Background: an optimization exercise with open tools, aiming at small area, a short achievable clock period and few clock cycles. Do not read the settings as production practice. RTL that was checked went through simulation tests only; none was proved equivalent to the original. Not every run is shown, and edits may drop behaviour that the tests do not exercise. Only the layout flow was run in runs 2 to 10 and 12 to 14; the RTL was not checked for function there.

## flow/design.v

```verilog
 module GCD(
	input clk, 
	input rst,
	input start,
	input [7:0] A,
	input [7:0] B,
	output reg [7:0] gcd_result,
	output reg ready
);
reg [7:0] a;
reg [7:0] b;
reg [1:0] state;
always @(posedge clk)
begin
	if(rst)
	begin
		state <= 0;
		ready <= 0;
		gcd_result <= 0;
	end
	else
	begin
	if(state == 0)
	begin
		gcd_result <= 0;
		ready <= 0;
		if(start) 
		begin
			if(A[7]) a <= -A;
			else a <= A ;
			if(B[7]) b <= -B;
			else b <= B ;
			state <= 1;
		end		
	end
	else if(state == 1)
	begin 	
		if(a == 0) 
		begin		
			gcd_result <= b;
			state <= 2;
		end
		else if(b == 0) 
		begin		
			gcd_result <= a;
			state <= 2;
		end
		else if(a >= b) 
		begin
			a <= a - b;
			state <= 1;
		end
		else if(b > a)
		begin
			b <= b - a;
			state <= 1;
		end
	end
	if(state == 2)
	begin		
		ready <= 1;
		if(ready) state <= 0;
	end
	end
end
endmodule
```

## flow/run.sh

```bash
#!/bin/bash
# synth_recipe.tcl (not shown) runs the flow's synth.tcl, then flattens the netlist and writes it again
# the make line also repeats each setting of config.mk as NAME=value (left out here)
make -C /OpenROAD-flow-scripts/flow DESIGN_CONFIG=/design/flow/config.mk WORK_HOME=/design/flow/orfs CLKGATE_MAP_FILE= SYNTH_SCRIPT=/design/flow/synth_recipe.tcl finish
```

## flow/config.mk

```make
export PLATFORM = sky130hd
export DESIGN_NAME = GCD
export DESIGN_NICKNAME = GCD
export VERILOG_FILES = /design/flow/design.v
export SDC_FILE = /design/flow/constraint.sdc
export NUM_CORES = 4
export LEC_CHECK = 0
export CAP_MARGIN = 20
export CORE_MARGIN = 2
export CORE_UTILIZATION = 40
export SLEW_MARGIN = 20
```

## flow/constraint.sdc

```tcl
create_clock -name core_clock -period 4.0 [get_ports {clk}]
set_input_delay 0.8000 -clock core_clock [delete_from_list [all_inputs] [get_ports {clk}]]
set_output_delay 0.8000 -clock core_clock [all_outputs]
set_load 0.01 [all_outputs]
```

==> notes.md, run 1 <==
* Endpoint of the most critical register-to-register path: b[3]
- Fin crit period: 2.63 ns
- Post-CTS setup repair buffer count: 0
- Data on the critical path arrives at its endpoint at 2.58 ns.
* Final cycle utilization of the critical path: 65.8%
- Synthesis produced a netlist whose cell count is ~270.
- Final Skew: 0.00441 ns
* Area used by sequential logic in the layout: 701 um2
- The die is 78.7 um wide.
- Max-cap violations in this run came to 0.
- Number of antenna violations at the first check in global routing: 0
- In this run the cell area of the synthesized design comes to 2230 um2.
- Total congestion overflow after global routing: 0
- Worst path slowest cell: sky130_fd_sc_hd__edfxtp_1
* Final instance area: ~2600 um2
* Filler Cell Count: about 550
* DRT antenna net count: 0
- Status: timing/DRC/antenna clean
- The most critical setup path has its startpoint at a[0].
- The initial utilization of the core area, before any placement, comes to 41.0%.
* Area of placed instances: 2550 um2
- For this run, design rule violations remaining after detail routing come to 0.
- Layout Nets: 330
- Multi-input gate area: between 1000 and 1500 um2
- The number of placed instances, taps included, is roughly 360.
- Delay of the slowest cell on the worst path: 0.46 ns
- Of the cells placed in the final design, the portion with a size suffix greater than 1 is 5.17%.
- Clock latency on the worst-skew pair, taken at its later pin, is roughly 0.28 ns.
* Minimum setup slack among reg-to-reg paths: roughly 1.4 ns
- Setup violations remaining at the end of the flow were counted as 0.
- Cell repeated most along the worst path: sky130_fd_sc_hd__a21oi_1
- The worst pin sits at a relative slew slack of between 50 and 60%.
- Hold violation count in the final report: 0
- GRT Total Usage: 19.4%
- The die is 78.7 um tall.
* CORE AREA: 5440 um2
- Sequential fraction of the synthesis area: 31.4%
- Post-CTS repair changed the size of 0 cells.
* Worst setup slack after layout: 1.37 ns
- In this run the worst setup path terminates at b[3].
- Number of synthesized register bits: 27
* Fin Setup TNS: 0 ns
Testbench counts for the RTL of run 1, summed over its fixed seeds: cycles 157,427.
-- run 1: area by class of cell --
class,count,share of cell area [%]
Tap cell,72,3.47
Timing Repair Buffer,28,10.7
Inverter,27,3.91
Clock buffer,4,1.74
Sequential cell,27,27.0
Multi-Input combinational cell,204,53.2
-- run 1: per-stage QoR --
step / utilization [%] / hold WS (ns)
2_1_floorplan: - / 0.485
3_3_place_gp: 46.8 / 0.461
3_5_place_dp: 46.8 / 0.463
4_1_cts: 47.7 / 0.481
5_1_grt: 47.7 / 0.512
6_report: 47.7 / 0.473
-- run 1: metal layers --
metal | GRT usage [%] | share of wire [%] | routed length (um) | up-vias
met4 | 4.74 | 1.7 | 97 | 0
li1 | - | - | - | 998
met3 | 2.50 | 5.8 | 329 | 10
met1 | 26.9 | 46 | 2610 | 896
met5 | 0 | 0 | 0 | -
met2 | 32.1 | 46 | 2610 | 81
-- run 1: Yosys cell counts (all sizes together), types with 5 or more instances --
cell type  instances
edfxtp            16
xnor2              5
a21oi             28
clkbuf             8
ha                18
nor2              24
a211oi            11
nor4               9
nor2b              7
nand2             24
inv               27
nor3               7
dfxtp             11
xor2               6
o21ai             12
-- run 1: kinds of logic after synthesis --
logic type | count (synthesis) | share of synthesized area [%]
simple gates | 94 | 21.5
mux | 4 | 1.85
xor+xnor | 11 | 4.32
fa+ha+maj | 20 | 11.9
flops | 27 | 31.4
compound gates | 75 | 22.1
buf+inv | 38 | 6.89
-- run 1: critical path, delay by kind of cell (launching register included) --
| family | cells | cell delay, ns |
|---|---|---|
| flops | 1 | 0.46 |
| fa+ha+maj | 2 | 0.63 |
| compound gates | 3 | 0.79 |
| simple gates | 2 | 0.41 |
-- run 1: state kept, by name (all words and copies together) (netlist names) --
register,flops
b,8
a,8
gcd_result,8
ready,1
state,2
-- run 1: how the worst min path moves through the flow --
stage | from | end | slack, ns | depth (start not counted)
after floorplan | ready | ready | 0.49 | 2
after global placement | ready | ready | 0.46 | 2
after detailed placement | ready | ready | 0.46 | 2
after CTS | ready | ready | 0.48 | 2
after global routing | ready | ready | 0.51 | 2
final | ready | ready | 0.47 | 2
Fig. 1: run 1, the metal 2 layer
Drawn at 6 px/um.
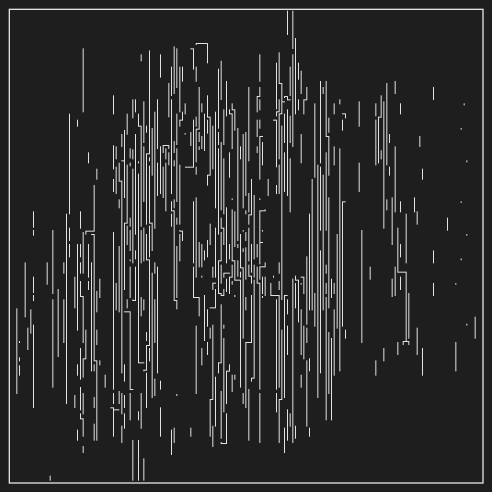
The layer carries 2610 um of wire. The layer holds 46% of the routed length. The wires run mostly vertical.

Fig. 2: run 1, sequential cells grouped by signal name
Drawn at 6 px/um.
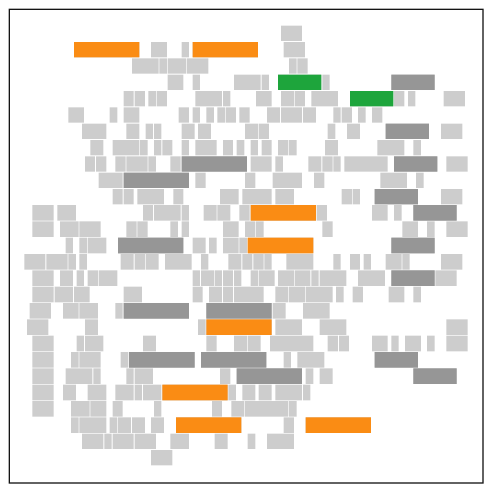
Key: orange = a [placed flops 8]; green = state [placed flops 2]
Another 17 sequential cells are not colored.

Fig. 3: run 1, met3 routing
Drawn at 6 px/um. Cells faint in the background.
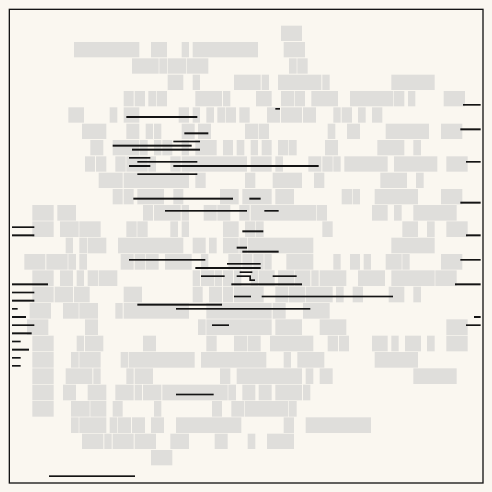
The longest straight run is 23.9 um. The wires run mostly horizontal. The layer holds 5.8% of the routed length. 46 nets have wire on it. The layer carries 330 um of wire.

==> run 2: changes to the inputs <==
==> flow/design.v (replaced) <==
module GCD(
	input clk,
	input rst,
	input start,
	input [7:0] A,
	input [7:0] B,
	output [7:0] gcd_result,
	output ready
);
reg [5:0] a_h;
reg [5:0] b_h;
reg       a0;
reg [2:0] k;
reg       busy;
function [2:0] ctz8(input [7:0] v);
	casez (v)
		8'b???????1: ctz8 = 3'd0;
		8'b??????10: ctz8 = 3'd1;
		8'b?????100: ctz8 = 3'd2;
		8'b????1000: ctz8 = 3'd3;
		8'b???10000: ctz8 = 3'd4;
		8'b??100000: ctz8 = 3'd5;
		8'b?1000000: ctz8 = 3'd6;
		default:     ctz8 = 3'd7;
	endcase
endfunction
function [5:0] oddhi(input [7:0] v);
	reg [7:0] x;
	reg [7:0] sh;
	begin
		x = v ^ {8{v[7]}};
		sh = x >> ctz8(v);
		oddhi = sh[6:1];
	end
endfunction
wire       za = (A == 8'd0);
wire       zb = (B == 8'd0);
wire [5:0] ha = oddhi(A);
wire [5:0] hb = oddhi(B);
wire [5:0] a_init = za ? hb : ha;
wire [5:0] b_init = zb ? ha : hb;
wire [2:0] k_init = ctz8(A | B);
wire       a0_init = ~(za & zb);
wire [6:0] d = {1'b0, a_h} - {1'b0, b_h};
wire       s = d[6];                  
wire [5:0] m = d[5:0] ^ {6{s}};
wire [5:0] u = a_h ^ b_h;
function [2:0] ctz6(input [5:0] v);
	casez (v)
		6'b?????1: ctz6 = 3'd0;
		6'b????10: ctz6 = 3'd1;
		6'b???100: ctz6 = 3'd2;
		6'b??1000: ctz6 = 3'd3;
		6'b?10000: ctz6 = 3'd4;
		default:   ctz6 = 3'd5;
	endcase
endfunction
wire [5:0] b_step = m >> (ctz6(u) + 3'd1);
wire [5:0] a_step = s ? a_h : b_h;
wire eq = (u == 6'd0) | (a_h == 6'd0) | (b_h == 6'd0);    
always @(posedge clk) begin
	if (start) begin
		a_h <= a_init;
		b_h <= b_init;
		k   <= k_init;
		a0  <= a0_init;
	end else begin
		a_h <= a_step;
		b_h <= b_step;
	end
end
always @(posedge clk) begin
	if (rst)
		busy <= 1'b0;
	else if (start)
		busy <= 1'b1;
	else if (eq)
		busy <= 1'b0;
end
assign ready = busy & eq;
assign gcd_result = {a_h & b_h, a0} << k;
endmodule
Fig. 4: run 2, the metal 2 layer
Drawn at 6 px/um.
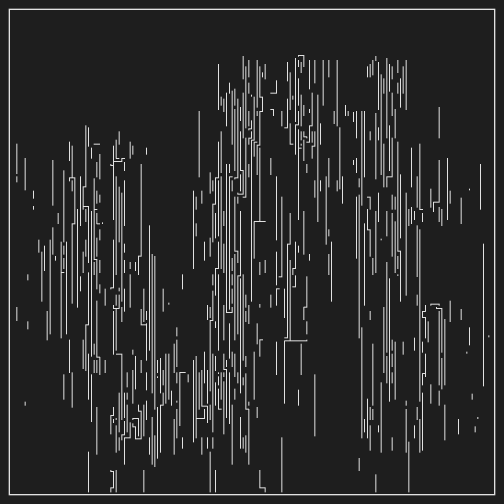
The wires run mostly vertical. The layer holds 46% of the routed length. The layer carries 2590 um of wire.

Fig. 5: run 2, sequential cells grouped by signal name
Drawn at 6 px/um.
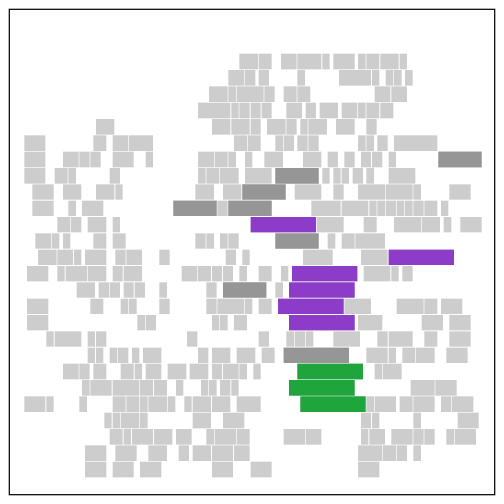
Key: purple = a_h [placed flops 6]; green = k [placed flops 3]
Another 8 sequential cells are not colored.

==> run 2 against run 1 <==
Effect of this change: non-clock buffer count is the same; synthesized cell count is 19% higher; largest cell class unchanged.
==> notes.md, run 2 <==
* Remaining max-slew budget at the tightest pin: between 50% and 60%
- After floorplanning, the core was divided into 27 placement rows.
- Most common library cell in the layout ignoring fill and taps: sky130_fd_sc_hd__nor2_1
- Yosys Warn Count: 1
- Once detail routing completed, the nets flagged for antenna violations numbered 0.
- Required time of the critical path: approximately 3.2 ns
- The final hold violation count is 0.
- Fill cells in the final layout number 560.
* CORE AREA: between 5000 and 6000 um2
* Floorplan die area: roughly 6500 um2
- Library cell used as clock root buffer: sky130_fd_sc_hd__clkbuf_8
* Number of synthesized register bits: 17
* Most common cell in the synthesized netlist: sky130_fd_sc_hd__nor2_1
- Clock tree buffer depth: 2
- Minimum setup slack among reg-to-reg paths: about 1.4 ns
- The startpoint identified for the worst register-to-register timing path is a_h[0].
- In this run the horizontal extent of the chip is 80.7 um.
* Number of DRC violations after detailed-routing iteration 0: 186
- The final route contains approximately 2300 vias.
* Largest registers: a_h (6), b_h (6), k (3)
* WP data arrival: 2.25 ns
* Final Skew: 0.00612 ns
- Number of antenna violations at the first check in global routing: 0
* Antenna diode instance count: 0
- The worst path needs 3.05 ns of the cycle, external delays included.
* Final setup vio count: 0
- After detailed routing, the number of remaining DRC violations is 0.
* Async S/R FF share, synth: 0%
- Cells with a size suffix above 1 make up ~5.7% of the layout.
- The share of the Yosys chip area taken by registers is a little under a fifth.
* GRT Total Usage: between 10% and 20%
* Fin Setup TNS: 0 ns
- Destination of the worst hold path: busy
- In this run the critical register-to-register path is captured at b_h[1].
- The number of global-route vias before repair was slightly above 2000.
* Post-CTS setup repair buffer count: 0
* Layout Nets: between 300 and 400
- After global routing the overflow that remains totals 0.
* Gate Count Post-Synth: 321
* Total CTS buffers: 3
- Once the floorplan was initialized, standard cells occupied 41.9% of the core.
- The cell area that synthesis handed to floorplanning was 2350 um2.
- Max-cap violations in this run came to 0.
* Final cycle utilization of the critical path: 76.3%
- Status: timing/DRC/antenna clean
* Commonest cells post-synth: sky130_fd_sc_hd__nor2_1, sky130_fd_sc_hd__nand2_1, sky130_fd_sc_hd__a21oi_1
* Worst Min Path Start: busy
- Sorting the synthesized cells by area gives the leading types as sky130_fd_sc_hd__edfxtp_1, sky130_fd_sc_hd__ha_1, sky130_fd_sc_hd__dfxtp_1, sky130_fd_sc_hd__nor2_1, sky130_fd_sc_hd__a21oi_1.
- Core Util, Final: 47.9%
- Worst hold path depth: 2
* Y dimension of the die: roughly 80 um
- RSZ-0062 raised after global routing: false
- In this run, post-CTS repair resized a total of 0 instances.
* Number of levels the H-tree was split into: 1
* Worst-skew pair later-pin latency: 0.25 ns
Fig. 6: run 2, met3 routing
Drawn at 6 px/um. Cells faint in the background.
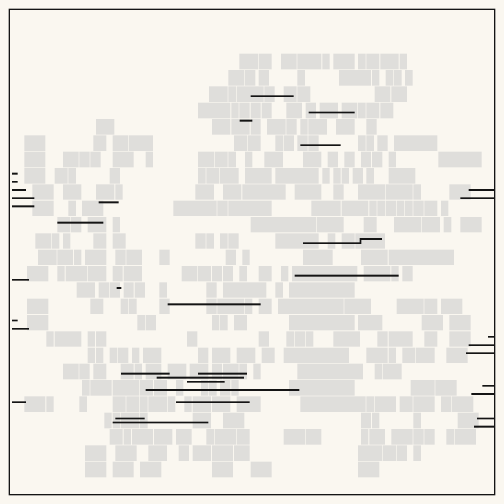
met3 usage in global routing: 1.01%
sum of routed wire length over all layers: 5660 um

run 2: routing by layer:
| metal | up-vias | GRT usage [%] | wire length, um |
|---|---|---|---|
| met1 | 1031 | 27.0 | 2840 |
| met3 | 2 | 1.01 | 219 |
| li1 | 1200 | - | - |
| met5 | - | 0 | 0 |
| met2 | 55 | 30.2 | 2590 |
| met4 | 0 | 3.05 | 14 |
run 2: area by class of cell:
type                            count  area (um2)  share of cell area (%)
Multi-Input combinational cell    261        1750                    65.0
Inverter                           23        88.8                    3.30
Tap cell                           72        90.1                    3.35
Sequential cell                    17         440                    16.4
Timing Repair Buffer               28         278                    10.3
Clock buffer                        4        45.0                    1.68
run 2: through the flow:
step	instances	hold WS, ns	instance area [um2]	setup slack [ns]
after floorplan	321	0.501	2350	1.30
after global placement	401	0.527	2640	0.623
after detailed placement	401	0.556	2640	0.723
after CTS	405	0.566	2690	0.943
after global routing	405	0.606	2690	0.713
final	405	0.556	2690	0.950
run 2: logic make-up (layout without fill, tap and decap cells):
family	after synthesis	count (layout)	synth area share [%]
muxes	17	17	7.56
AOI/OAI and AO/OA	103	103	30.1
DFF	17	17	18.7
adders and majority gates	16	16	8.83
xor gates and xnor gates	15	15	5.59
buffers and inverters	43	55	6.97
and+or+nand+nor	110	110	22.2
run 2: worst max path at each step:
stage            from      to  slack, ns  cells past startpoint
2_1_floorplan    A[7]  b_h[1]       1.30                      9
3_3_place_gp     B[0]  b_h[4]       0.62                      6
3_5_place_dp     B[0]  b_h[4]       0.72                      6
4_1_cts        b_h[2]   ready       0.94                      7
5_1_grt          B[0]  b_h[4]       0.71                      6
6_report       a_h[2]   ready       0.95                      6
run 2: critical path: stages (launching register included):
cell and delay, ns:
sky130_fd_sc_hd__edfxtp_1 0.43, sky130_fd_sc_hd__ha_1 0.43, sky130_fd_sc_hd__nand2_1 0.10, sky130_fd_sc_hd__nor2_1 0.19, sky130_fd_sc_hd__nand3_1 0.14, sky130_fd_sc_hd__a31oi_1 0.16
sky130_fd_sc_hd__clkdlybuf4s50_1 0.55
==> run 3: changes to the inputs <==
--- a/flow/config.mk
+++ b/flow/config.mk
@@ -10,2 +10,3 @@
 export CORE_UTILIZATION = 40
+export SETUP_SLACK_MARGIN = 1.5
 export SLEW_MARGIN = 20
Fig. 7: run 3, met3 routing
Drawn at 6 px/um. Cells faint in the background.
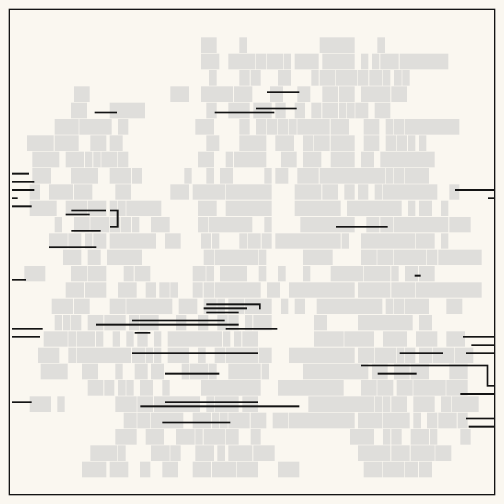
sum of routed wire length over all layers: 7090 um
via total after detailed routing: 2605

Fig. 8: run 3, sequential cells grouped by signal name
Drawn at 6 px/um.
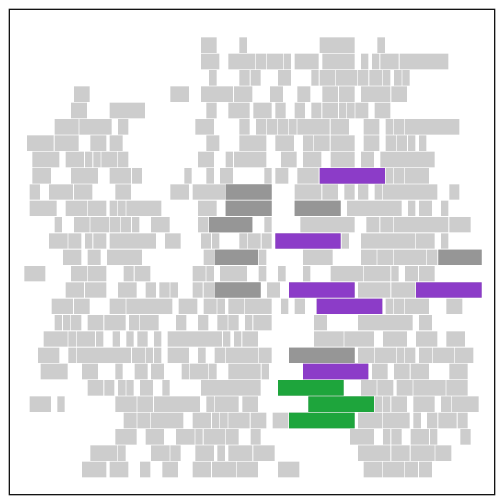
Key: purple = a_h [placed flops 6]; green = k [placed flops 3]

==> run 3 against run 2 <==
Effect of this change: sequential share of layout area is 3.2 points lower; critical path type unchanged; wire length is 25% higher; maximum frequency is 17% higher; final area is 26% higher; highest routed layer unchanged.
==> notes.md, run 3 <==
* Sequence of cells on the critical path: buf_6 -> ha_4 -> mux2_4 -> nor2_4 -> a21oi_2 -> mux2_4 -> buf_6
- Of the post-synthesis cell area, the part taken by muxes is 7.56%.
- For this run, the number of Yosys warnings is 1.
- Of all flip-flops after synthesis, the portion carrying an async set or reset was 0%.
- After the flow finishes, the layout carries non-filler instances totaling ~440.
* Layout Nets: 408
- After synthesis, the most frequently instantiated cells are sky130_fd_sc_hd__nor2_1, sky130_fd_sc_hd__nand2_1, sky130_fd_sc_hd__a21oi_1.
* Status: timing/DRC/antenna clean
- Global routing used 20.3% of the available tracks.
- XOR/XNOR Fraction of Synth Area: 5.59%
- Fraction of final layout cells sized beyond drive strength 1: around 34%
- At the worst endpoint, the required time is 3.20 ns.
- Sorting the synthesized cells by area gives the leading types as sky130_fd_sc_hd__edfxtp_1, sky130_fd_sc_hd__ha_1, sky130_fd_sc_hd__dfxtp_1, sky130_fd_sc_hd__nor2_1, sky130_fd_sc_hd__a21oi_1.
* DRT antenna net count: 0
- Remaining max-slew budget at the tightest pin: between 60% and 70%
- Die X-Extent: 80.7 um
* Effective utilization at floorplan: 41.9%
- The largest registers in the layout are a_h (6), b_h (6), k (3).
- The synthesized netlist occupies a cell area of 2350 um2.
* Final cycle utilization of the critical path: 65.1%
- The finished cells cover 3390 um2.
* Vias in the first global route: 2256
- The core region is 5610 um2.
- WP data arrival: 1.80 ns
- Summed over all failing endpoints, the final setup total negative slack is 0 ns.
* Clock tree buffer depth: 2
- Max-cap violations in this run came to 0.
- Most common cell in the synthesized netlist: sky130_fd_sc_hd__nor2_1
* Library cell used as clock root buffer: sky130_fd_sc_hd__clkbuf_8
- Dominant combinational cell family by area after synthesis: compound AO/OA/AOI/OAI gates
- Final Skew: 0.0158 ns
- Worst-case hold slack: 0.543 ns
- In this run, synthesis produced a sequential element count of 17.
Fig. 9: run 3, cell outlines without signal wires
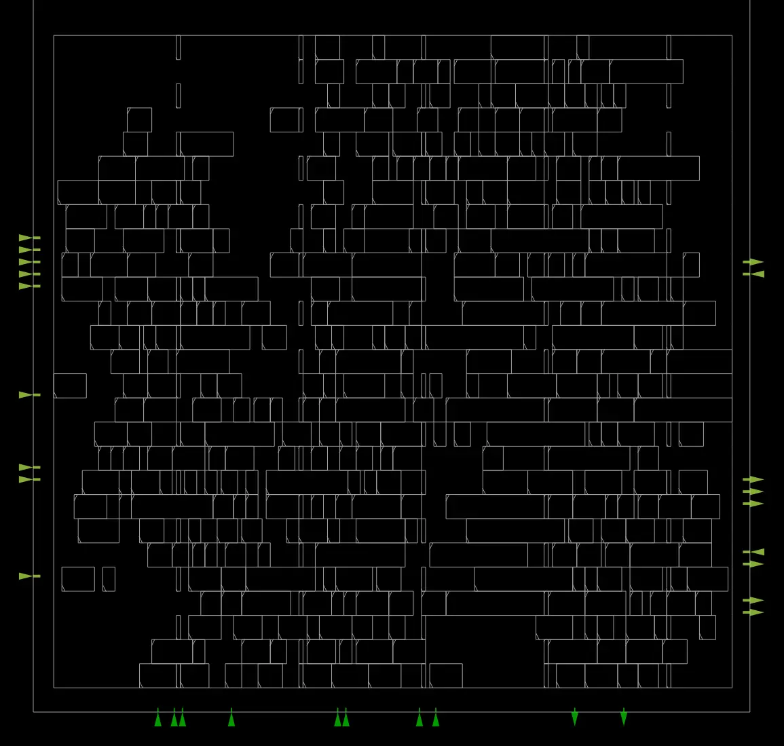
number of sequential storage elements: 17
Filler Cell Count: 509
row count: 27

[run 3: cell counts after synthesis]
No cell type changed its count.
[run 3: cells by family after synthesis]
family	count (synthesis)
flops	17
buf+inv	43
fa+ha+maj	16
compound gates	103
xor+xnor	15
simple gates	110
mux	17
[run 3: through the flow]
step	util (%)	setup slack [ns]
floorplan	-	1.47
global placement	47.7	0.799
detailed placement	47.7	0.751
CTS	53.8	1.41
global route	60.5	1.35
finish	60.5	1.40
[run 3: worst paths after layout]
check,depth (start not counted),startpoint,end,slack [ns]
max,7,a_h[3],gcd_result[6],1.40
min,2,busy,busy,0.54
max reg2reg,10,a_h[1],b_h[1],1.53
min reg2reg,2,busy,busy,0.54
[run 3: cell type report]
class,count,area [um2]
fill,509,2220
timing repair buffer,67,572
multi-input combinational,261,2140
sequential,17,445
tap,72,90.1
clock buffer,3,41.3
inverter,23,91.3
clock inverter,1,6.26
[run 3: worst max-delay path: cells and delay by family (launching register included)]
family,cells,cell delay (ns)
muxes,2,0.56
DFF,1,0.43
buffers and inverters,2,0.27
adders and majority gates,1,0.15
and+or+nand+nor,1,0.11
AOI/OAI and AO/OA,1,0.03
[run 3: metal layers]
metal | share of wire [%] | routed length, um | global-route usage, %
met1 | 44 | 3150 | 27.3
met3 | 4.4 | 311 | 1.01
met4 | 0.54 | 38 | 1.86
met5 | 0 | 0 | 0
met2 | 51 | 3590 | 36.9
[run 3: what timing repair did]
| action | in CTS | in global routing |
|---|---|---|
| cloned | 0 | 1 |
| setup endpoints to repair | 21 | 20 |
| hold endpoints to repair | 0 | 0 |
| buffers inserted | 18 | 16 |
| resized for setup | 67 | 74 |
| pin swaps | 6 | 28 |
| hold buffers | 0 | 0 |
Fig. 10: run 3, the metal 2 layer
Drawn at 6 px/um.
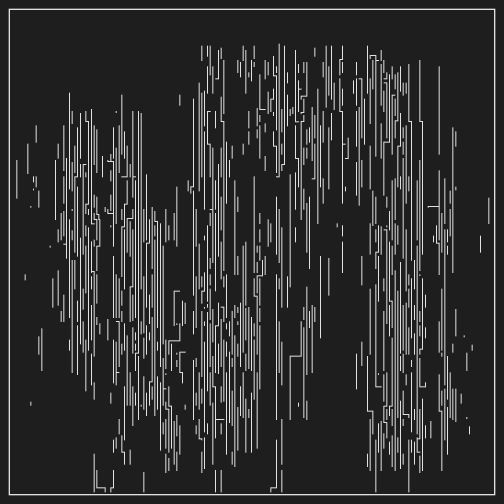

==> run 4: changes to the inputs <==
--- a/flow/config.mk
+++ b/flow/config.mk
@@ -10,3 +10,3 @@
 export CORE_UTILIZATION = 40
-export SETUP_SLACK_MARGIN = 1.5
+export SETUP_SLACK_MARGIN = 1.2
 export SLEW_MARGIN = 20
Fig. 11: run 4, the metal 2 layer
Drawn at 6 px/um.
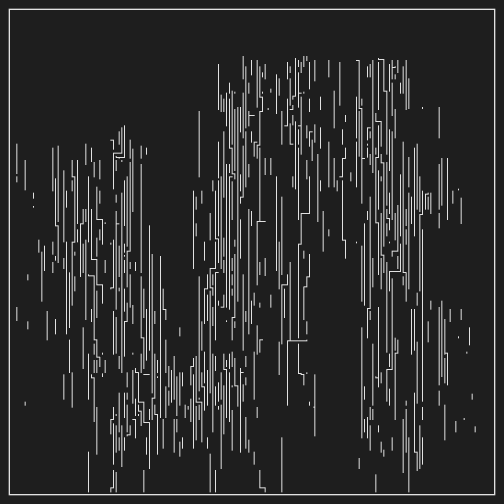
The longest straight run is 32.3 um. 297 nets have wire on it. The layer carries 2710 um of wire. The wires run mostly vertical. The layer holds 47% of the routed length.

Fig. 12: run 4, M1 wires
Drawn at 6 px/um.
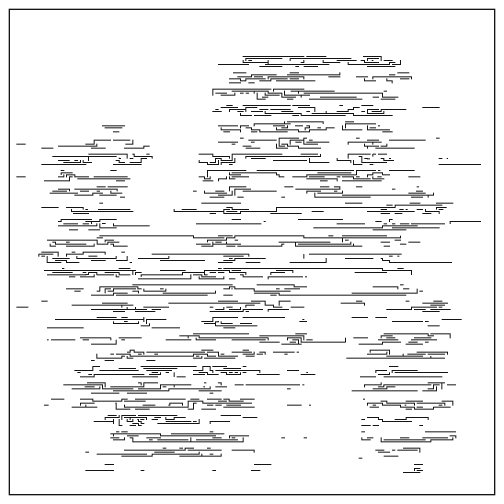
The layer holds 47% of the routed length. The longest straight run is 26.5 um. 336 nets have wire on it. The layer carries 2760 um of wire.

Fig. 13: run 4, sequential cells grouped by signal name
Drawn at 6 px/um.
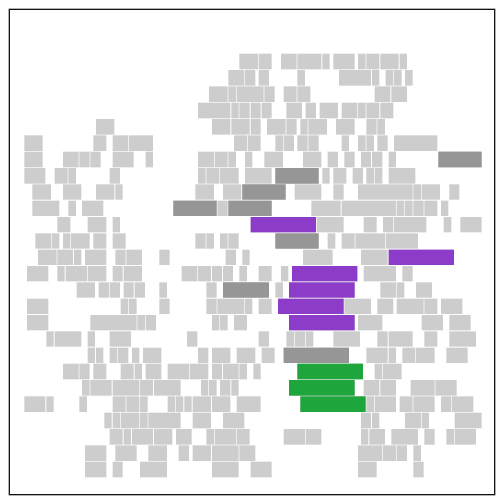
Key: purple = a_h [placed flops 6]; green = k [placed flops 3]
Another 8 sequential cells are not colored.

==> run 4 against run 3 <==
Effect of this change: synthesized cell count did not move; final cell count is 7.4% lower; critical path depth decreased by 3; sequential share of layout area increased by 2.6 points; core utilization shrank 10 points; area after synthesis did not move; clock-buffer cell count increased by 1; wire length shrank 18%; global-route usage fell by 1.6 points; non-clock buffer count decreased by 33; clock skew is 0.0086 ns lower; first-iteration DRC count rose by 40%.
==> notes.md, run 4 <==
- Commonest cells post-synth: sky130_fd_sc_hd__nor2_1, sky130_fd_sc_hd__nand2_1, sky130_fd_sc_hd__a21oi_1
- Max-cap violations in this run came to 0.
* Dominant combinational cell family by area after synthesis: compound AO/OA/AOI/OAI gates
- Clock tree buffer depth: 2
- Reg2Reg Launch Point: a_h[0]
- The clock arrives with 0.00714 ns of skew.
* Yosys Warn Count: 1
- Total congestion overflow after global routing: 0
* Required time of the critical path: 3.20 ns
* Most frequently used flop master after synthesis: sky130_fd_sc_hd__edfxtp_1
* DRT antenna net count: 0
- In this run, post-CTS hold repair placed 0 buffers.
* Fraction of final layout cells sized beyond drive strength 1: between 10% and 20%
* Sum of routed wire length over all layers: 5830 um
- Most common library cell in the layout ignoring fill and taps: sky130_fd_sc_hd__nor2_1
* Die X-Extent: 80.7 um
* Hold violation count in the final report: 0
- Of the total synthesized cell area, the portion taken by AND, OR, NAND and NOR gates is 22.2%.
- By area the synthesized netlist is led by sky130_fd_sc_hd__edfxtp_1, sky130_fd_sc_hd__ha_1, sky130_fd_sc_hd__dfxtp_1, sky130_fd_sc_hd__nor2_1, sky130_fd_sc_hd__a21oi_1.
* Multiplexer fraction of the synthesized cell area: ~7.6%
- Summing the areas of all xor and xnor instances in the mapped netlist gives 5.59% of the synthesized area.
- In the final timing run, aggregate negative setup slack is 0 ns.
- The number of global-route vias before repair was 2062.
- Y dimension of the die: between 80 and 90 um
* Final setup vio count: 0
* RSZ-0062 raised after global routing: true
- CTS built an H-tree with a depth of 1.
- Number of DRC violations after detailed-routing iteration 0: around 200
- Remaining max-slew budget at the tightest pin: 64.8%
- The startpoint identified for the worst hold timing path is busy.
- Most common cell in the synthesized netlist: sky130_fd_sc_hd__nor2_1
- The number of clock buffers added by TritonCTS is 3.
* Summed instance area of the synthesized netlist: 2350 um2
* GRT Total Usage: 18.7%
- Of the synthesized area, sequential elements account for between 10% and 20%.
* Layout Nets: roughly 380
* Final cycle utilization of the critical path: 68.1%
* Effective utilization at floorplan: 41.9%
* Worst-skew pair later-pin latency: 0.25 ns
* Antenna diode instance count: 0
- The synthesized netlist devotes between 30% and 40% of its cell area to compound gates.
- The tree is rooted in a sky130_fd_sc_hd__clkbuf_8.
* Status: timing/DRC/antenna clean
- Summing the areas of all fa, ha and maj instances in the mapped netlist gives 8.83% of the synthesized area.
- For flop-to-flop paths, the worst setup slack is 1.35 ns.
- WP data arrival: approximately 1.9 ns
* Number of antenna violations at the first check in global routing: 0
- Row count: 27
- Number of synthesized register bits: 17
- The floorplan step defined a die boundary enclosing 6510 um2.
[run 4: cell count changes in the layout (fill, tap and decap cells not counted), moves of 4 or more]
| cell | delta |
|---|---|
| sky130_fd_sc_hd__mux2_2 | +4 |
| sky130_fd_sc_hd__a21oi_1 | +7 |
| sky130_fd_sc_hd__clkbuf_2 | -4 |
| sky130_fd_sc_hd__ha_1 | +8 |
| sky130_fd_sc_hd__ha_4 | -8 |
| sky130_fd_sc_hd__mux2_4 | -4 |
| sky130_fd_sc_hd__clkdlybuf4s50_1 | +8 |
| sky130_fd_sc_hd__buf_4 | -25 |
| sky130_fd_sc_hd__buf_6 | -8 |
| sky130_fd_sc_hd__inv_1 | +4 |
| sky130_fd_sc_hd__a21oi_2 | -5 |
[run 4: path summary, 6_finish.rpt]
kind,endpoint,cells past startpoint
worst max-delay path,gcd_result[4],4
worst min-delay path,busy,2
worst max register to register,b_h[1],10
worst min register to register,busy,2
[run 4: cell families (layout without fill, tap and decap cells)]
family | after synthesis | after routing
adder cells (fa/ha/maj) | 16 | 16
XOR/XNOR | 15 | 15
buffers and inverters | 43 | 61
AND/OR/NAND/NOR | 110 | 110
AO/OA/AOI/OAI | 103 | 103
multiplexers | 17 | 17
flip-flops | 17 | 17
[run 4: worst max-delay path, stage by stage, from the launching register on]
cell and delay (ns):
sky130_fd_sc_hd__edfxtp_1 0.55, sky130_fd_sc_hd__mux2i_1 0.19, sky130_fd_sc_hd__o22a_1 0.23, sky130_fd_sc_hd__o22ai_1 0.15, sky130_fd_sc_hd__clkdlybuf4s50_1 0.55
[run 4: cell type report]
type,instances,area [um2]
Fill cell,549,2800
Multi-Input combinational cell,261,1820
Sequential cell,17,442
Timing Repair Buffer,34,325
Tap cell,72,90.1
Inverter,23,88.8
Clock buffer,4,45.0
[run 4: through the flow]
step	worst slack [ns]	util [%]	cells	cell area (um2)	hold WS, ns
after floorplan	1.30	-	321	2350	0.501
after global placement	0.623	47.1	401	2640	0.527
after detailed placement	0.723	47.1	401	2640	0.556
after CTS	1.21	49.0	409	2750	0.566
after global routing	1.17	50.1	411	2810	0.625
final	1.28	50.1	411	2810	0.578
[run 4: timing repair]
item,in CTS,in global routing
gates resized for setup,14,19
pin swaps,0,1
setup buffers,4,2
setup endpoints to repair,10,12
[run 4: per-layer routing]
metal	track usage (%)	vias to the layer above	wire, um
li1	-	1207	-
met5	0	-	0
met4	3.05	0	39
met3	1.57	4	316
met1	27.0	1066	2760
met2	30.8	77	2710
==> run 5: changes to the inputs <==
--- a/flow/config.mk
+++ b/flow/config.mk
@@ -10,3 +10,3 @@
 export CORE_UTILIZATION = 40
-export SETUP_SLACK_MARGIN = 1.2
+export SETUP_SLACK_MARGIN = 1.0
 export SLEW_MARGIN = 20
Fig. 14: run 5, M1 wires
Drawn at 6 px/um.
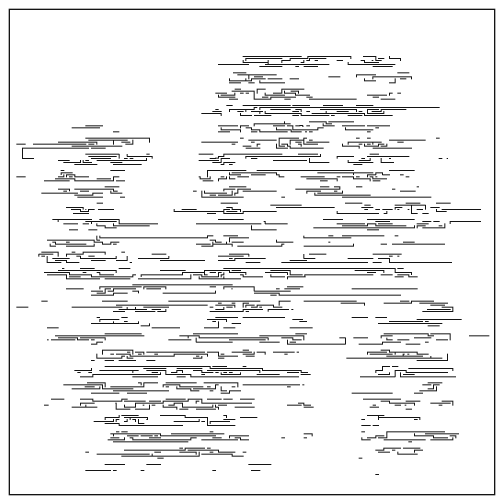
The layer carries 2790 um of wire. The layer holds 49% of the routed length. The wires run mostly horizontal. The longest straight run is 29.9 um.

Fig. 15: run 5, cell outlines without signal wires
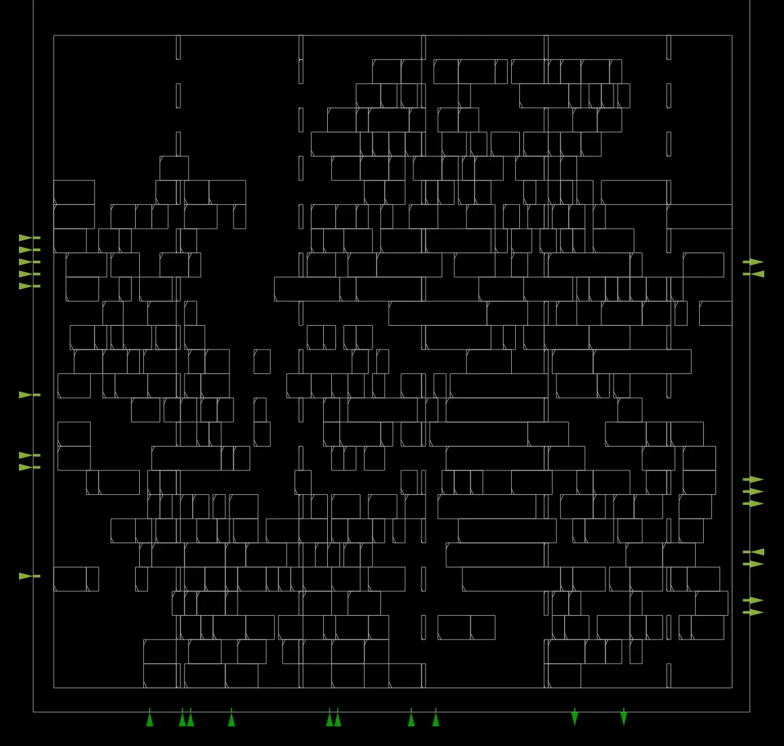
sequential share of cell area: 16.0%
CORE AREA: 5610 um2
Filler Cell Count: 551
Non-Filler Instances: 408

==> run 5 against run 4 <==
Effect of this change: via count down 1.4%; sequential cell count unchanged; critical path depth up 2; worst setup slack worse by 0.17 ns; area after synthesis unchanged; highest routed layer unchanged.
==> notes.md, run 5 <==
* Final cycle utilization of the critical path: 72.4%
- The detailed router placed ~2300 vias in this run.
* Summed instance area of the synthesized netlist: 2350 um2
* Number of synthesized register bits: 17
- CTS built an H-tree with a depth of 1.
- DRC viols: 0
* Required time of the critical path: 3.20 ns
- DRT antenna net count: 0
- The largest registers in the layout are a_h (6), b_h (6), k (3).
- Area of placed instances: 2640 um2
- In the final design database the tool counted 372 nets.
- The die is around 80 um tall.
- Sum of routed wire length over all layers: approximately 5700 um
* Fin crit period: just under 3 ns
- In this run, post-CTS hold repair placed 0 buffers.
- Antenna diode instance count: 0
- Clock tree buffer depth: 2
- The final hold violation count is 0.
- GRT Total Usage: 18.5%
- Setup repair after global routing left no endpoint under its margin.
- Row count: 27
- Worst-skew pair later-pin latency: 0.25 ns
* Cell repeated most along the worst path: sky130_fd_sc_hd__mux2_2
* Async S/R FF share, synth: 0%
* Die X-Extent: slightly above 80 um
- Cells with a size suffix above 1 make up 8.63% of the layout.
- Final Skew: between 0.006 and 0.007 ns
- Status: timing/DRC/antenna clean
- Reported max-cap violation count: 0
* Most common library cell in the layout ignoring fill and taps: sky130_fd_sc_hd__nor2_1
- For the worst setup path, the data arrival time is roughly 2.1 ns.
* Worst path slowest cell: sky130_fd_sc_hd__clkdlybuf4s50_1
- Fin Setup TNS: 0 ns
- Total congestion overflow after global routing: 0
* Leading cell types by total area after synthesis: sky130_fd_sc_hd__edfxtp_1, sky130_fd_sc_hd__ha_1, sky130_fd_sc_hd__dfxtp_1, sky130_fd_sc_hd__nor2_1, sky130_fd_sc_hd__a21oi_1
Fig. 16: run 5, the metal 2 layer
Drawn at 6 px/um.
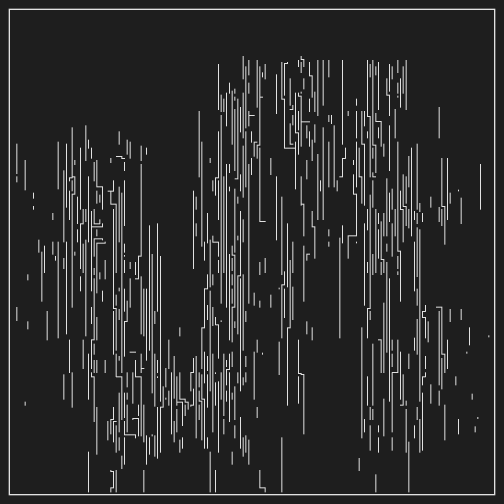
The longest straight run is 31.3 um. The wires run mostly vertical. 289 nets have wire on it. The layer carries 2630 um of wire.

## run 5: cell types whose count changed in the layout (fill, tap and decap cells not counted), sizes merged
cell / previous run / this run
clkdlybuf4s50: 14 / 22
dlygate4sd2: 4 / 0
dlymetal6s2s: 7 / 5
clkbuf: 6 / 4
buf: 7 / 4
## run 5: cell type report
| class | count | area [um2] | share of cell area [%] |
|---|---|---|---|
| well taps | 72 | 90.1 | 3.25 |
| inverters | 23 | 88.8 | 3.21 |
| clock buffers | 4 | 45.0 | 1.63 |
| flip-flops and latches | 17 | 442 | 16.0 |
| multi-input cells | 261 | 1790 | 64.7 |
| repair buffers | 31 | 313 | 11.3 |
## run 5: stage by stage
stage / setup slack, ns / cells / util (%)
2_1_floorplan: 1.30 / 321 / -
3_3_place_gp: 0.623 / 401 / 47.1
3_5_place_dp: 0.723 / 401 / 47.1
4_1_cts: 0.967 / 405 / 48.2
5_1_grt: 1.02 / 408 / 49.4
6_report: 1.10 / 408 / 49.4
## run 5: worst paths after layout
kind	start	end	slack [ns]	depth (start not counted)
worst max-delay path	a_h[3]	gcd_result[6]	1.10	6
worst min register to register	busy	busy	0.56	2
worst max register to register	a_h[0]	b_h[1]	1.37	10
worst min-delay path	busy	busy	0.56	2
## run 5: logic make-up after synthesis
| logic type | after synthesis | share of synthesized area (%) |
|---|---|---|
| xor+xnor | 15 | 5.59 |
| flops | 17 | 18.7 |
| buf+inv | 43 | 6.97 |
| simple gates | 110 | 22.2 |
| fa+ha+maj | 16 | 8.83 |
| mux | 17 | 7.56 |
| compound gates | 103 | 30.1 |
## run 5: tightest hold or removal path: cells and delay by family (launching register included)
| family | cells | cell delay (ns) |
|---|---|---|
| flip-flops | 1 | 0.32 |
| AO/OA/AOI/OAI | 1 | 0.15 |
| AND/OR/NAND/NOR | 1 | 0.05 |
## run 5: what timing repair did
| action | CTS | global route |
|---|---|---|
| buffers inserted | 0 | 3 |
| endpoints found under the setup margin | 2 | 8 |
| resized for setup | 4 | 11 |
## run 5: routing by layer
metal,vias to the layer above,GRT usage (%),routed length (um)
met4,0,3.22,39
met3,4,1.01,247
met2,57,30.4,2630
met5,-,0,0
met1,1056,27.0,2790
li1,1204,-,-
==> run 6: changes to the inputs <==
==> flow/flow/run.sh (new file) <==
#!/bin/bash
set -euo pipefail
bash standard.sh 'BUFFER_PORTS_ARGS=-buffer_cell sky130_fd_sc_hd__buf_2' finish > standard_flow.log 2>&1
==> flow/standard.sh (new file) <==
#!/bin/bash
# synth_recipe.tcl (not shown) runs the flow's synth.tcl, then flattens the netlist and writes it again
# the make line also repeats each setting of config.mk as NAME=value (left out here)
make -C /OpenROAD-flow-scripts/flow DESIGN_CONFIG=/design/flow/config.mk WORK_HOME=/design/flow/orfs CLKGATE_MAP_FILE= SYNTH_SCRIPT=/design/flow/synth_recipe.tcl "${@:-finish}"
removed: flow/run.sh
Fig. 17: run 6, met3 routing
Drawn at 6 px/um. Cells faint in the background.
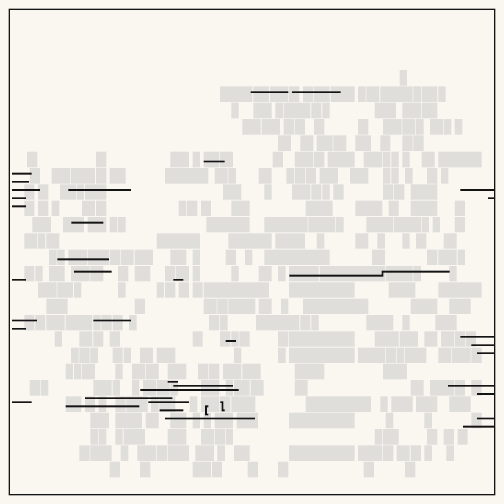
The layer holds 3.8% of the routed length. The wires run mostly horizontal. The layer carries 224 um of wire. 36 nets have wire on it.

Fig. 18: run 6, the metal 2 layer
Drawn at 6 px/um.
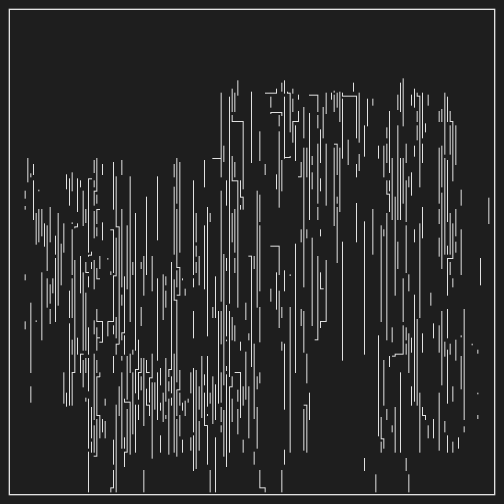
via total after detailed routing: 2320
met2 capacity usage during global routing: 30.0%
sum of routed wire length over all layers: 5820 um

==> run 6 against run 5 <==
Effect of this change: hold slack lost 0.015 ns; clock-buffer cell count shrank 1; synthesized cell count unchanged; maximum frequency rose by 7.4%; wire length up 2.0%; core utilization shrank 3.9 points; die area unchanged; clock skew increased by 0.0082 ns; final cell count shrank 0.98%; global-route usage is 0.28 points lower; critical endpoint is now b_h[4]; highest routed layer unchanged.
==> notes.md, run 6 <==
- The floorplan has 27 rows.
- The slowest stage of the critical path belongs to the cell sky130_fd_sc_hd__nor4_1.
- The worst pin sits at a relative slew slack of 56.7%.
- Delay of the slowest cell on the worst path: 0.61 ns
- WP data arrival: between 2 and 3 ns
* GRT Total Usage: 18.2%
* Library cell used as clock root buffer: sky130_fd_sc_hd__clkbuf_8
* Sequence of cells on the critical path: buf_2 -> nor4_1 -> nand3_1 -> a2111oi_0 -> o21ai_0 -> o21ai_1
* Layout Nets: about 370
- Required time of the critical path: between 4 and 5 ns
* Effective utilization at floorplan: 41.9%
- 0 antenna diodes ended up in the layout.
- Fin crit period: 2.70 ns
* Most common library cell in the layout ignoring fill and taps: sky130_fd_sc_hd__nor2_1
* Destination of the worst hold path: busy
- Sequential fraction of the synthesis area: between 10% and 20%
- CTS built an H-tree with a depth of 1.
* Multi-input gate area: 1750 um2
- DRC viols: 0
- The finished layout holds between 400 and 500 standard cells, fillers aside.
* Total congestion overflow after global routing: 0
- The worst register-to-register path ends at b_h[0].
- In the post-synthesis netlist, the cell with the most instances is sky130_fd_sc_hd__nor2_1.
* Worst Min Path Start: busy
- Core Util, Final: 45.4%
- Synthesis inferred 17 register bits.
- Summed instance area of the synthesized netlist: roughly 2400 um2
* Commonest cells post-synth: sky130_fd_sc_hd__nor2_1, sky130_fd_sc_hd__nand2_1, sky130_fd_sc_hd__a21oi_1
- The run finished with no timing, DRC or antenna violations.
- Number of hold-repair buffers added at the cts stage: 0
- For this run, global-route usage on met1 was measured as 25.9%.
* Area used by sequential logic in the layout: roughly 440 um2
- By area the synthesized netlist is led by sky130_fd_sc_hd__edfxtp_1, sky130_fd_sc_hd__ha_1, sky130_fd_sc_hd__dfxtp_1, sky130_fd_sc_hd__nor2_1, sky130_fd_sc_hd__a21oi_1.
- Once placement completed, the tool counted placed cells totaling 400.
- Reported max-cap violation count: 0
* Gate Count Post-Synth: roughly 320
- Number of DRC violations after detailed-routing iteration 0: 188
- Setup violations remaining at the end of the flow were counted as 0.
- Number of antenna violations at the first check in global routing: 0
- Minimum setup slack among reg-to-reg paths: 1.30 ns
- The number of global-route vias before repair was 1977.
- Hold violation count in the final report: 0
* Final instance area: 2550 um2
- Post-CTS setup repair buffer count: 0
Fig. 19: run 6, M1 wires
Drawn at 6 px/um.
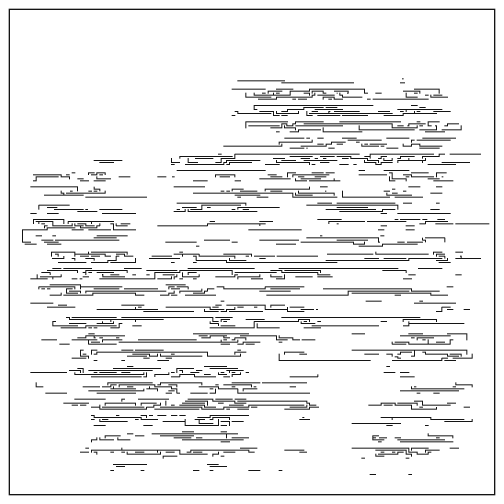
330 nets have wire on it. The layer carries 2900 um of wire. The layer holds 50% of the routed length. The longest straight run is 23.0 um. The wires run mostly horizontal.

-- run 6: cell counts after synthesis --
No cell type changed its count.
-- run 6: cells by family after synthesis --
kind of cell / Yosys count / share of synthesized area (%)
flip-flops: 17 / 18.7
buffers and inverters: 43 / 6.97
multiplexers: 17 / 7.56
adder cells (fa/ha/maj): 16 / 8.83
AND/OR/NAND/NOR: 110 / 22.2
AO/OA/AOI/OAI: 103 / 30.1
XOR/XNOR: 15 / 5.59
-- run 6: stage by stage --
step | setup slack [ns] | hold slack (ns)
after CTS | 1.34 | 0.552
after detailed placement | 1.06 | 0.535
after floorplan | 1.30 | 0.501
after global routing | 1.11 | 0.581
final | 1.30 | 0.543
after global placement | 0.966 | 0.529
-- run 6: per-layer routing --
layer | wire length [um] | share of wire [%]
met4 | 19 | 0.33
met5 | 0 | 0
met2 | 2680 | 46
met3 | 223 | 3.8
met1 | 2900 | 50
-- run 6: cell type report --
cell class              count  share of cell area, %
clock inverters             1                  0.245
clock buffers               3                   1.62
flip-flops and latches     17                   17.3
multi-input cells         261                   68.5
inverters                  23                   3.49
repair buffers             27                   5.30
well taps                  72                   3.53
-- run 6: worst max-delay path by stage --
| stage | start | to | slack, ns |
|---|---|---|---|
| finish | B[0] | b_h[4] | 1.30 |
| global route | a_h[0] | b_h[0] | 1.11 |
| CTS | B[0] | b_h[4] | 1.34 |
| detailed placement | B[0] | b_h[4] | 1.06 |
| global placement | B[0] | b_h[4] | 0.97 |
| floorplan | A[7] | b_h[1] | 1.30 |
-- run 6: worst register-to-register path, cell delays in order (launching register included) --
cell	delay, ns
sky130_fd_sc_hd__edfxtp_1	0.39
sky130_fd_sc_hd__inv_1	0.08
sky130_fd_sc_hd__ha_1	0.24
sky130_fd_sc_hd__fa_1	0.42
sky130_fd_sc_hd__nand2b_1	0.26
sky130_fd_sc_hd__a21oi_2	0.28
sky130_fd_sc_hd__a2111oi_0	0.14
sky130_fd_sc_hd__a21oi_1	0.18
sky130_fd_sc_hd__xnor2_1	0.10
sky130_fd_sc_hd__o22ai_1	0.30
sky130_fd_sc_hd__o221ai_1	0.17
==> run 7: changes to the inputs <==
--- a/flow/config.mk
+++ b/flow/config.mk
@@ -10,3 +10,2 @@
 export CORE_UTILIZATION = 40
-export SETUP_SLACK_MARGIN = 1.0
 export SLEW_MARGIN = 20
Fig. 20: run 7, cell outlines without signal wires
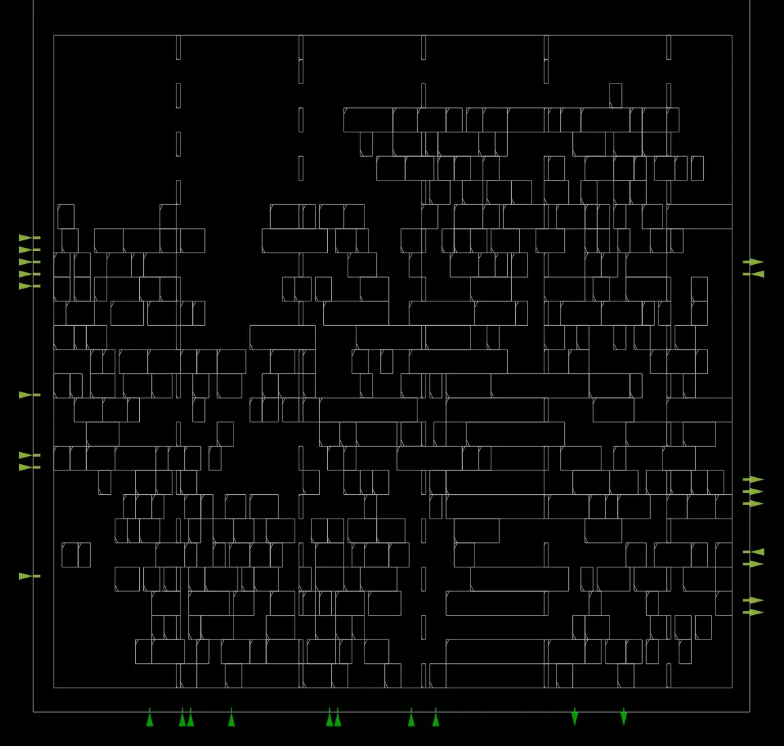
Core Util, Final: 45.4%
Filler Cell Count: 591
TAP cells: 72
Non-Filler Instances: 404

==> run 7 against run 6 <==
Effect of this change: still clean; worst setup slack stayed put; clock skew stayed put; first-iteration DRC count unchanged; die area unchanged; critical path type unchanged; critical endpoint unchanged.
==> notes.md, run 7 <==
* Status: timing/DRC/antenna clean
- Sequence of cells on the critical path: buf_2 -> nor4_1 -> nand3_1 -> a2111oi_0 -> o21ai_0 -> o21ai_1
- The post-route netlist has between 10% and 20% of its cells at a drive strength greater than 1.
- Synthesis inferred 17 register bits.
- Yosys Warn Count: 1
- The cell area that synthesis handed to floorplanning was 2350 um2.
* Fin crit period: ~2.7 ns
- WP data arrival: roughly 2.9 ns
- Summing the areas of all and, or, nand and nor instances in the mapped netlist gives 22.2% of the synthesized area.
- Fin Setup TNS: 0 ns
- Final Skew: 0.0150 ns
- Reported max-cap violation count: 0
* Crit-path leading delay family: simple AND/OR/NAND/NOR gates
* Leading cell types by total area after synthesis: sky130_fd_sc_hd__edfxtp_1, sky130_fd_sc_hd__ha_1, sky130_fd_sc_hd__dfxtp_1, sky130_fd_sc_hd__nor2_1, sky130_fd_sc_hd__a21oi_1
* Minimum setup slack among reg-to-reg paths: 1.30 ns
* Post-CTS Resized: 0
* Effective utilization at floorplan: 41.9%
- The synthesized netlist devotes between 30 and 40% of its cell area to compound gates.
* Antenna diode instance count: 0
- Vias in the first global route: 1977
* Commonest cells post-synth: sky130_fd_sc_hd__nor2_1, sky130_fd_sc_hd__nand2_1, sky130_fd_sc_hd__a21oi_1
- Remaining max-slew budget at the tightest pin: 56.7%
- In the final layout, the multi-input gates occupy 1750 um2.
- Delay of the slowest cell on the worst path: 0.61 ns
* Hold violation count in the final report: 0
- Synthesis produced 321 cells.
* Floorplan die area: roughly 6500 um2
* Sum of routed wire length over all layers: 5820 um
* DRT antenna net count: 0
* GRT Total Usage: 18.2%
- Counting flops with an async set or reset pin after synthesis yields a share of 0%.
- After Yosys synthesis, full adders, half adders and majority gates account for between 8 and 9% of the synthesized area.
* CORE AREA: 5610 um2
- Worst setup slack after layout: 1.30 ns
* Area used by sequential logic in the layout: 440 um2
- In the routed design, unresolved DRC markers number 0.
* Placement-stage worst setup slack: 1.06 ns
* Via total after detailed routing: approximately 2300
- Final setup vio count: 0
- Die X-Extent: a little over 80 um
- Post-CTS setup repair buffer count: 0
Fig. 21: run 7, sequential cells grouped by signal name
Drawn at 6 px/um.
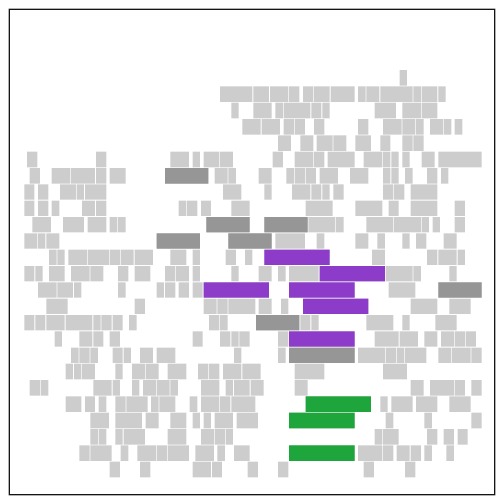
Key: green = k [placed flops 3]; purple = a_h [placed flops 6]
Another 8 sequential cells are not colored.

run 7: cell type report:
type	count	area share [%]
Clock inverter	1	0.245
Inverter	23	3.49
Multi-Input combinational cell	261	68.5
Sequential cell	17	17.3
Timing Repair Buffer	27	5.30
Tap cell	72	3.53
Clock buffer	3	1.62
run 7: cells by family after synthesis:
logic type	after synthesis
buf+inv	43
flops	17
fa+ha+maj	16
mux	17
compound gates	103
simple gates	110
xor+xnor	15
run 7: metrics by stage:
stage          hold slack, ns  instances  cell area [um2]
2_1_floorplan           0.501        321             2350
3_3_place_gp            0.529        400             2500
3_5_place_dp            0.535        400             2500
4_1_cts                 0.552        404             2550
5_1_grt                 0.581        404             2550
6_report                0.543        404             2550
run 7: layer usage:
metal	global-route usage, %	routed length [um]
met1	25.9	2900
met2	30.0	2680
met3	1.69	223
met4	3.56	19
met5	0	0
run 7: final timing paths:
check                             from  endpoint
worst max register to register  a_h[0]    b_h[0]
worst min-delay path              busy      busy
worst max-delay path              B[0]    b_h[4]
worst min register to register    busy      busy
run 7: worst register-to-register path: stages (launching register included):
cell and delay [ns]:
sky130_fd_sc_hd__edfxtp_1 0.39, sky130_fd_sc_hd__inv_1 0.08, sky130_fd_sc_hd__ha_1 0.24, sky130_fd_sc_hd__fa_1 0.42
sky130_fd_sc_hd__nand2b_1 0.26, sky130_fd_sc_hd__a21oi_2 0.28, sky130_fd_sc_hd__a2111oi_0 0.14, sky130_fd_sc_hd__a21oi_1 0.18
sky130_fd_sc_hd__xnor2_1 0.10, sky130_fd_sc_hd__o22ai_1 0.30, sky130_fd_sc_hd__o221ai_1 0.17
==> run 8: changes to the inputs <==
--- a/flow/config.mk
+++ b/flow/config.mk
@@ -10,2 +10,3 @@
 export CORE_UTILIZATION = 40
+export SETUP_SLACK_MARGIN = 1.6
 export SLEW_MARGIN = 20
==> run 8 against run 7 <==
Effect of this change: still clean; critical path depth up 1; register-to-register slack better by 0.31 ns; maximum frequency up 5.6%; clock skew down 0.0015 ns; highest routed layer unchanged.
==> notes.md, run 8 <==
- Clock tree synthesis inserted a total of 3 buffers.
* Commonest cells post-synth: sky130_fd_sc_hd__nor2_1, sky130_fd_sc_hd__nand2_1, sky130_fd_sc_hd__a21oi_1
- For the final database, setup skew stands at 0.0135 ns.
* Library cell used as clock root buffer: sky130_fd_sc_hd__clkbuf_8
- Row count: 27
- Antenna diode instance count: 0
- By area, the combinational part of the netlist is dominated by compound AO/OA/AOI/OAI gates.
- Summed instance area of the synthesized netlist: approximately 2400 um2
- Endpoint of the most critical register-to-register path: b_h[1]
- Yosys Warn Count: 1
- Number of synthesized register bits: 17
* Final setup vio count: 0
- The worst hold path terminates at busy.
- Sum of routed wire length over all layers: 6390 um
- Layout Nets: 387
- Adder and majority cell fraction of the synthesized area: 8.83%
- Hold violation count in the final report: 0
* Reported max-cap violation count: 0
- For the finished layout, the period the worst path requires is 2.56 ns.
* Vias in the first global route: ~2200
- Gate Count Post-Synth: 321
- Core Util, Final: 53.1%
* DRT antenna net count: 0
- Minimum setup slack among reg-to-reg paths: 1.61 ns
- Number of DRC violations after detailed-routing iteration 0: 150
* Required time of the critical path: around 3.2 ns
- By instance count, the leading cell after synthesis is sky130_fd_sc_hd__nor2_1.
* Worst Min Path Start: busy
* DRC viols: 0
- Y dimension of the die: 80.7 um
- On the final layout, the worst hold slack is 0.584 ns.
* Total congestion overflow after global routing: 0
- Reg2Reg Launch Point: a_h[0]
- Delay of the slowest cell on the worst path: 0.44 ns
* Number of hold-repair buffers added at the cts stage: 0
- After synthesis, the share of cell area in mux cells is 7.56%.
- The flow ran to the end and the layout has no timing, DRC or antenna violations.
- In this run the cell area measured after placement is 2520 um2.
- The clock passes through at most 2 buffers.
- In the final layout, the share of cells above drive strength 1 is 29.9%.
- After synthesis, the cell types taking the most area are sky130_fd_sc_hd__edfxtp_1, sky130_fd_sc_hd__ha_1, sky130_fd_sc_hd__dfxtp_1, sky130_fd_sc_hd__nor2_1, sky130_fd_sc_hd__a21oi_1.
* Crit-path leading delay family: flip-flops
- The die is slightly above 80 um wide.
- Fin Setup TNS: 0 ns
## run 8: cell counts after synthesis
Identical to the previous run, type by type.
## run 8: tightest hold or removal path, cell delays in order (launching register included)
cell                      delay [ns]
sky130_fd_sc_hd__dfxtp_1        0.32
sky130_fd_sc_hd__a41oi_1        0.16
sky130_fd_sc_hd__nor2_1         0.06
## run 8: metrics by stage
step | setup WS (ns)
2_1_floorplan | 1.59
3_3_place_gp | 1.13
3_5_place_dp | 1.19
4_1_cts | 1.43
5_1_grt | 1.37
6_report | 1.44
## run 8: final cells by class
cell class,instances,area (um2),area share [%]
clock inverter,1,6.26,0.210
inverter,23,88.8,2.99
timing repair buffer,46,307,10.3
clock buffer,3,41.3,1.39
tap,72,90.1,3.03
sequential,17,448,15.1
multi-input combinational,261,1990,67.0
## run 8: metal layers
metal  up-vias  routed length (um)  GRT usage, %
met5         -                   0             0
met3         2                 271          1.69
met2        53                3180          33.8
met1      1164                2920          27.3
li1       1238                   -             -
met4         0                  16          2.54
## run 8: kinds of logic after synthesis
logic type / after synthesis
flip-flops: 17
AO/OA/AOI/OAI: 103
AND/OR/NAND/NOR: 110
buffers and inverters: 43
adder cells (fa/ha/maj): 16
XOR/XNOR: 15
multiplexers: 17
## run 8: repair_timing
item	CTS	global route
endpoints found under the setup margin	18	14
hold endpoints to repair	0	0
resized for setup	19	39
setup buffers	7	12
cloned	0	0
pin swaps	4	12
## run 8: how the worst max path moves through the flow
stage / start / endpoint / slack (ns) / depth (start not counted)
floorplan: A[7] / b_h[1] / 1.59 / 9
global placement: B[0] / b_h[4] / 1.13 / 6
detailed placement: B[0] / b_h[4] / 1.19 / 6
CTS: a_h[3] / gcd_result[6] / 1.43 / 6
global route: a_h[3] / ready / 1.37 / 7
finish: a_h[3] / ready / 1.44 / 7
Fig. 22: run 8, M1 wires
Drawn at 6 px/um.
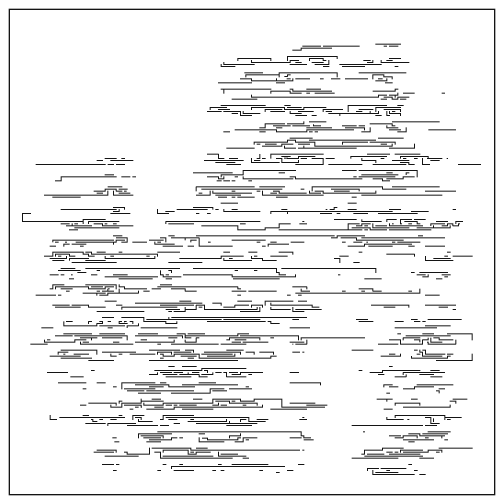
The longest straight run is 23.9 um. The layer carries 2920 um of wire.

Fig. 23: run 8, sequential cells grouped by signal name
Drawn at 6 px/um.
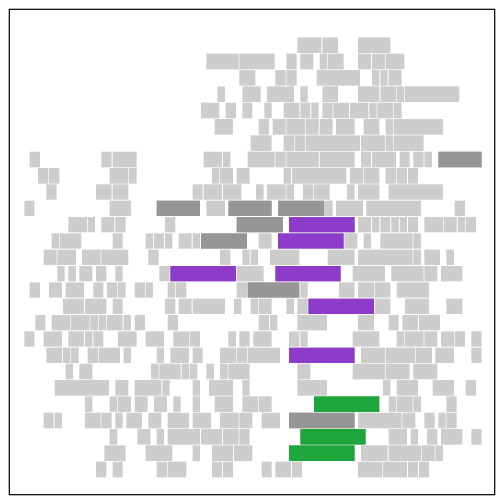
Key: green = k [placed flops 3]; purple = a_h [placed flops 6]
Another 8 sequential cells are not colored.

Fig. 24: run 8, met3 routing
Drawn at 6 px/um. Cells faint in the background.
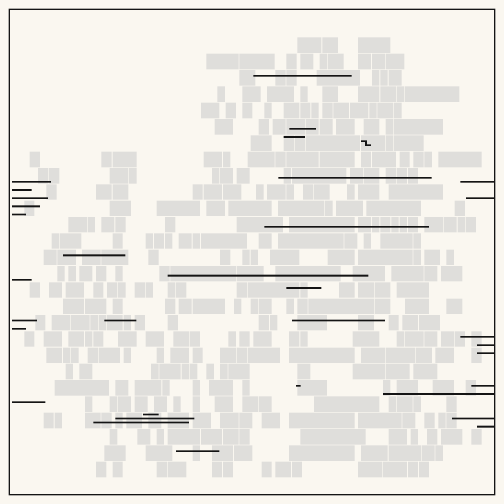
The layer carries 271 um of wire. The longest straight run is 33.1 um. The wires run mostly horizontal. 32 nets have wire on it.

==> run 9: changes to the inputs <==
--- a/flow/config.mk
+++ b/flow/config.mk
@@ -10,3 +10,3 @@
 export CORE_UTILIZATION = 40
-export SETUP_SLACK_MARGIN = 1.6
+export SETUP_SLACK_MARGIN = 2.0
 export SLEW_MARGIN = 20
Fig. 25: run 9, M1 wires
Drawn at 6 px/um.
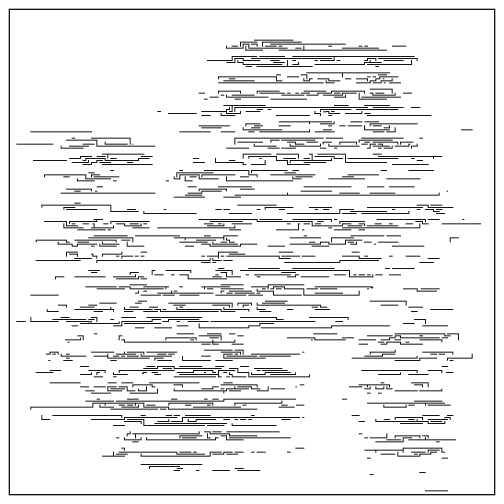
The layer carries 3150 um of wire. 362 nets have wire on it.

Fig. 26: run 9, the metal 2 layer
Drawn at 6 px/um.
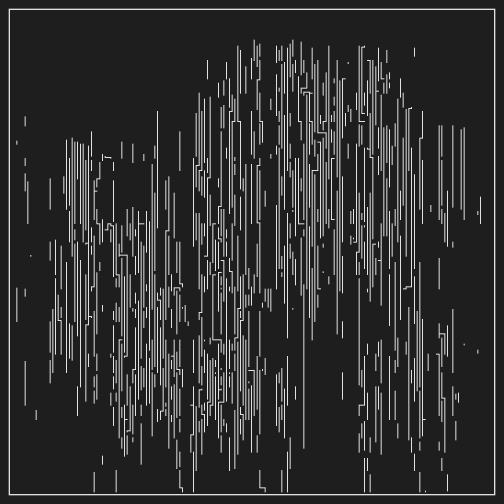
met2 capacity usage during global routing: 38.3%
sum of routed wire length over all layers: 7100 um
via total after detailed routing: 2585

Fig. 27: run 9, cell outlines without signal wires
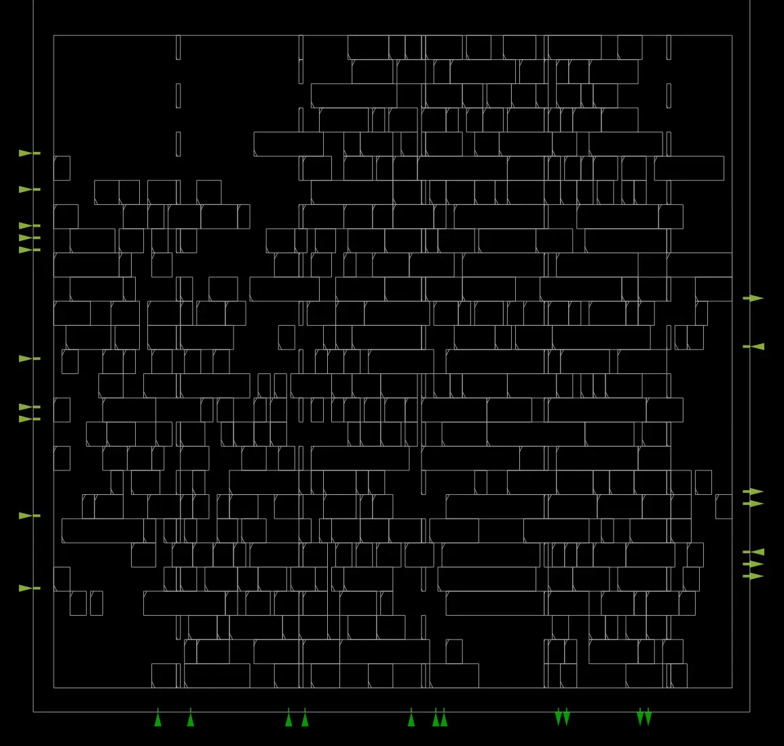
Filler Cell Count: 472
Non-Filler Instances: 440
Core Util, Final: 62.4%
sequential share of cell area: 12.7%

==> run 9 against run 8 <==
Effect of this change: still clean; core utilization is 9.3 points higher; sequential cell count unchanged; critical path depth stayed put; final area rose by 18%; maximum frequency rose by 3.1%; clock-buffer cell count grew 1.
==> notes.md, run 9 <==
- The largest registers in the layout are a_h (6), b_h (6), k (3).
* Number of synthesized register bits: 17
* Fin Setup TNS: 0 ns
* Minimum setup slack among reg-to-reg paths: 1.55 ns
- The mapped netlist covers 2350 um2.
- The initialized floorplan defines 27 standard-cell rows.
- The run finished with no timing, DRC or antenna violations.
- Sequence of cells on the critical path: buf_6 -> ha_4 -> nand2_4 -> nor2_4 -> nand3_4 -> a31oi_4 -> buf_6
- Total CTS buffers: 3
* Worst path slowest cell: sky130_fd_sc_hd__edfxtp_1
* RSZ-0062 raised after global routing: true
- The core region is 5610 um2.
- Summing all flip-flop and latch instances after layout gives 444 um2.
- Number of DRC violations after detailed-routing iteration 0: roughly 150
- Cell repeated most along the worst path: sky130_fd_sc_hd__buf_6
* Number of levels the H-tree was split into: 1
- Floorplan die area: 6510 um2
- Async S/R FF share, synth: 0%
- After detailed routing, the number of remaining DRC violations is 0.
* Sequential fraction of the synthesis area: 18.7%
* DRT antenna net count: 0
- In this run the deepest clock path goes through 2 buffers.
run 9: cell counts after synthesis:
No cell type changed its count.
run 9: per-stage QoR:
stage	worst slack [ns]	cell area, um2	hold WS (ns)	utilization (%)	cells
6_report	1.52	3500	0.565	62.4	440
5_1_grt	1.45	3500	0.587	62.4	440
4_1_cts	1.53	3270	0.572	58.4	435
3_5_place_dp	1.45	2720	0.559	48.5	400
3_3_place_gp	1.46	2720	0.539	48.5	400
2_1_floorplan	1.77	2650	0.501	-	321
run 9: layer usage:
metal	global-route usage, %	share of wire, %	wire, um
met4	4.07	1.1	76
met3	1.46	3.7	265
met2	38.3	51	3600
met5	0	0	0
met1	29.9	44	3150
run 9: cells by family after synthesis:
family,Yosys count,synth area share [%]
xor gates and xnor gates,15,5.59
muxes,17,7.56
buffers and inverters,43,6.97
adders and majority gates,16,8.83
DFF,17,18.7
AOI/OAI and AO/OA,103,30.1
and+or+nand+nor,110,22.2
run 9: final cells by class:
| class | count | area share [%] |
|---|---|---|
| multi-input cells | 261 | 65.2 |
| flip-flops and latches | 17 | 12.7 |
| clock buffers | 4 | 1.29 |
| repair buffers | 63 | 15.5 |
| well taps | 72 | 2.58 |
| inverters | 23 | 2.83 |
run 9: worst reg2reg max path, delay by kind of cell, from the launching register on:
family / cells / cell delay [ns]
simple gates: 3 / 0.76
compound gates: 4 / 0.60
fa+ha+maj: 2 / 0.54
flops: 1 / 0.40
buf+inv: 1 / 0.08
run 9: path summary, 6_finish.rpt:
kind / from / endpoint / cells after the start
max: a_h[3] / ready / 7
min reg2reg: busy / busy / 2
max reg2reg: a_h[0] / b_h[3] / 10
min: busy / busy / 2
run 9: what timing repair did:
item                                   CTS  global route
endpoints found under the hold margin    0             0
setup endpoints to repair               26            27
pin swaps                               33            23
setup buffers                           31             5
resized for setup                       61            43
==> run 10: changes to the inputs <==
--- a/flow/config.mk
+++ b/flow/config.mk
@@ -7,2 +7,3 @@
 export LEC_CHECK = 0
+export ABC_AREA = 1
 export CAP_MARGIN = 20
@@ -10,3 +11,2 @@
 export CORE_UTILIZATION = 40
-export SETUP_SLACK_MARGIN = 2.0
 export SLEW_MARGIN = 20
Fig. 28: run 10, sequential cells grouped by signal name
Drawn at 6 px/um.
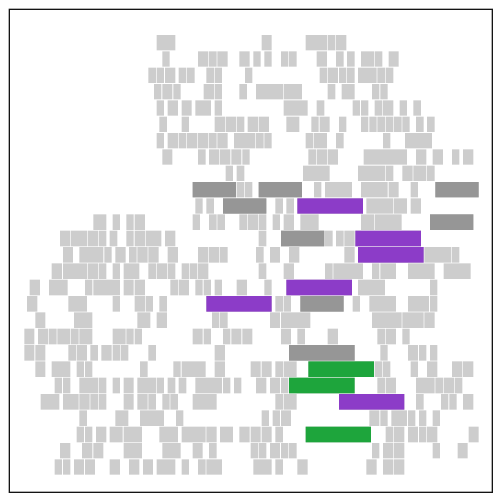
Key: green = k [placed flops 3]; purple = a_h [placed flops 6]

Fig. 29: run 10, met3 routing
Drawn at 6 px/um. Cells faint in the background.
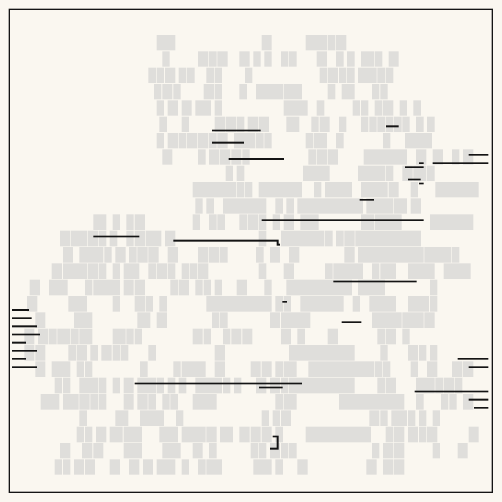
The layer carries 198 um of wire. The layer holds 3.4% of the routed length. The wires run mostly horizontal.

==> run 10 against run 9 <==
Effect of this change: critical path depth is 2 higher; hold slack worse by 0.062 ns; highest routed layer unchanged.
==> notes.md, run 10 <==
- The die covers 6440 um2.
* Area of placed instances: between 2000 and 3000 um2
* Number of synthesized register bits: 17
* WP data arrival: 1.84 ns
* Final setup vio count: 0
- Final cycle utilization of the critical path: approximately 66%
* Die X-Extent: 80.3 um
- Most frequently used flop master after synthesis: sky130_fd_sc_hd__edfxtp_1
- In this run the core area contains 27 standard-cell rows.
- In the final layout, the registers with the most flip-flops are a_h (6), b_h (6), k (3).
- Counting every instance in the synthesized netlist gives 382.
- Status: timing/DRC/antenna clean
* Layout Nets: 443
- Fin Setup TNS: 0 ns
- Hold violation count in the final report: 0
* Antenna diode instance count: 0
- Buffers inserted to repair hold after CTS numbered 0.
- Commonest cells post-synth: sky130_fd_sc_hd__nand2_1, sky130_fd_sc_hd__nand3_1, sky130_fd_sc_hd__inv_1
- Gates resized during post-CTS repair numbered 0.
* Total CTS buffers: 3
- Leading cell types by total area after synthesis: sky130_fd_sc_hd__nand2_1, sky130_fd_sc_hd__nand3_1, sky130_fd_sc_hd__edfxtp_1, sky130_fd_sc_hd__ha_1, sky130_fd_sc_hd__inv_1
* Most common library cell in the layout ignoring fill and taps: sky130_fd_sc_hd__nand2_1
- The root buffer cell chosen for the clock tree is sky130_fd_sc_hd__clkbuf_8.
- The mapped netlist covers 2330 um2.
- Non-Filler Instances: between 400 and 500
- Yosys Warn Count: 1
- Across every metal layer, demand over resource in global routing totals 18.9%.
- Final instance area: 2570 um2
- Async S/R FF share, synth: 0%
* Fin crit period: roughly 2.6 ns
Fig. 30: run 10, the metal 2 layer
Drawn at 6 px/um.
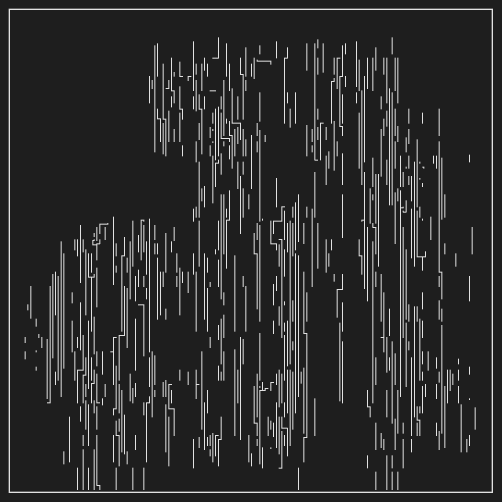
via total after detailed routing: 2442
sum of routed wire length over all layers: 5840 um
met2 capacity usage during global routing: 32.7%

-- run 10: cell types whose count changed after synthesis, moves of 9 or more --
cell / change
sky130_fd_sc_hd__mux2i_1: -9
sky130_fd_sc_hd__nand3_1: +58
sky130_fd_sc_hd__a21oi_1: -13
sky130_fd_sc_hd__inv_1: +23
sky130_fd_sc_hd__nand2_1: +87
sky130_fd_sc_hd__nor2_1: -14
sky130_fd_sc_hd__clkbuf_1: -17
-- run 10: final timing paths --
path | to | start | depth (start not counted)
worst max register to register | b_h[2] | b_h[1] | 11
worst min-delay path | busy | busy | 2
worst max-delay path | ready | b_h[1] | 9
worst min register to register | busy | busy | 2
-- run 10: kinds of logic after synthesis --
| family | synth area share [%] |
|---|---|
| simple gates | 46.5 |
| buf+inv | 9.63 |
| compound gates | 10.3 |
| flops | 18.9 |
| fa+ha+maj | 8.93 |
| xor+xnor | 4.90 |
| mux | 0.861 |
-- run 10: layout make-up --
type                            instances  area (um2)
Timing Repair Buffer                   27         135
Clock inverter                          1        7.51
Clock buffer                            3        41.3
Inverter                               52         195
Fill cell                             628        3000
Multi-Input combinational cell        307        1660
Sequential cell                        17         440
Tap cell                               72        90.1
-- run 10: per-stage QoR --
step,utilization (%),worst slack (ns),hold slack [ns]
after floorplan,-,1.91,0.461
after CTS,46.1,1.36,0.502
after global placement,45.3,1.61,0.477
final,46.1,1.36,0.503
after detailed placement,45.3,1.61,0.488
after global routing,46.1,1.16,0.542
-- run 10: worst max-delay path, cell delays in order, from the launching register on --
cell and delay [ns]:
sky130_fd_sc_hd__dfxtp_1 0.46, sky130_fd_sc_hd__inv_1 0.10, sky130_fd_sc_hd__ha_1 0.34, sky130_fd_sc_hd__nand2_1 0.09
sky130_fd_sc_hd__nor2_2 0.19, sky130_fd_sc_hd__nand2_1 0.11, sky130_fd_sc_hd__nand3_1 0.10, sky130_fd_sc_hd__nand2_1 0.05
sky130_fd_sc_hd__inv_1 0.04, sky130_fd_sc_hd__buf_2 0.11
-- run 10: layer usage --
metal  share of wire [%]  GRT usage [%]  routed length, um  vias up
met2                  46           32.7               2670       43
met3                 3.4           2.13                197        8
met4                 1.1           3.39                 65        0
li1                    -              -                  -     1303
met5                   0              0                  0        -
met1                  50           25.6               2900     1088
==> run 11: changes to the inputs <==
--- a/flow/design.v
+++ b/flow/design.v
@@ -59,3 +59,3 @@
 wire [5:0] a_step = s ? a_h : b_h;
-wire eq = (u == 6'd0) | (a_h == 6'd0) | (b_h == 6'd0);    
+wire eq = (u == 6'd0);
 always @(posedge clk) begin
@@ -80,3 +80,3 @@
 assign ready = busy & eq;
-assign gcd_result = {a_h & b_h, a0} << k;
+assign gcd_result = {a_h, a0} << k;
 endmodule
==> flow/run.sh (new file) <==
#!/bin/bash
# synth_recipe.tcl (not shown) runs the flow's synth.tcl, then flattens the netlist and writes it again
# the make line also repeats each setting of config.mk as NAME=value (left out here)
make -C /OpenROAD-flow-scripts/flow DESIGN_CONFIG=/design/flow/config.mk WORK_HOME=/design/flow/orfs CLKGATE_MAP_FILE= SYNTH_SCRIPT=/design/flow/synth_recipe.tcl finish
--- a/flow/config.mk
+++ b/flow/config.mk
@@ -7,3 +7,2 @@
 export LEC_CHECK = 0
-export ABC_AREA = 1
 export CAP_MARGIN = 20
removed: flow/flow/run.sh
removed: flow/standard.sh
Fig. 31: run 11, cell outlines without signal wires
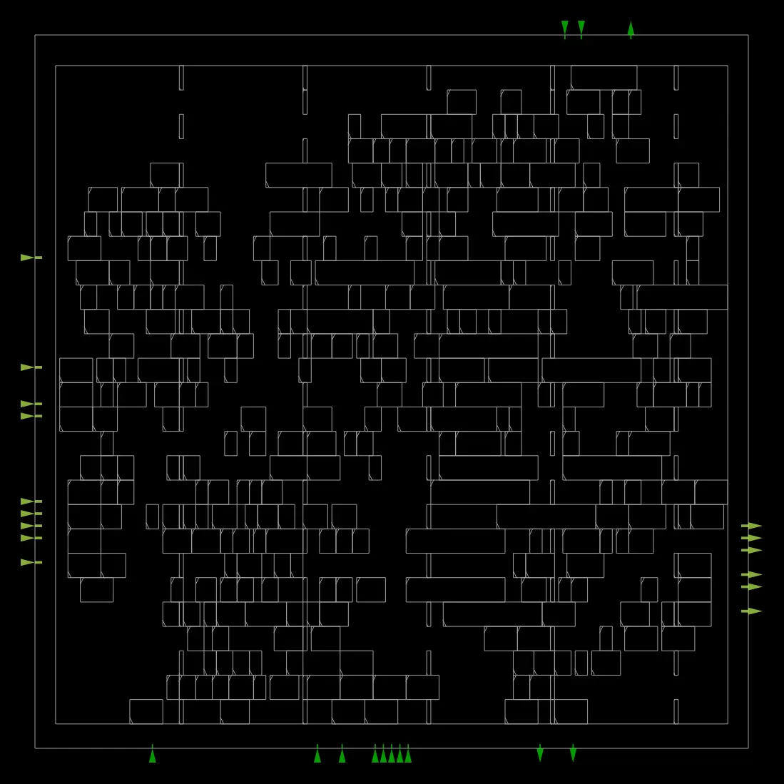
Non-Filler Instances: 395
CORE AREA: 5510 um2
Core Util, Final: 47.6%
sequential share of cell area: 16.8%
Filler Cell Count: 589

Fig. 32: run 11, M1 wires
Drawn at 6 px/um.
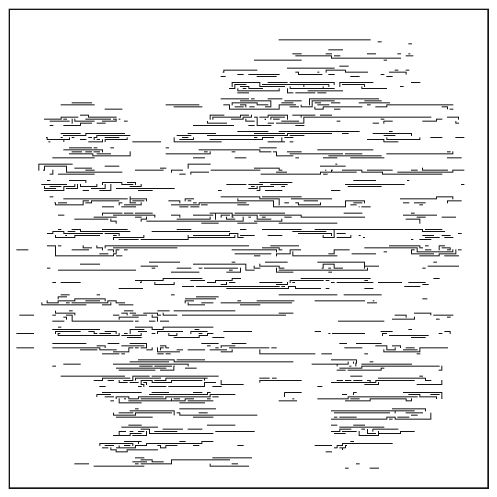
M1 GR Usage: 25.2%
sum of routed wire length over all layers: 5950 um
via total after detailed routing: 2260

Fig. 33: run 11, the metal 2 layer
Drawn at 6 px/um.
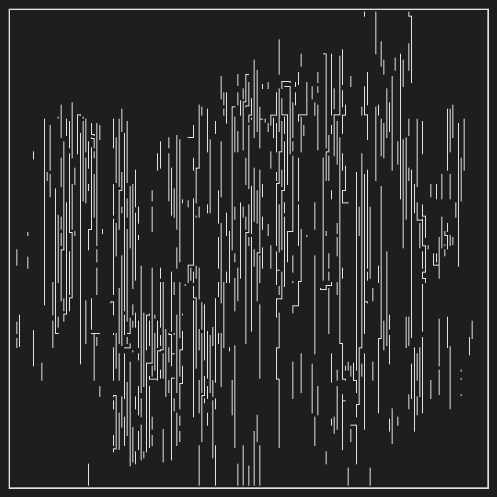
The wires run mostly vertical. The layer carries 2900 um of wire. 286 nets have wire on it. The layer holds 49% of the routed length. The longest straight run is 38.4 um.

==> run 11 against run 10 <==
Effect of this change: clock-buffer cell count did not move; hold slack got worse by 0.029 ns; sequential share of layout area fell by 0.33 points; critical endpoint is now b_h[2].
==> notes.md, run 11 <==
* Status: timing/DRC/antenna clean
- In this design, the stage delay of the slowest critical-path cell is 0.64 ns.
- Summing all placed instances gives a cell area of 2570 um2.
* Sequential fraction of the synthesis area: 19.3%
- The initialized floorplan defines 27 standard-cell rows.
- Leading cell types by total area after synthesis: sky130_fd_sc_hd__edfxtp_1, sky130_fd_sc_hd__dfxtp_1, sky130_fd_sc_hd__o21ai_0, sky130_fd_sc_hd__nor2_1, sky130_fd_sc_hd__ha_1
* Die X-Extent: between 70 and 80 um
- On the critical path, the stage with the largest delay is an instance of sky130_fd_sc_hd__clkdlybuf4s50_1.
- RSZ-0062 raised after global routing: false
* Total congestion overflow after global routing: 0
* Reported max-cap violation count: 0
* Number of antenna violations at the first check in global routing: 0
* Yosys Warn Count: 1
* Worst-skew pair later-pin latency: around 0.26 ns
- Library cell used as clock root buffer: sky130_fd_sc_hd__clkbuf_8
- Largest registers: a_h (6), b_h (6), k (3)
* Remaining max-slew budget at the tightest pin: 67.9%
- WP data arrival: 3.25 ns
* Final Skew: 0.00343 ns
* Post-CTS setup repair buffer count: 0
- Measured along the y axis, the die boundary spans 79.6 um.
- Among all cell types in the netlist, the one instantiated most often is sky130_fd_sc_hd__nor2_1.
- The floorplan step defined a die boundary enclosing approximately 6300 um2.
- Summed instance area of the synthesized netlist: 2280 um2
- The setup check on the worst reg-to-reg path leaves a slack of 1.16 ns.
- Synthesis produced a netlist whose cell count is 311.
- Total CTS buffers: 3
- Vias in the first global route: 2092
Testbench counts for the RTL of run 11, summed over its fixed seeds: cycles 43,530.
run 11: cell count changes after synthesis, moves of 6 or more:
cell | previous run | this run
sky130_fd_sc_hd__nand2_1 | 117 | 25
sky130_fd_sc_hd__nand3_1 | 66 | 7
sky130_fd_sc_hd__inv_1 | 45 | 20
sky130_fd_sc_hd__nor3_1 | 1 | 16
sky130_fd_sc_hd__nor2_1 | 21 | 34
sky130_fd_sc_hd__clkbuf_1 | 3 | 15
sky130_fd_sc_hd__a21oi_1 | 10 | 20
sky130_fd_sc_hd__o21ai_0 | 18 | 26
sky130_fd_sc_hd__mux2i_1 | 2 | 9
sky130_fd_sc_hd__a211oi_1 | 0 | 6
sky130_fd_sc_hd__ha_1 | 15 | 9
sky130_fd_sc_hd__inv_2 | 6 | 0
sky130_fd_sc_hd__nand2_4 | 6 | 0
sky130_fd_sc_hd__nor2_2 | 6 | 0
run 11: path summary, 6_finish.rpt:
kind | start | endpoint
setup / recovery | A[7] | b_h[2]
setup reg to reg | a_h[2] | b_h[2]
hold reg to reg | busy | busy
hold / removal | busy | busy
run 11: area by class of cell:
class | instances | area, um2 | share of cell area (%)
clock buffers | 3 | 41.3 | 1.58
clock inverters | 1 | 5.00 | 0.191
inverters | 21 | 78.8 | 3.01
multi-input cells | 251 | 1670 | 63.8
flip-flops and latches | 17 | 440 | 16.8
well taps | 72 | 90.1 | 3.44
repair buffers | 30 | 293 | 11.2
run 11: worst max-delay path: cells and delay by family:
family	cells	cell delay [ns]
buffers and inverters	2	0.93
AOI/OAI and AO/OA	2	0.43
muxes	1	0.30
and+or+nand+nor	1	0.36
adders and majority gates	1	0.43
run 11: logic make-up after synthesis:
logic type | synth area share (%)
AND/OR/NAND/NOR | 25.0
AO/OA/AOI/OAI | 29.4
buffers and inverters | 7.50
flip-flops | 19.3
XOR/XNOR | 6.46
multiplexers | 6.57
adder cells (fa/ha/maj) | 5.81
run 11: layer usage:
| metal | up-vias | GRT usage (%) | share of wire (%) |
|---|---|---|---|
| li1 | 1161 | - | - |
| met1 | 1043 | 25.2 | 47 |
| met2 | 46 | 34.0 | 49 |
| met4 | 0 | 6.03 | 1.6 |
| met5 | - | 0 | 0 |
| met3 | 10 | 1.58 | 2.4 |
run 11: per-stage QoR:
| stage | cells | setup WS, ns | util [%] |
|---|---|---|---|
| after floorplan | 311 | 1.37 | - |
| after global placement | 391 | 0.681 | 46.8 |
| after detailed placement | 391 | 0.602 | 46.8 |
| after CTS | 395 | 0.874 | 47.6 |
| after global routing | 395 | 0.689 | 47.6 |
| final | 395 | 0.901 | 47.6 |
==> run 12: changes to the inputs <==
==> flow/design.v (replaced) <==
module GCD(
	input clk,
	input rst,
	input start,
	input [7:0] A,
	input [7:0] B,
	output [7:0] gcd_result,
	output ready
);
reg [5:0] a_h;
reg [5:0] b_h;
reg [2:0] k;
reg       z;      
reg       nz;     
reg       busy;
function [2:0] ctz8(input [7:0] v);
	casez (v)
		8'b???????1: ctz8 = 3'd0;
		8'b??????10: ctz8 = 3'd1;
		8'b?????100: ctz8 = 3'd2;
		8'b????1000: ctz8 = 3'd3;
		8'b???10000: ctz8 = 3'd4;
		8'b??100000: ctz8 = 3'd5;
		8'b?1000000: ctz8 = 3'd6;
		default:     ctz8 = 3'd7;
	endcase
endfunction
function [5:0] oddhi(input [7:0] v);
	reg [7:0] x;
	reg [7:0] p;     
	reg       seen;
	integer   i, t;
	begin
		x = v ^ {8{v[7]}};
		seen = 1'b0;
		for (i = 0; i < 8; i = i + 1) begin
			p[i] = v[i] & ~seen;
			seen = seen | v[i];
		end
		for (i = 0; i < 6; i = i + 1) begin
			oddhi[i] = 1'b0;
			for (t = 0; t + i + 1 < 7; t = t + 1)
				oddhi[i] = oddhi[i] | (p[t] & x[i + 1 + t]);
		end
	end
endfunction
wire za = (A == 8'd0);
wire zb = (B == 8'd0);
function [2:0] ctz6(input [5:0] v);
	casez (v)
		6'b?????1: ctz6 = 3'd0;
		6'b????10: ctz6 = 3'd1;
		6'b???100: ctz6 = 3'd2;
		6'b??1000: ctz6 = 3'd3;
		6'b?10000: ctz6 = 3'd4;
		default:   ctz6 = 3'd5;
	endcase
endfunction
wire [6:0] d = {1'b0, a_h} - {1'b0, b_h};
wire       s = d[6];                  
wire [5:0] m = d[5:0] ^ {6{s}};
wire [5:0] u = a_h ^ b_h;
wire [5:0] b_step = m >> (ctz6(u) + 3'd1);
wire [5:0] a_step = s ? a_h : b_h;
wire done = (u == 6'd0) | (a_h == 6'd0) | (b_h == 6'd0);
always @(posedge clk) begin
	if (start) begin
		a_h <= oddhi(A);
		b_h <= oddhi(B);
		k   <= ctz8(A | B);
	end else begin
		a_h <= a_step;
		b_h <= b_step;
	end
	z  <= start & (za | zb);
	nz <= ~(start & za & zb);
end
always @(posedge clk) begin
	if (rst)
		busy <= 1'b0;
	else if (start)
		busy <= 1'b1;
	else if (done)
		busy <= 1'b0;
end
assign ready = busy & done;
assign gcd_result = {(a_h & b_h) | ({6{z}} & (a_h | b_h)), nz} << k;
endmodule
==> flow/flow/run.sh (new file) <==
#!/bin/bash
set -euo pipefail
bash standard.sh 'BUFFER_PORTS_ARGS=-buffer_cell sky130_fd_sc_hd__buf_2' finish > standard_flow.log 2>&1
==> flow/standard.sh (new file) <==
#!/bin/bash
# synth_recipe.tcl (not shown) runs the flow's synth.tcl, then flattens the netlist and writes it again
# the make line also repeats each setting of config.mk as NAME=value (left out here)
make -C /OpenROAD-flow-scripts/flow DESIGN_CONFIG=/design/flow/config.mk WORK_HOME=/design/flow/orfs CLKGATE_MAP_FILE= SYNTH_SCRIPT=/design/flow/synth_recipe.tcl "${@:-finish}"
--- a/flow/config.mk
+++ b/flow/config.mk
@@ -7,2 +7,3 @@
 export LEC_CHECK = 0
+export ABC_AREA = 1
 export CAP_MARGIN = 20
removed: flow/run.sh
Fig. 34: run 12, the metal 2 layer
Drawn at 6 px/um.
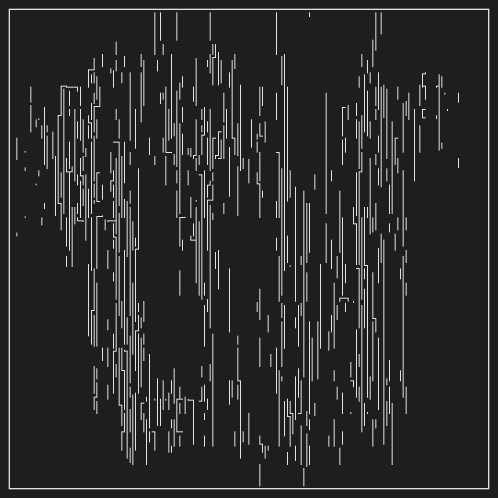
The longest straight run is 36.0 um. The layer holds 45% of the routed length.

Fig. 35: run 12, M1 wires
Drawn at 6 px/um.
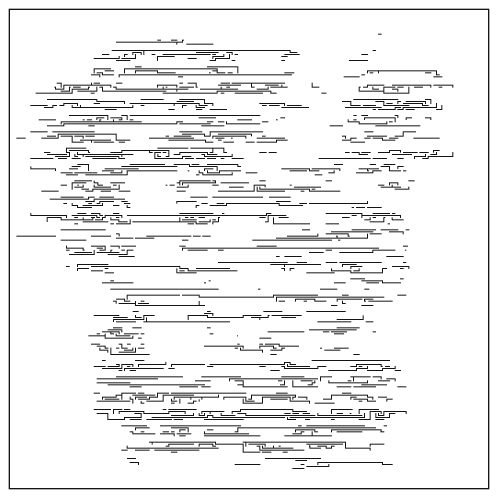
M1 GR Usage: 24.5%
via total after detailed routing: 2246
sum of routed wire length over all layers: 5380 um

Fig. 36: run 12, cell outlines without signal wires
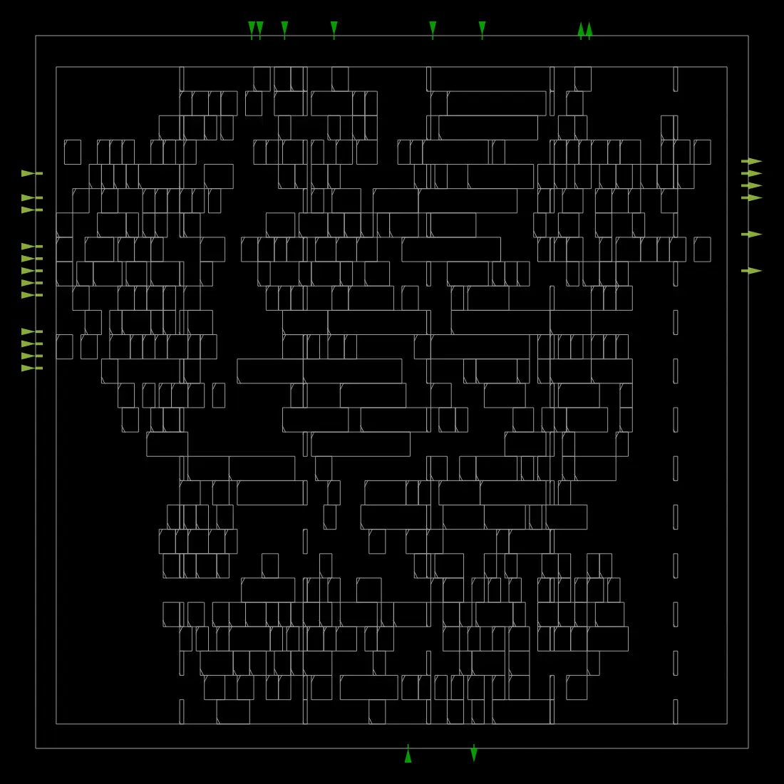
Core Util, Final: 46.1%
Filler Cell Count: 575

==> run 12 against run 11 <==
Effect of this change: critical path type is now flip-flop to output pin; die area up 0.21%; sequential share of layout area up 0.94 points; wire length down 9.7%; final cell count up 14%; still clean; sequential cell count up 1; critical path depth up 2.
==> notes.md, run 12 <==
- Effective utilization at floorplan: between 40% and 50%
* Antenna diode instance count: 0
* CORE AREA: around 5500 um2
* Total CTS buffers: 3
- The die covers between 6000 and 7000 um2.
- Counting tap cells, the placed design contains a total of 447 instances.
- Minimum setup slack among reg-to-reg paths: roughly 1.6 ns
- Async S/R FF share, synth: 0%
- Total congestion overflow after global routing: 0
- Setup violations remaining at the end of the flow were counted as 0.
* Vias in the first global route: 1985
* Leading cell types by total area after synthesis: sky130_fd_sc_hd__edfxtp_1, sky130_fd_sc_hd__ha_1, sky130_fd_sc_hd__nand2_1, sky130_fd_sc_hd__inv_1, sky130_fd_sc_hd__dfxtp_1
* Detailed-route vias per instance: 4.98
- Gate Count Post-Synth: 355
- Fin Setup TNS: 0 ns
- The final hold violation count was 0.
* Most frequently used flop master after synthesis: sky130_fd_sc_hd__edfxtp_1
- CTS built an H-tree with a depth of 1.
* GRT Total Usage: between 15 and 20%
- From bottom edge to top edge, the die measures 79.7 um.
* Post-CTS Resized: 0
* Sequential fraction of the synthesis area: 19.7%
- Number of hold-repair buffers added at the cts stage: 0
- The largest single stage delay on the critical path is 0.44 ns.
- Status: timing/DRC/antenna clean
- In this design, the largest share of critical-path delay is due to simple AND/OR/NAND/NOR gates.
- Combined buffer and inverter count along the critical path: 2
- Non-Filler Instances: 451
* Post-CTS setup repair buffer count: 0
* Commonest cells post-synth: sky130_fd_sc_hd__nand2_1, sky130_fd_sc_hd__inv_1, sky130_fd_sc_hd__nor2_1
* Sequence of cells on the critical path: inv_1 -> ha_1 -> nor2_1 -> nor2_1 -> nand2_1 -> o21ai_0 -> or2_2 -> o21ai_0 -> buf_2
- In this run the tightest slew margin relative to its limit is between 60% and 70%.
* RSZ-0062 raised after global routing: false
- Prior to clock tree synthesis, the placed netlist has a worst setup slack of 1.65 ns.
- DRC viols: 0
- Summed instance area of the synthesized netlist: 2290 um2
* Library cell used as clock root buffer: sky130_fd_sc_hd__clkbuf_8
- Layout Nets: 421
* Multi-input gate area: 1560 um2
* Area used by sequential logic in the layout: 450 um2
* Fin crit period: 2.61 ns
* Worst setup slack after layout: roughly 1.4 ns
* WP data arrival: 1.81 ns
- Most common cell in the synthesized netlist: sky130_fd_sc_hd__nand2_1
- The library cell used most frequently in the layout, excluding fill and tap cells, is sky130_fd_sc_hd__nand2_1.
* Number of antenna violations at the first check in global routing: 0
- Fraction of final layout cells sized beyond drive strength 1: 16.6%
* Final Skew: 0.00327 ns
- Number of synthesized register bits: 18
- Yosys Warn Count: 1
- DRT antenna net count: 0
- Measured along the x axis, the die boundary spans between 70 and 80 um.
* Reported max-cap violation count: 0
* Final cycle utilization of the critical path: between 60% and 70%
- The longest clock path from root to sink contains 2 buffers.
- The largest registers in the layout are a_h (6), b_h (6), k (3).
==> run 12: final cells by class <==
cell class | count | area share, %
clock buffer | 4 | 2.17
inverter | 65 | 9.81
multi-input combinational | 265 | 61.4
sequential | 18 | 17.7
tap | 72 | 3.55
timing repair buffer | 27 | 5.32
==> run 12: cells by family after synthesis <==
logic type | count (synthesis) | synth area share [%]
simple gates | 174 | 36.2
compound gates | 61 | 16.1
xor+xnor | 8 | 3.39
fa+ha+maj | 22 | 12.3
buf+inv | 72 | 12.2
flops | 18 | 19.7
==> run 12: worst reg2reg max path, stage by stage (launching register included) <==
cell and delay, ns:
sky130_fd_sc_hd__edfxtp_1 0.41, sky130_fd_sc_hd__inv_1 0.10, sky130_fd_sc_hd__ha_1 0.35, sky130_fd_sc_hd__nor2_1 0.21
sky130_fd_sc_hd__nand3_2 0.13, sky130_fd_sc_hd__nand2_4 0.14, sky130_fd_sc_hd__ha_1 0.29, sky130_fd_sc_hd__inv_1 0.20
sky130_fd_sc_hd__nand3_1 0.11, sky130_fd_sc_hd__nand2_1 0.08, sky130_fd_sc_hd__inv_2 0.03, sky130_fd_sc_hd__a21oi_1 0.13
sky130_fd_sc_hd__a21oi_1 0.08
==> run 12: per-stage QoR <==
stage          cell area (um2)  hold WS [ns]
2_1_floorplan             2290         0.461
3_3_place_gp              2480         0.478
3_5_place_dp              2480         0.480
4_1_cts                   2540         0.490
5_1_grt                   2540         0.511
6_report                  2540         0.486
==> run 12: path summary, 6_finish.rpt <==
kind,start,endpoint,depth (start not counted)
worst max-delay path,b_h[0],gcd_result[5],9
worst min-delay path,busy,busy,2
worst max register to register,a_h[1],b_h[0],12
worst min register to register,busy,busy,2
==> run 12: routing by layer <==
layer	routed length, um	global-route usage, %	share of wire [%]	vias to the layer above
met2	2420	29.6	45	42
met5	0	0	0	-
li1	-	-	-	1220
met1	2740	24.5	51	978
met3	153	1.24	2.8	6
met4	67	3.79	1.2	0
==> run 13: changes to the inputs <==
--- a/flow/config.mk
+++ b/flow/config.mk
@@ -11,2 +11,4 @@
 export CORE_UTILIZATION = 40
+export CTS_CLUSTER_DIAMETER = 100
+export CTS_CLUSTER_SIZE = 30
 export SLEW_MARGIN = 20
==> run 13 against run 12 <==
Effect of this change: register-to-register slack about the same; die area unchanged; via count unchanged; sequential share of layout area unchanged; critical path type unchanged; largest cell class unchanged; highest routed layer unchanged.
==> notes.md, run 13 <==
- Number of antenna violations at the first check in global routing: 0
* Final Skew: 0.00327 ns
- At the worst endpoint, the required time is 3.20 ns.
* Layout Nets: about 420
- Sequence of cells on the critical path: inv_1 -> ha_1 -> nor2_1 -> nor2_1 -> nand2_1 -> o21ai_0 -> or2_2 -> o21ai_0 -> buf_2
- Effective utilization at floorplan: 41.6%
* Reg2Reg Launch Point: a_h[1]
- RSZ-0062 raised after global routing: false
- Setup slack on the worst reg-to-reg path comes out at between 1.5 and 2 ns.
- The library cell used most frequently in the layout, excluding fill and tap cells, is sky130_fd_sc_hd__nand2_1.
* Commonest cells post-synth: sky130_fd_sc_hd__nand2_1, sky130_fd_sc_hd__inv_1, sky130_fd_sc_hd__nor2_1
- Routed signal wires occupy layers up through met4.
- In the routed layout, each cell is associated on average with a via count of 4.98.
- In the synthesized netlist the dominant register cell turns out to be sky130_fd_sc_hd__edfxtp_1.
- The repair_antennas step left the layout with diodes totalling 0.
- Status: timing/DRC/antenna clean
* Non-Filler Instances: 451
* Die X-Extent: 79.7 um
- Clock tree buffer depth: 2
- Post-CTS setup repair buffer count: 0
- The tree is rooted in a sky130_fd_sc_hd__clkbuf_8.
- Total congestion overflow after global routing: 0
- Row count: 27
- In this run the most critical hold path is launched from busy.
- Once the clock tree was built, the resizer swapped 0 gates to a different size.
- Worst path slowest cell: sky130_fd_sc_hd__dfxtp_1
* Delay of the slowest cell on the worst path: 0.44 ns
- Count of placed standard cells including taps: 447
- Prior to clock tree synthesis, the placed netlist has a worst setup slack of ~1.6 ns.
- sky130_fd_sc_hd__nand2_1 is the most common cell in the netlist.
- Wires add up to 5380 um.
- Counting flops and latches in the post-synthesis netlist gives 18.
- Y dimension of the die: between 70 and 80 um
- Synthesis produced 355 cells.
- Final setup vio count: 0
* Worst hold path depth: 2
## run 13: worst max-delay path: cells and delay by family (launching register included)
family                   cells  cell delay, ns
AND/OR/NAND/NOR              4            0.50
flip-flops                   1            0.44
AO/OA/AOI/OAI                2            0.23
buffers and inverters        2            0.22
adder cells (fa/ha/maj)      1            0.18
## run 13: stage by stage
step | hold slack, ns | utilization [%]
2_1_floorplan | 0.461 | -
3_3_place_gp | 0.478 | 45.1
3_5_place_dp | 0.480 | 45.1
4_1_cts | 0.490 | 46.1
5_1_grt | 0.511 | 46.1
6_report | 0.486 | 46.1
## run 13: final cells by class
type | instances | area, um2 | share of cell area (%)
Inverter | 65 | 249 | 9.81
Tap cell | 72 | 90.1 | 3.55
Clock buffer | 4 | 55.1 | 2.17
Sequential cell | 18 | 450 | 17.7
Multi-Input combinational cell | 265 | 1560 | 61.4
Timing Repair Buffer | 27 | 135 | 5.32
## run 13: worst max path at each step
stage / from / end / slack (ns) / cells after the start
CTS: b_h[0] / gcd_result[5] / 1.38 / 9
detailed placement: b_h[0] / gcd_result[5] / 1.65 / 9
global route: a_h[1] / gcd_result[7] / 1.18 / 8
floorplan: a_h[0] / gcd_result[5] / 1.80 / 8
global placement: b_h[0] / gcd_result[5] / 1.62 / 9
finish: b_h[0] / gcd_result[5] / 1.39 / 9
## run 13: metal layers
layer | GRT usage (%) | vias to the layer above
met2 | 29.6 | 42
met3 | 1.24 | 6
met5 | 0 | -
met4 | 3.79 | 0
met1 | 24.5 | 978
li1 | - | 1220
## run 13: cells by family after synthesis
logic type	after synthesis	share of synthesized area, %
adder cells (fa/ha/maj)	22	12.3
AND/OR/NAND/NOR	174	36.2
XOR/XNOR	8	3.39
AO/OA/AOI/OAI	61	16.1
buffers and inverters	72	12.2
flip-flops	18	19.7
Fig. 37: run 13, sequential cells grouped by signal name
Drawn at 6 px/um.
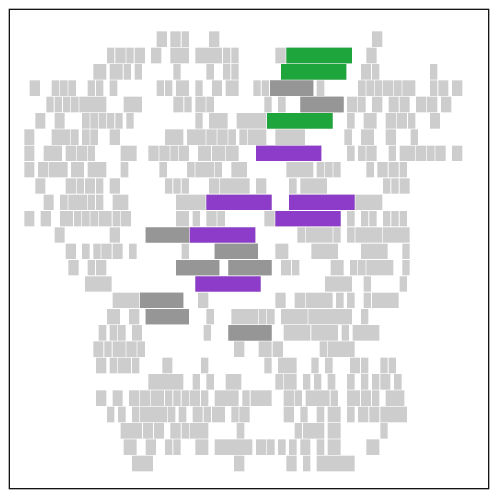
area used by sequential logic in the layout: 450 um2
sequential share of cell area: 17.7%

Fig. 38: run 13, met3 routing
Drawn at 6 px/um. Cells faint in the background.
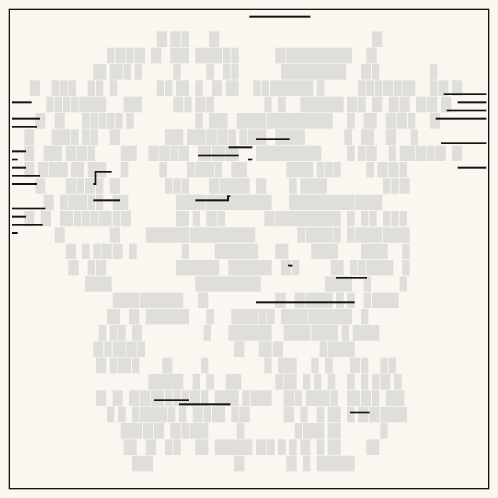
met3 usage in global routing: 1.24%

==> run 14: changes to the inputs <==
--- a/flow/config.mk
+++ b/flow/config.mk
@@ -11,2 +11,3 @@
 export CORE_UTILIZATION = 40
+export CTS_BUF_LIST = sky130_fd_sc_hd__clkbuf_16
 export CTS_CLUSTER_DIAMETER = 100
Fig. 39: run 14, cell outlines without signal wires
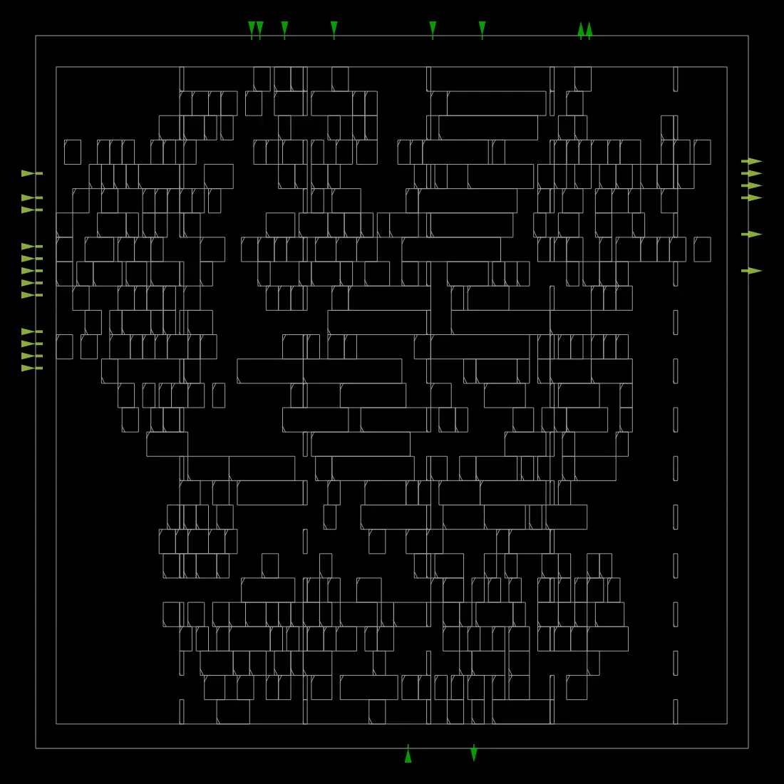
number of sequential storage elements: 18
sequential share of cell area: 17.6%

Fig. 40: run 14, sequential cells grouped by signal name
Drawn at 6 px/um.
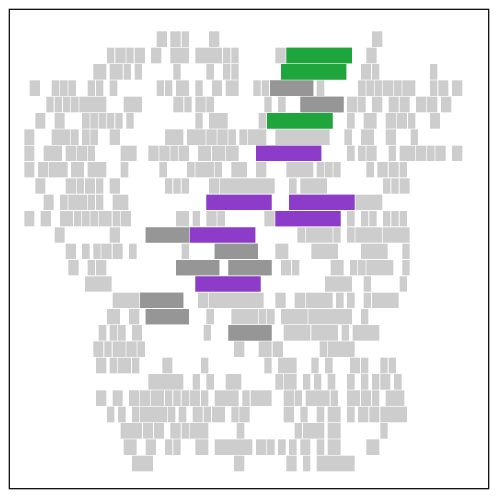
Key: green = k [placed flops 3]; purple = a_h [placed flops 6, where middle]
Another 9 sequential cells are not colored.

Fig. 41: run 14, met3 routing
Drawn at 6 px/um. Cells faint in the background.
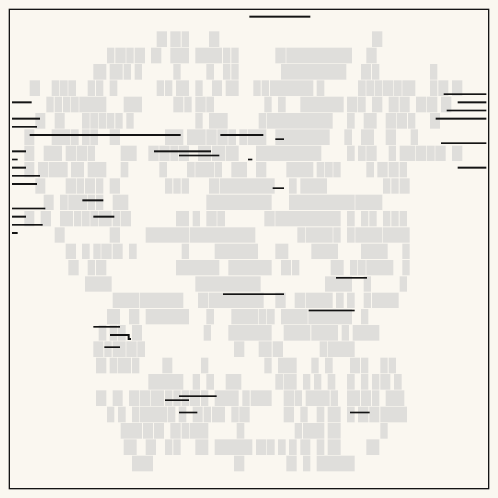
The layer carries 189 um of wire. 34 nets have wire on it. The wires run mostly horizontal.

==> run 14 against run 13 <==
Effect of this change: final area rose by 0.94%; first-iteration DRC count rose by 0.88%; maximum frequency rose by 0.53%; highest routed layer unchanged; synthesized cell count did not move; final cell count did not move; global-route usage rose by 0.26 points; hold slack got worse by 0.0018 ns; sequential cell count did not move; largest cell class unchanged; critical path type unchanged; register-to-register slack improved by 0.02 ns.
==> notes.md, run 14 <==
- Status: timing/DRC/antenna clean
- Placement-stage worst setup slack: 1.65 ns
* Most common cell in the synthesized netlist: sky130_fd_sc_hd__nand2_1
- Number of synthesized register bits: 18
* Most frequently used flop master after synthesis: sky130_fd_sc_hd__edfxtp_1
- The initial utilization of the core area, before any placement, comes to 41.6%.
* Dominant combinational cell family by area after synthesis: simple AND/OR/NAND/NOR gates
- Across the run, the number of max-cap violations was 0.
- Final setup vio count: 0
- After detailed routing, the number of remaining DRC violations is 0.
- DRT antenna net count: 0
- Die X-Extent: 79.7 um
- The number of global-route vias before repair was 1981.
- Measured against its own limit, the worst slew margin works out to 68.9%.
- Core Util, Final: a little under half
- Row count: 27
- For the final routed database, the setup TNS stands at 0 ns.
- Largest registers: a_h (6), b_h (6), k (3)
- Hold is met by 0.484 ns.
- Combined buffer and inverter count along the critical path: 2
- Fill cells in the final layout number 574.
- Of the total synthesized cell area, the portion taken by XOR and XNOR cells is about 3.4%.
- Total CTS buffers: 3
- The die covers about 6300 um2.
- In the final layout, the share of cells above drive strength 1 is between 15 and 20%.
- The cell area that synthesis handed to floorplanning was 2290 um2.
- WP data arrival: 1.80 ns
- At the worst endpoint, the required time is 3.20 ns.
- In the synthesized netlist, mux cells make up 0% of the area.
- Final cycle utilization of the critical path: 64.9%
- Final Skew: 0.00433 ns
- Delay of the slowest cell on the worst path: around 0.43 ns
- Clock tree buffer depth: 2
- Broken down by cell family, the worst path's largest delay share belongs to simple AND/OR/NAND/NOR gates.
* Worst path slowest cell: sky130_fd_sc_hd__dfxtp_1
* Gate Count Post-Synth: 355
- Walking the worst path, the cells encountered are inv_1 -> ha_1 -> nor2_1 -> nor2_1 -> nand2_1 -> o21ai_0 -> or2_2 -> o21ai_0 -> buf_2.
- Number of DRC violations after detailed-routing iteration 0: 115
* Detailed-route vias per instance: 5.00
- The synthesized netlist devotes 36.2% of its cell area to simple gates.
- After layout, the minimum clock period comes to 2.60 ns.
- For this run the aggregate overflow at the end of global routing stands at 0.
- Yosys Warn Count: 1
* Number of hold-repair buffers added at the cts stage: 0
- By area the synthesized netlist is led by sky130_fd_sc_hd__edfxtp_1, sky130_fd_sc_hd__ha_1, sky130_fd_sc_hd__nand2_1, sky130_fd_sc_hd__inv_1, sky130_fd_sc_hd__dfxtp_1.
- GRT Total Usage: around 18%
* Reg2Reg Launch Point: a_h[1]
- RSZ-0062 raised after global routing: false
* Via total after detailed routing: about 2300
- Summing the areas of all compound-gate instances in the mapped netlist gives around 16% of the synthesized area.
run 14: changes by cell type in the layout (fill, tap and decap cells not counted), sizes merged:
cell and change:
clkinv +1, clkbuf -1
run 14: logic make-up after synthesis:
logic type | after synthesis
buf+inv | 72
simple gates | 174
compound gates | 61
xor+xnor | 8
fa+ha+maj | 22
flops | 18
run 14: layer usage:
metal	global-route usage, %	vias up	share of wire (%)
li1	-	1220	-
met1	24.7	974	50
met3	1.47	7	3.5
met5	0	-	0
met2	29.8	52	45
met4	4.31	0	1.3
run 14: final cells by class:
| cell class | count | area (um2) | share of cell area (%) |
|---|---|---|---|
| tap | 72 | 90.1 | 3.52 |
| timing repair buffer | 27 | 135 | 5.27 |
| inverter | 65 | 249 | 9.72 |
| sequential | 18 | 450 | 17.6 |
| clock buffer | 3 | 75.1 | 2.93 |
| clock inverter | 1 | 3.75 | 0.146 |
| multi-input combinational | 265 | 1560 | 60.8 |
run 14: path summary, 6_finish.rpt:
check,endpoint,cells after the start
setup / recovery,gcd_result[5],9
hold / removal,busy,2
setup reg to reg,b_h[0],12
hold reg to reg,busy,2
run 14: stage by stage:
stage / area, um2 / instances
final: 2560 / 451
after global routing: 2560 / 451
after CTS: 2560 / 451
after detailed placement: 2480 / 447
after global placement: 2480 / 447
after floorplan: 2290 / 355
run 14: worst register-to-register path, stage by stage (launching register included):
cell and delay [ns]:
sky130_fd_sc_hd__edfxtp_1 0.41, sky130_fd_sc_hd__inv_1 0.10, sky130_fd_sc_hd__ha_1 0.35, sky130_fd_sc_hd__nor2_1 0.21, sky130_fd_sc_hd__nand3_2 0.13, sky130_fd_sc_hd__nand2_4 0.14
sky130_fd_sc_hd__ha_1 0.29, sky130_fd_sc_hd__inv_1 0.20, sky130_fd_sc_hd__nand3_1 0.11, sky130_fd_sc_hd__nand2_1 0.08, sky130_fd_sc_hd__inv_2 0.03, sky130_fd_sc_hd__a21oi_1 0.12
sky130_fd_sc_hd__a21oi_1 0.07

==> layout pictures side by side <==
Met3 routing.
Drawn at 6 px/um. Cells faint in the background.
image #1
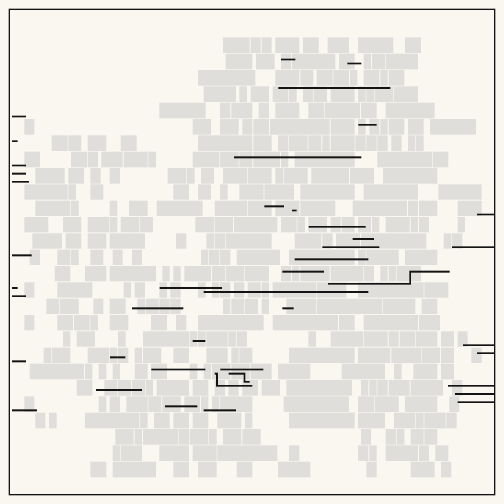
image #2
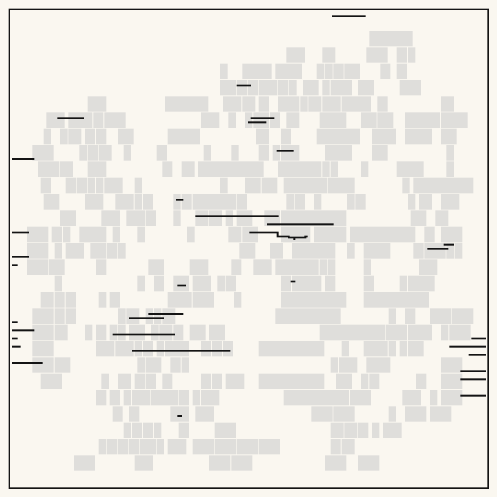
| picture | from |
|---|---|
| image #1 | run 9 |
| image #2 | run 11 |

Key to image #1:
The layer holds 3.7% of the routed length. The longest straight run is 27.1 um. The wires run mostly horizontal. The layer carries 266 um of wire. 36 nets have wire on it.


## Gallery

M1 wires.
Drawn at 6 px/um.
(a)
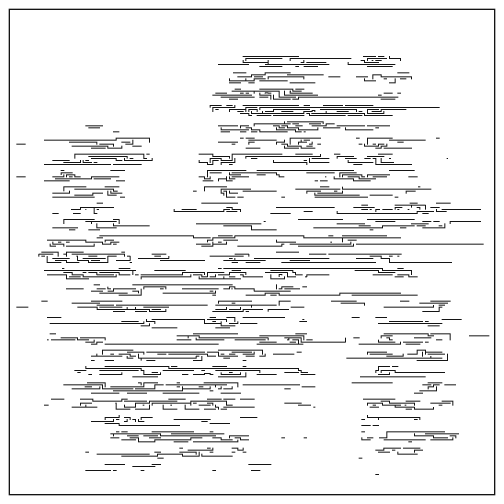
(b)
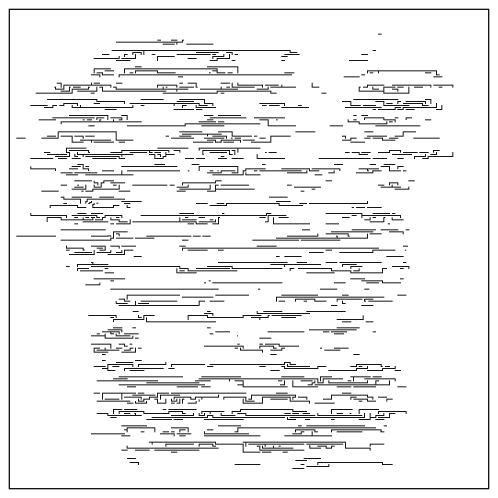
(c)
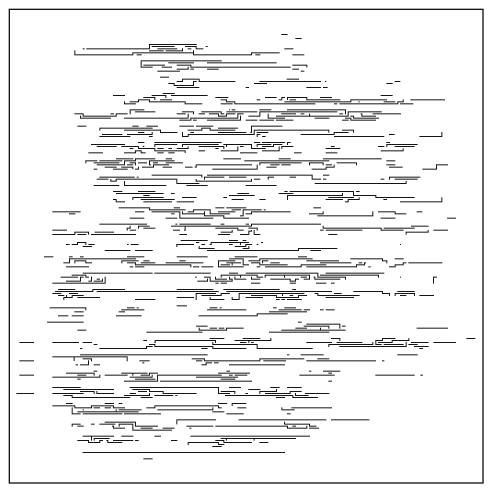
(d)
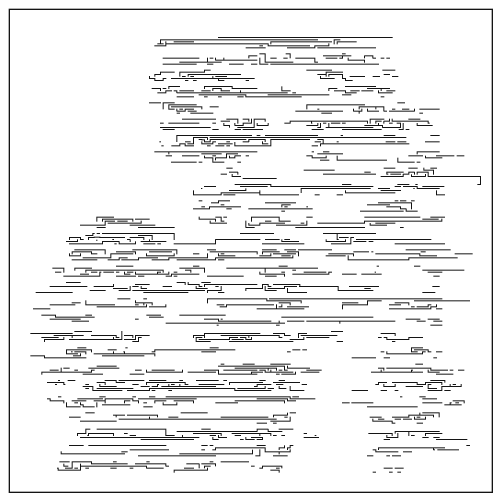
(c) is run 1.
(b) is run 14.
(a) is run 2.
(d) is run 10.

[re-timing with driven ports]
No port has a modelled driver above. Below, the same layouts with a new extraction and two added sets of constraints. Step 1, drivers: a clkbuf_16 drives clk and a buf_2 each remaining input, both assumed. Step 2, shift: input delay + t, output delay - t, t = (earliest + latest rising clock arrival at the registers) / 2. This alone moves slack from input paths to output paths. a / b / c = ideal ports / drivers / drivers and shift; a / b = the first two.
| run | t, ns | slack for setup (ns) | hold WS [ns] |
|---|---|---|---|
| run 1 | 0.309 | 1.367 / 1.367 / 1.316 | 0.473 / 0.473 / 0.473 |
| run 2 | 0.267 | 0.950 / 0.927 / 0.688 | 0.556 / 0.556 / 0.556 |
| run 3 | 0.271 | 1.395 / 1.373 / 1.286 | 0.543 / 0.543 / 0.543 |
| run 4 | 0.271 | 1.276 / 1.252 / 1.077 | 0.578 / 0.578 / 0.578 |
| run 5 | 0.271 | 1.103 / 1.078 / 0.933 | 0.558 / 0.558 / 0.558 |
| run 6 | 0.275 | 1.302 / 1.305 / 1.033 | 0.543 / 0.543 / 0.543 |
| run 7 | 0.275 | 1.302 / 1.305 / 1.033 | 0.543 / 0.543 / 0.543 |
| run 8 | 0.276 | 1.444 / 1.420 / 1.405 | 0.584 / 0.584 / 0.584 |
| run 9 | 0.278 | 1.521 / 1.495 / 1.554 | 0.565 / 0.565 / 0.565 |
| run 10 | 0.278 | 1.362 / 1.337 / 1.610 | 0.503 / 0.503 / 0.503 |
| run 11 | 0.284 | 0.901 / 0.903 / 0.619 | 0.474 / 0.474 / 0.474 |
| run 12 | 0.269 | 1.389 / 1.366 / 1.635 | 0.486 / 0.486 / 0.486 |
| run 13 | 0.269 | 1.389 / 1.366 / 1.635 | 0.486 / 0.486 / 0.486 |
| run 14 | 0.275 | 1.402 / 1.375 / 1.649 | 0.484 / 0.484 / 0.484 |
After both steps setup and hold are still met in every run listed. For run 11, which loses most, drivers alone change the setup slack by +0.002 ns; drivers and shift together by -0.282 ns.
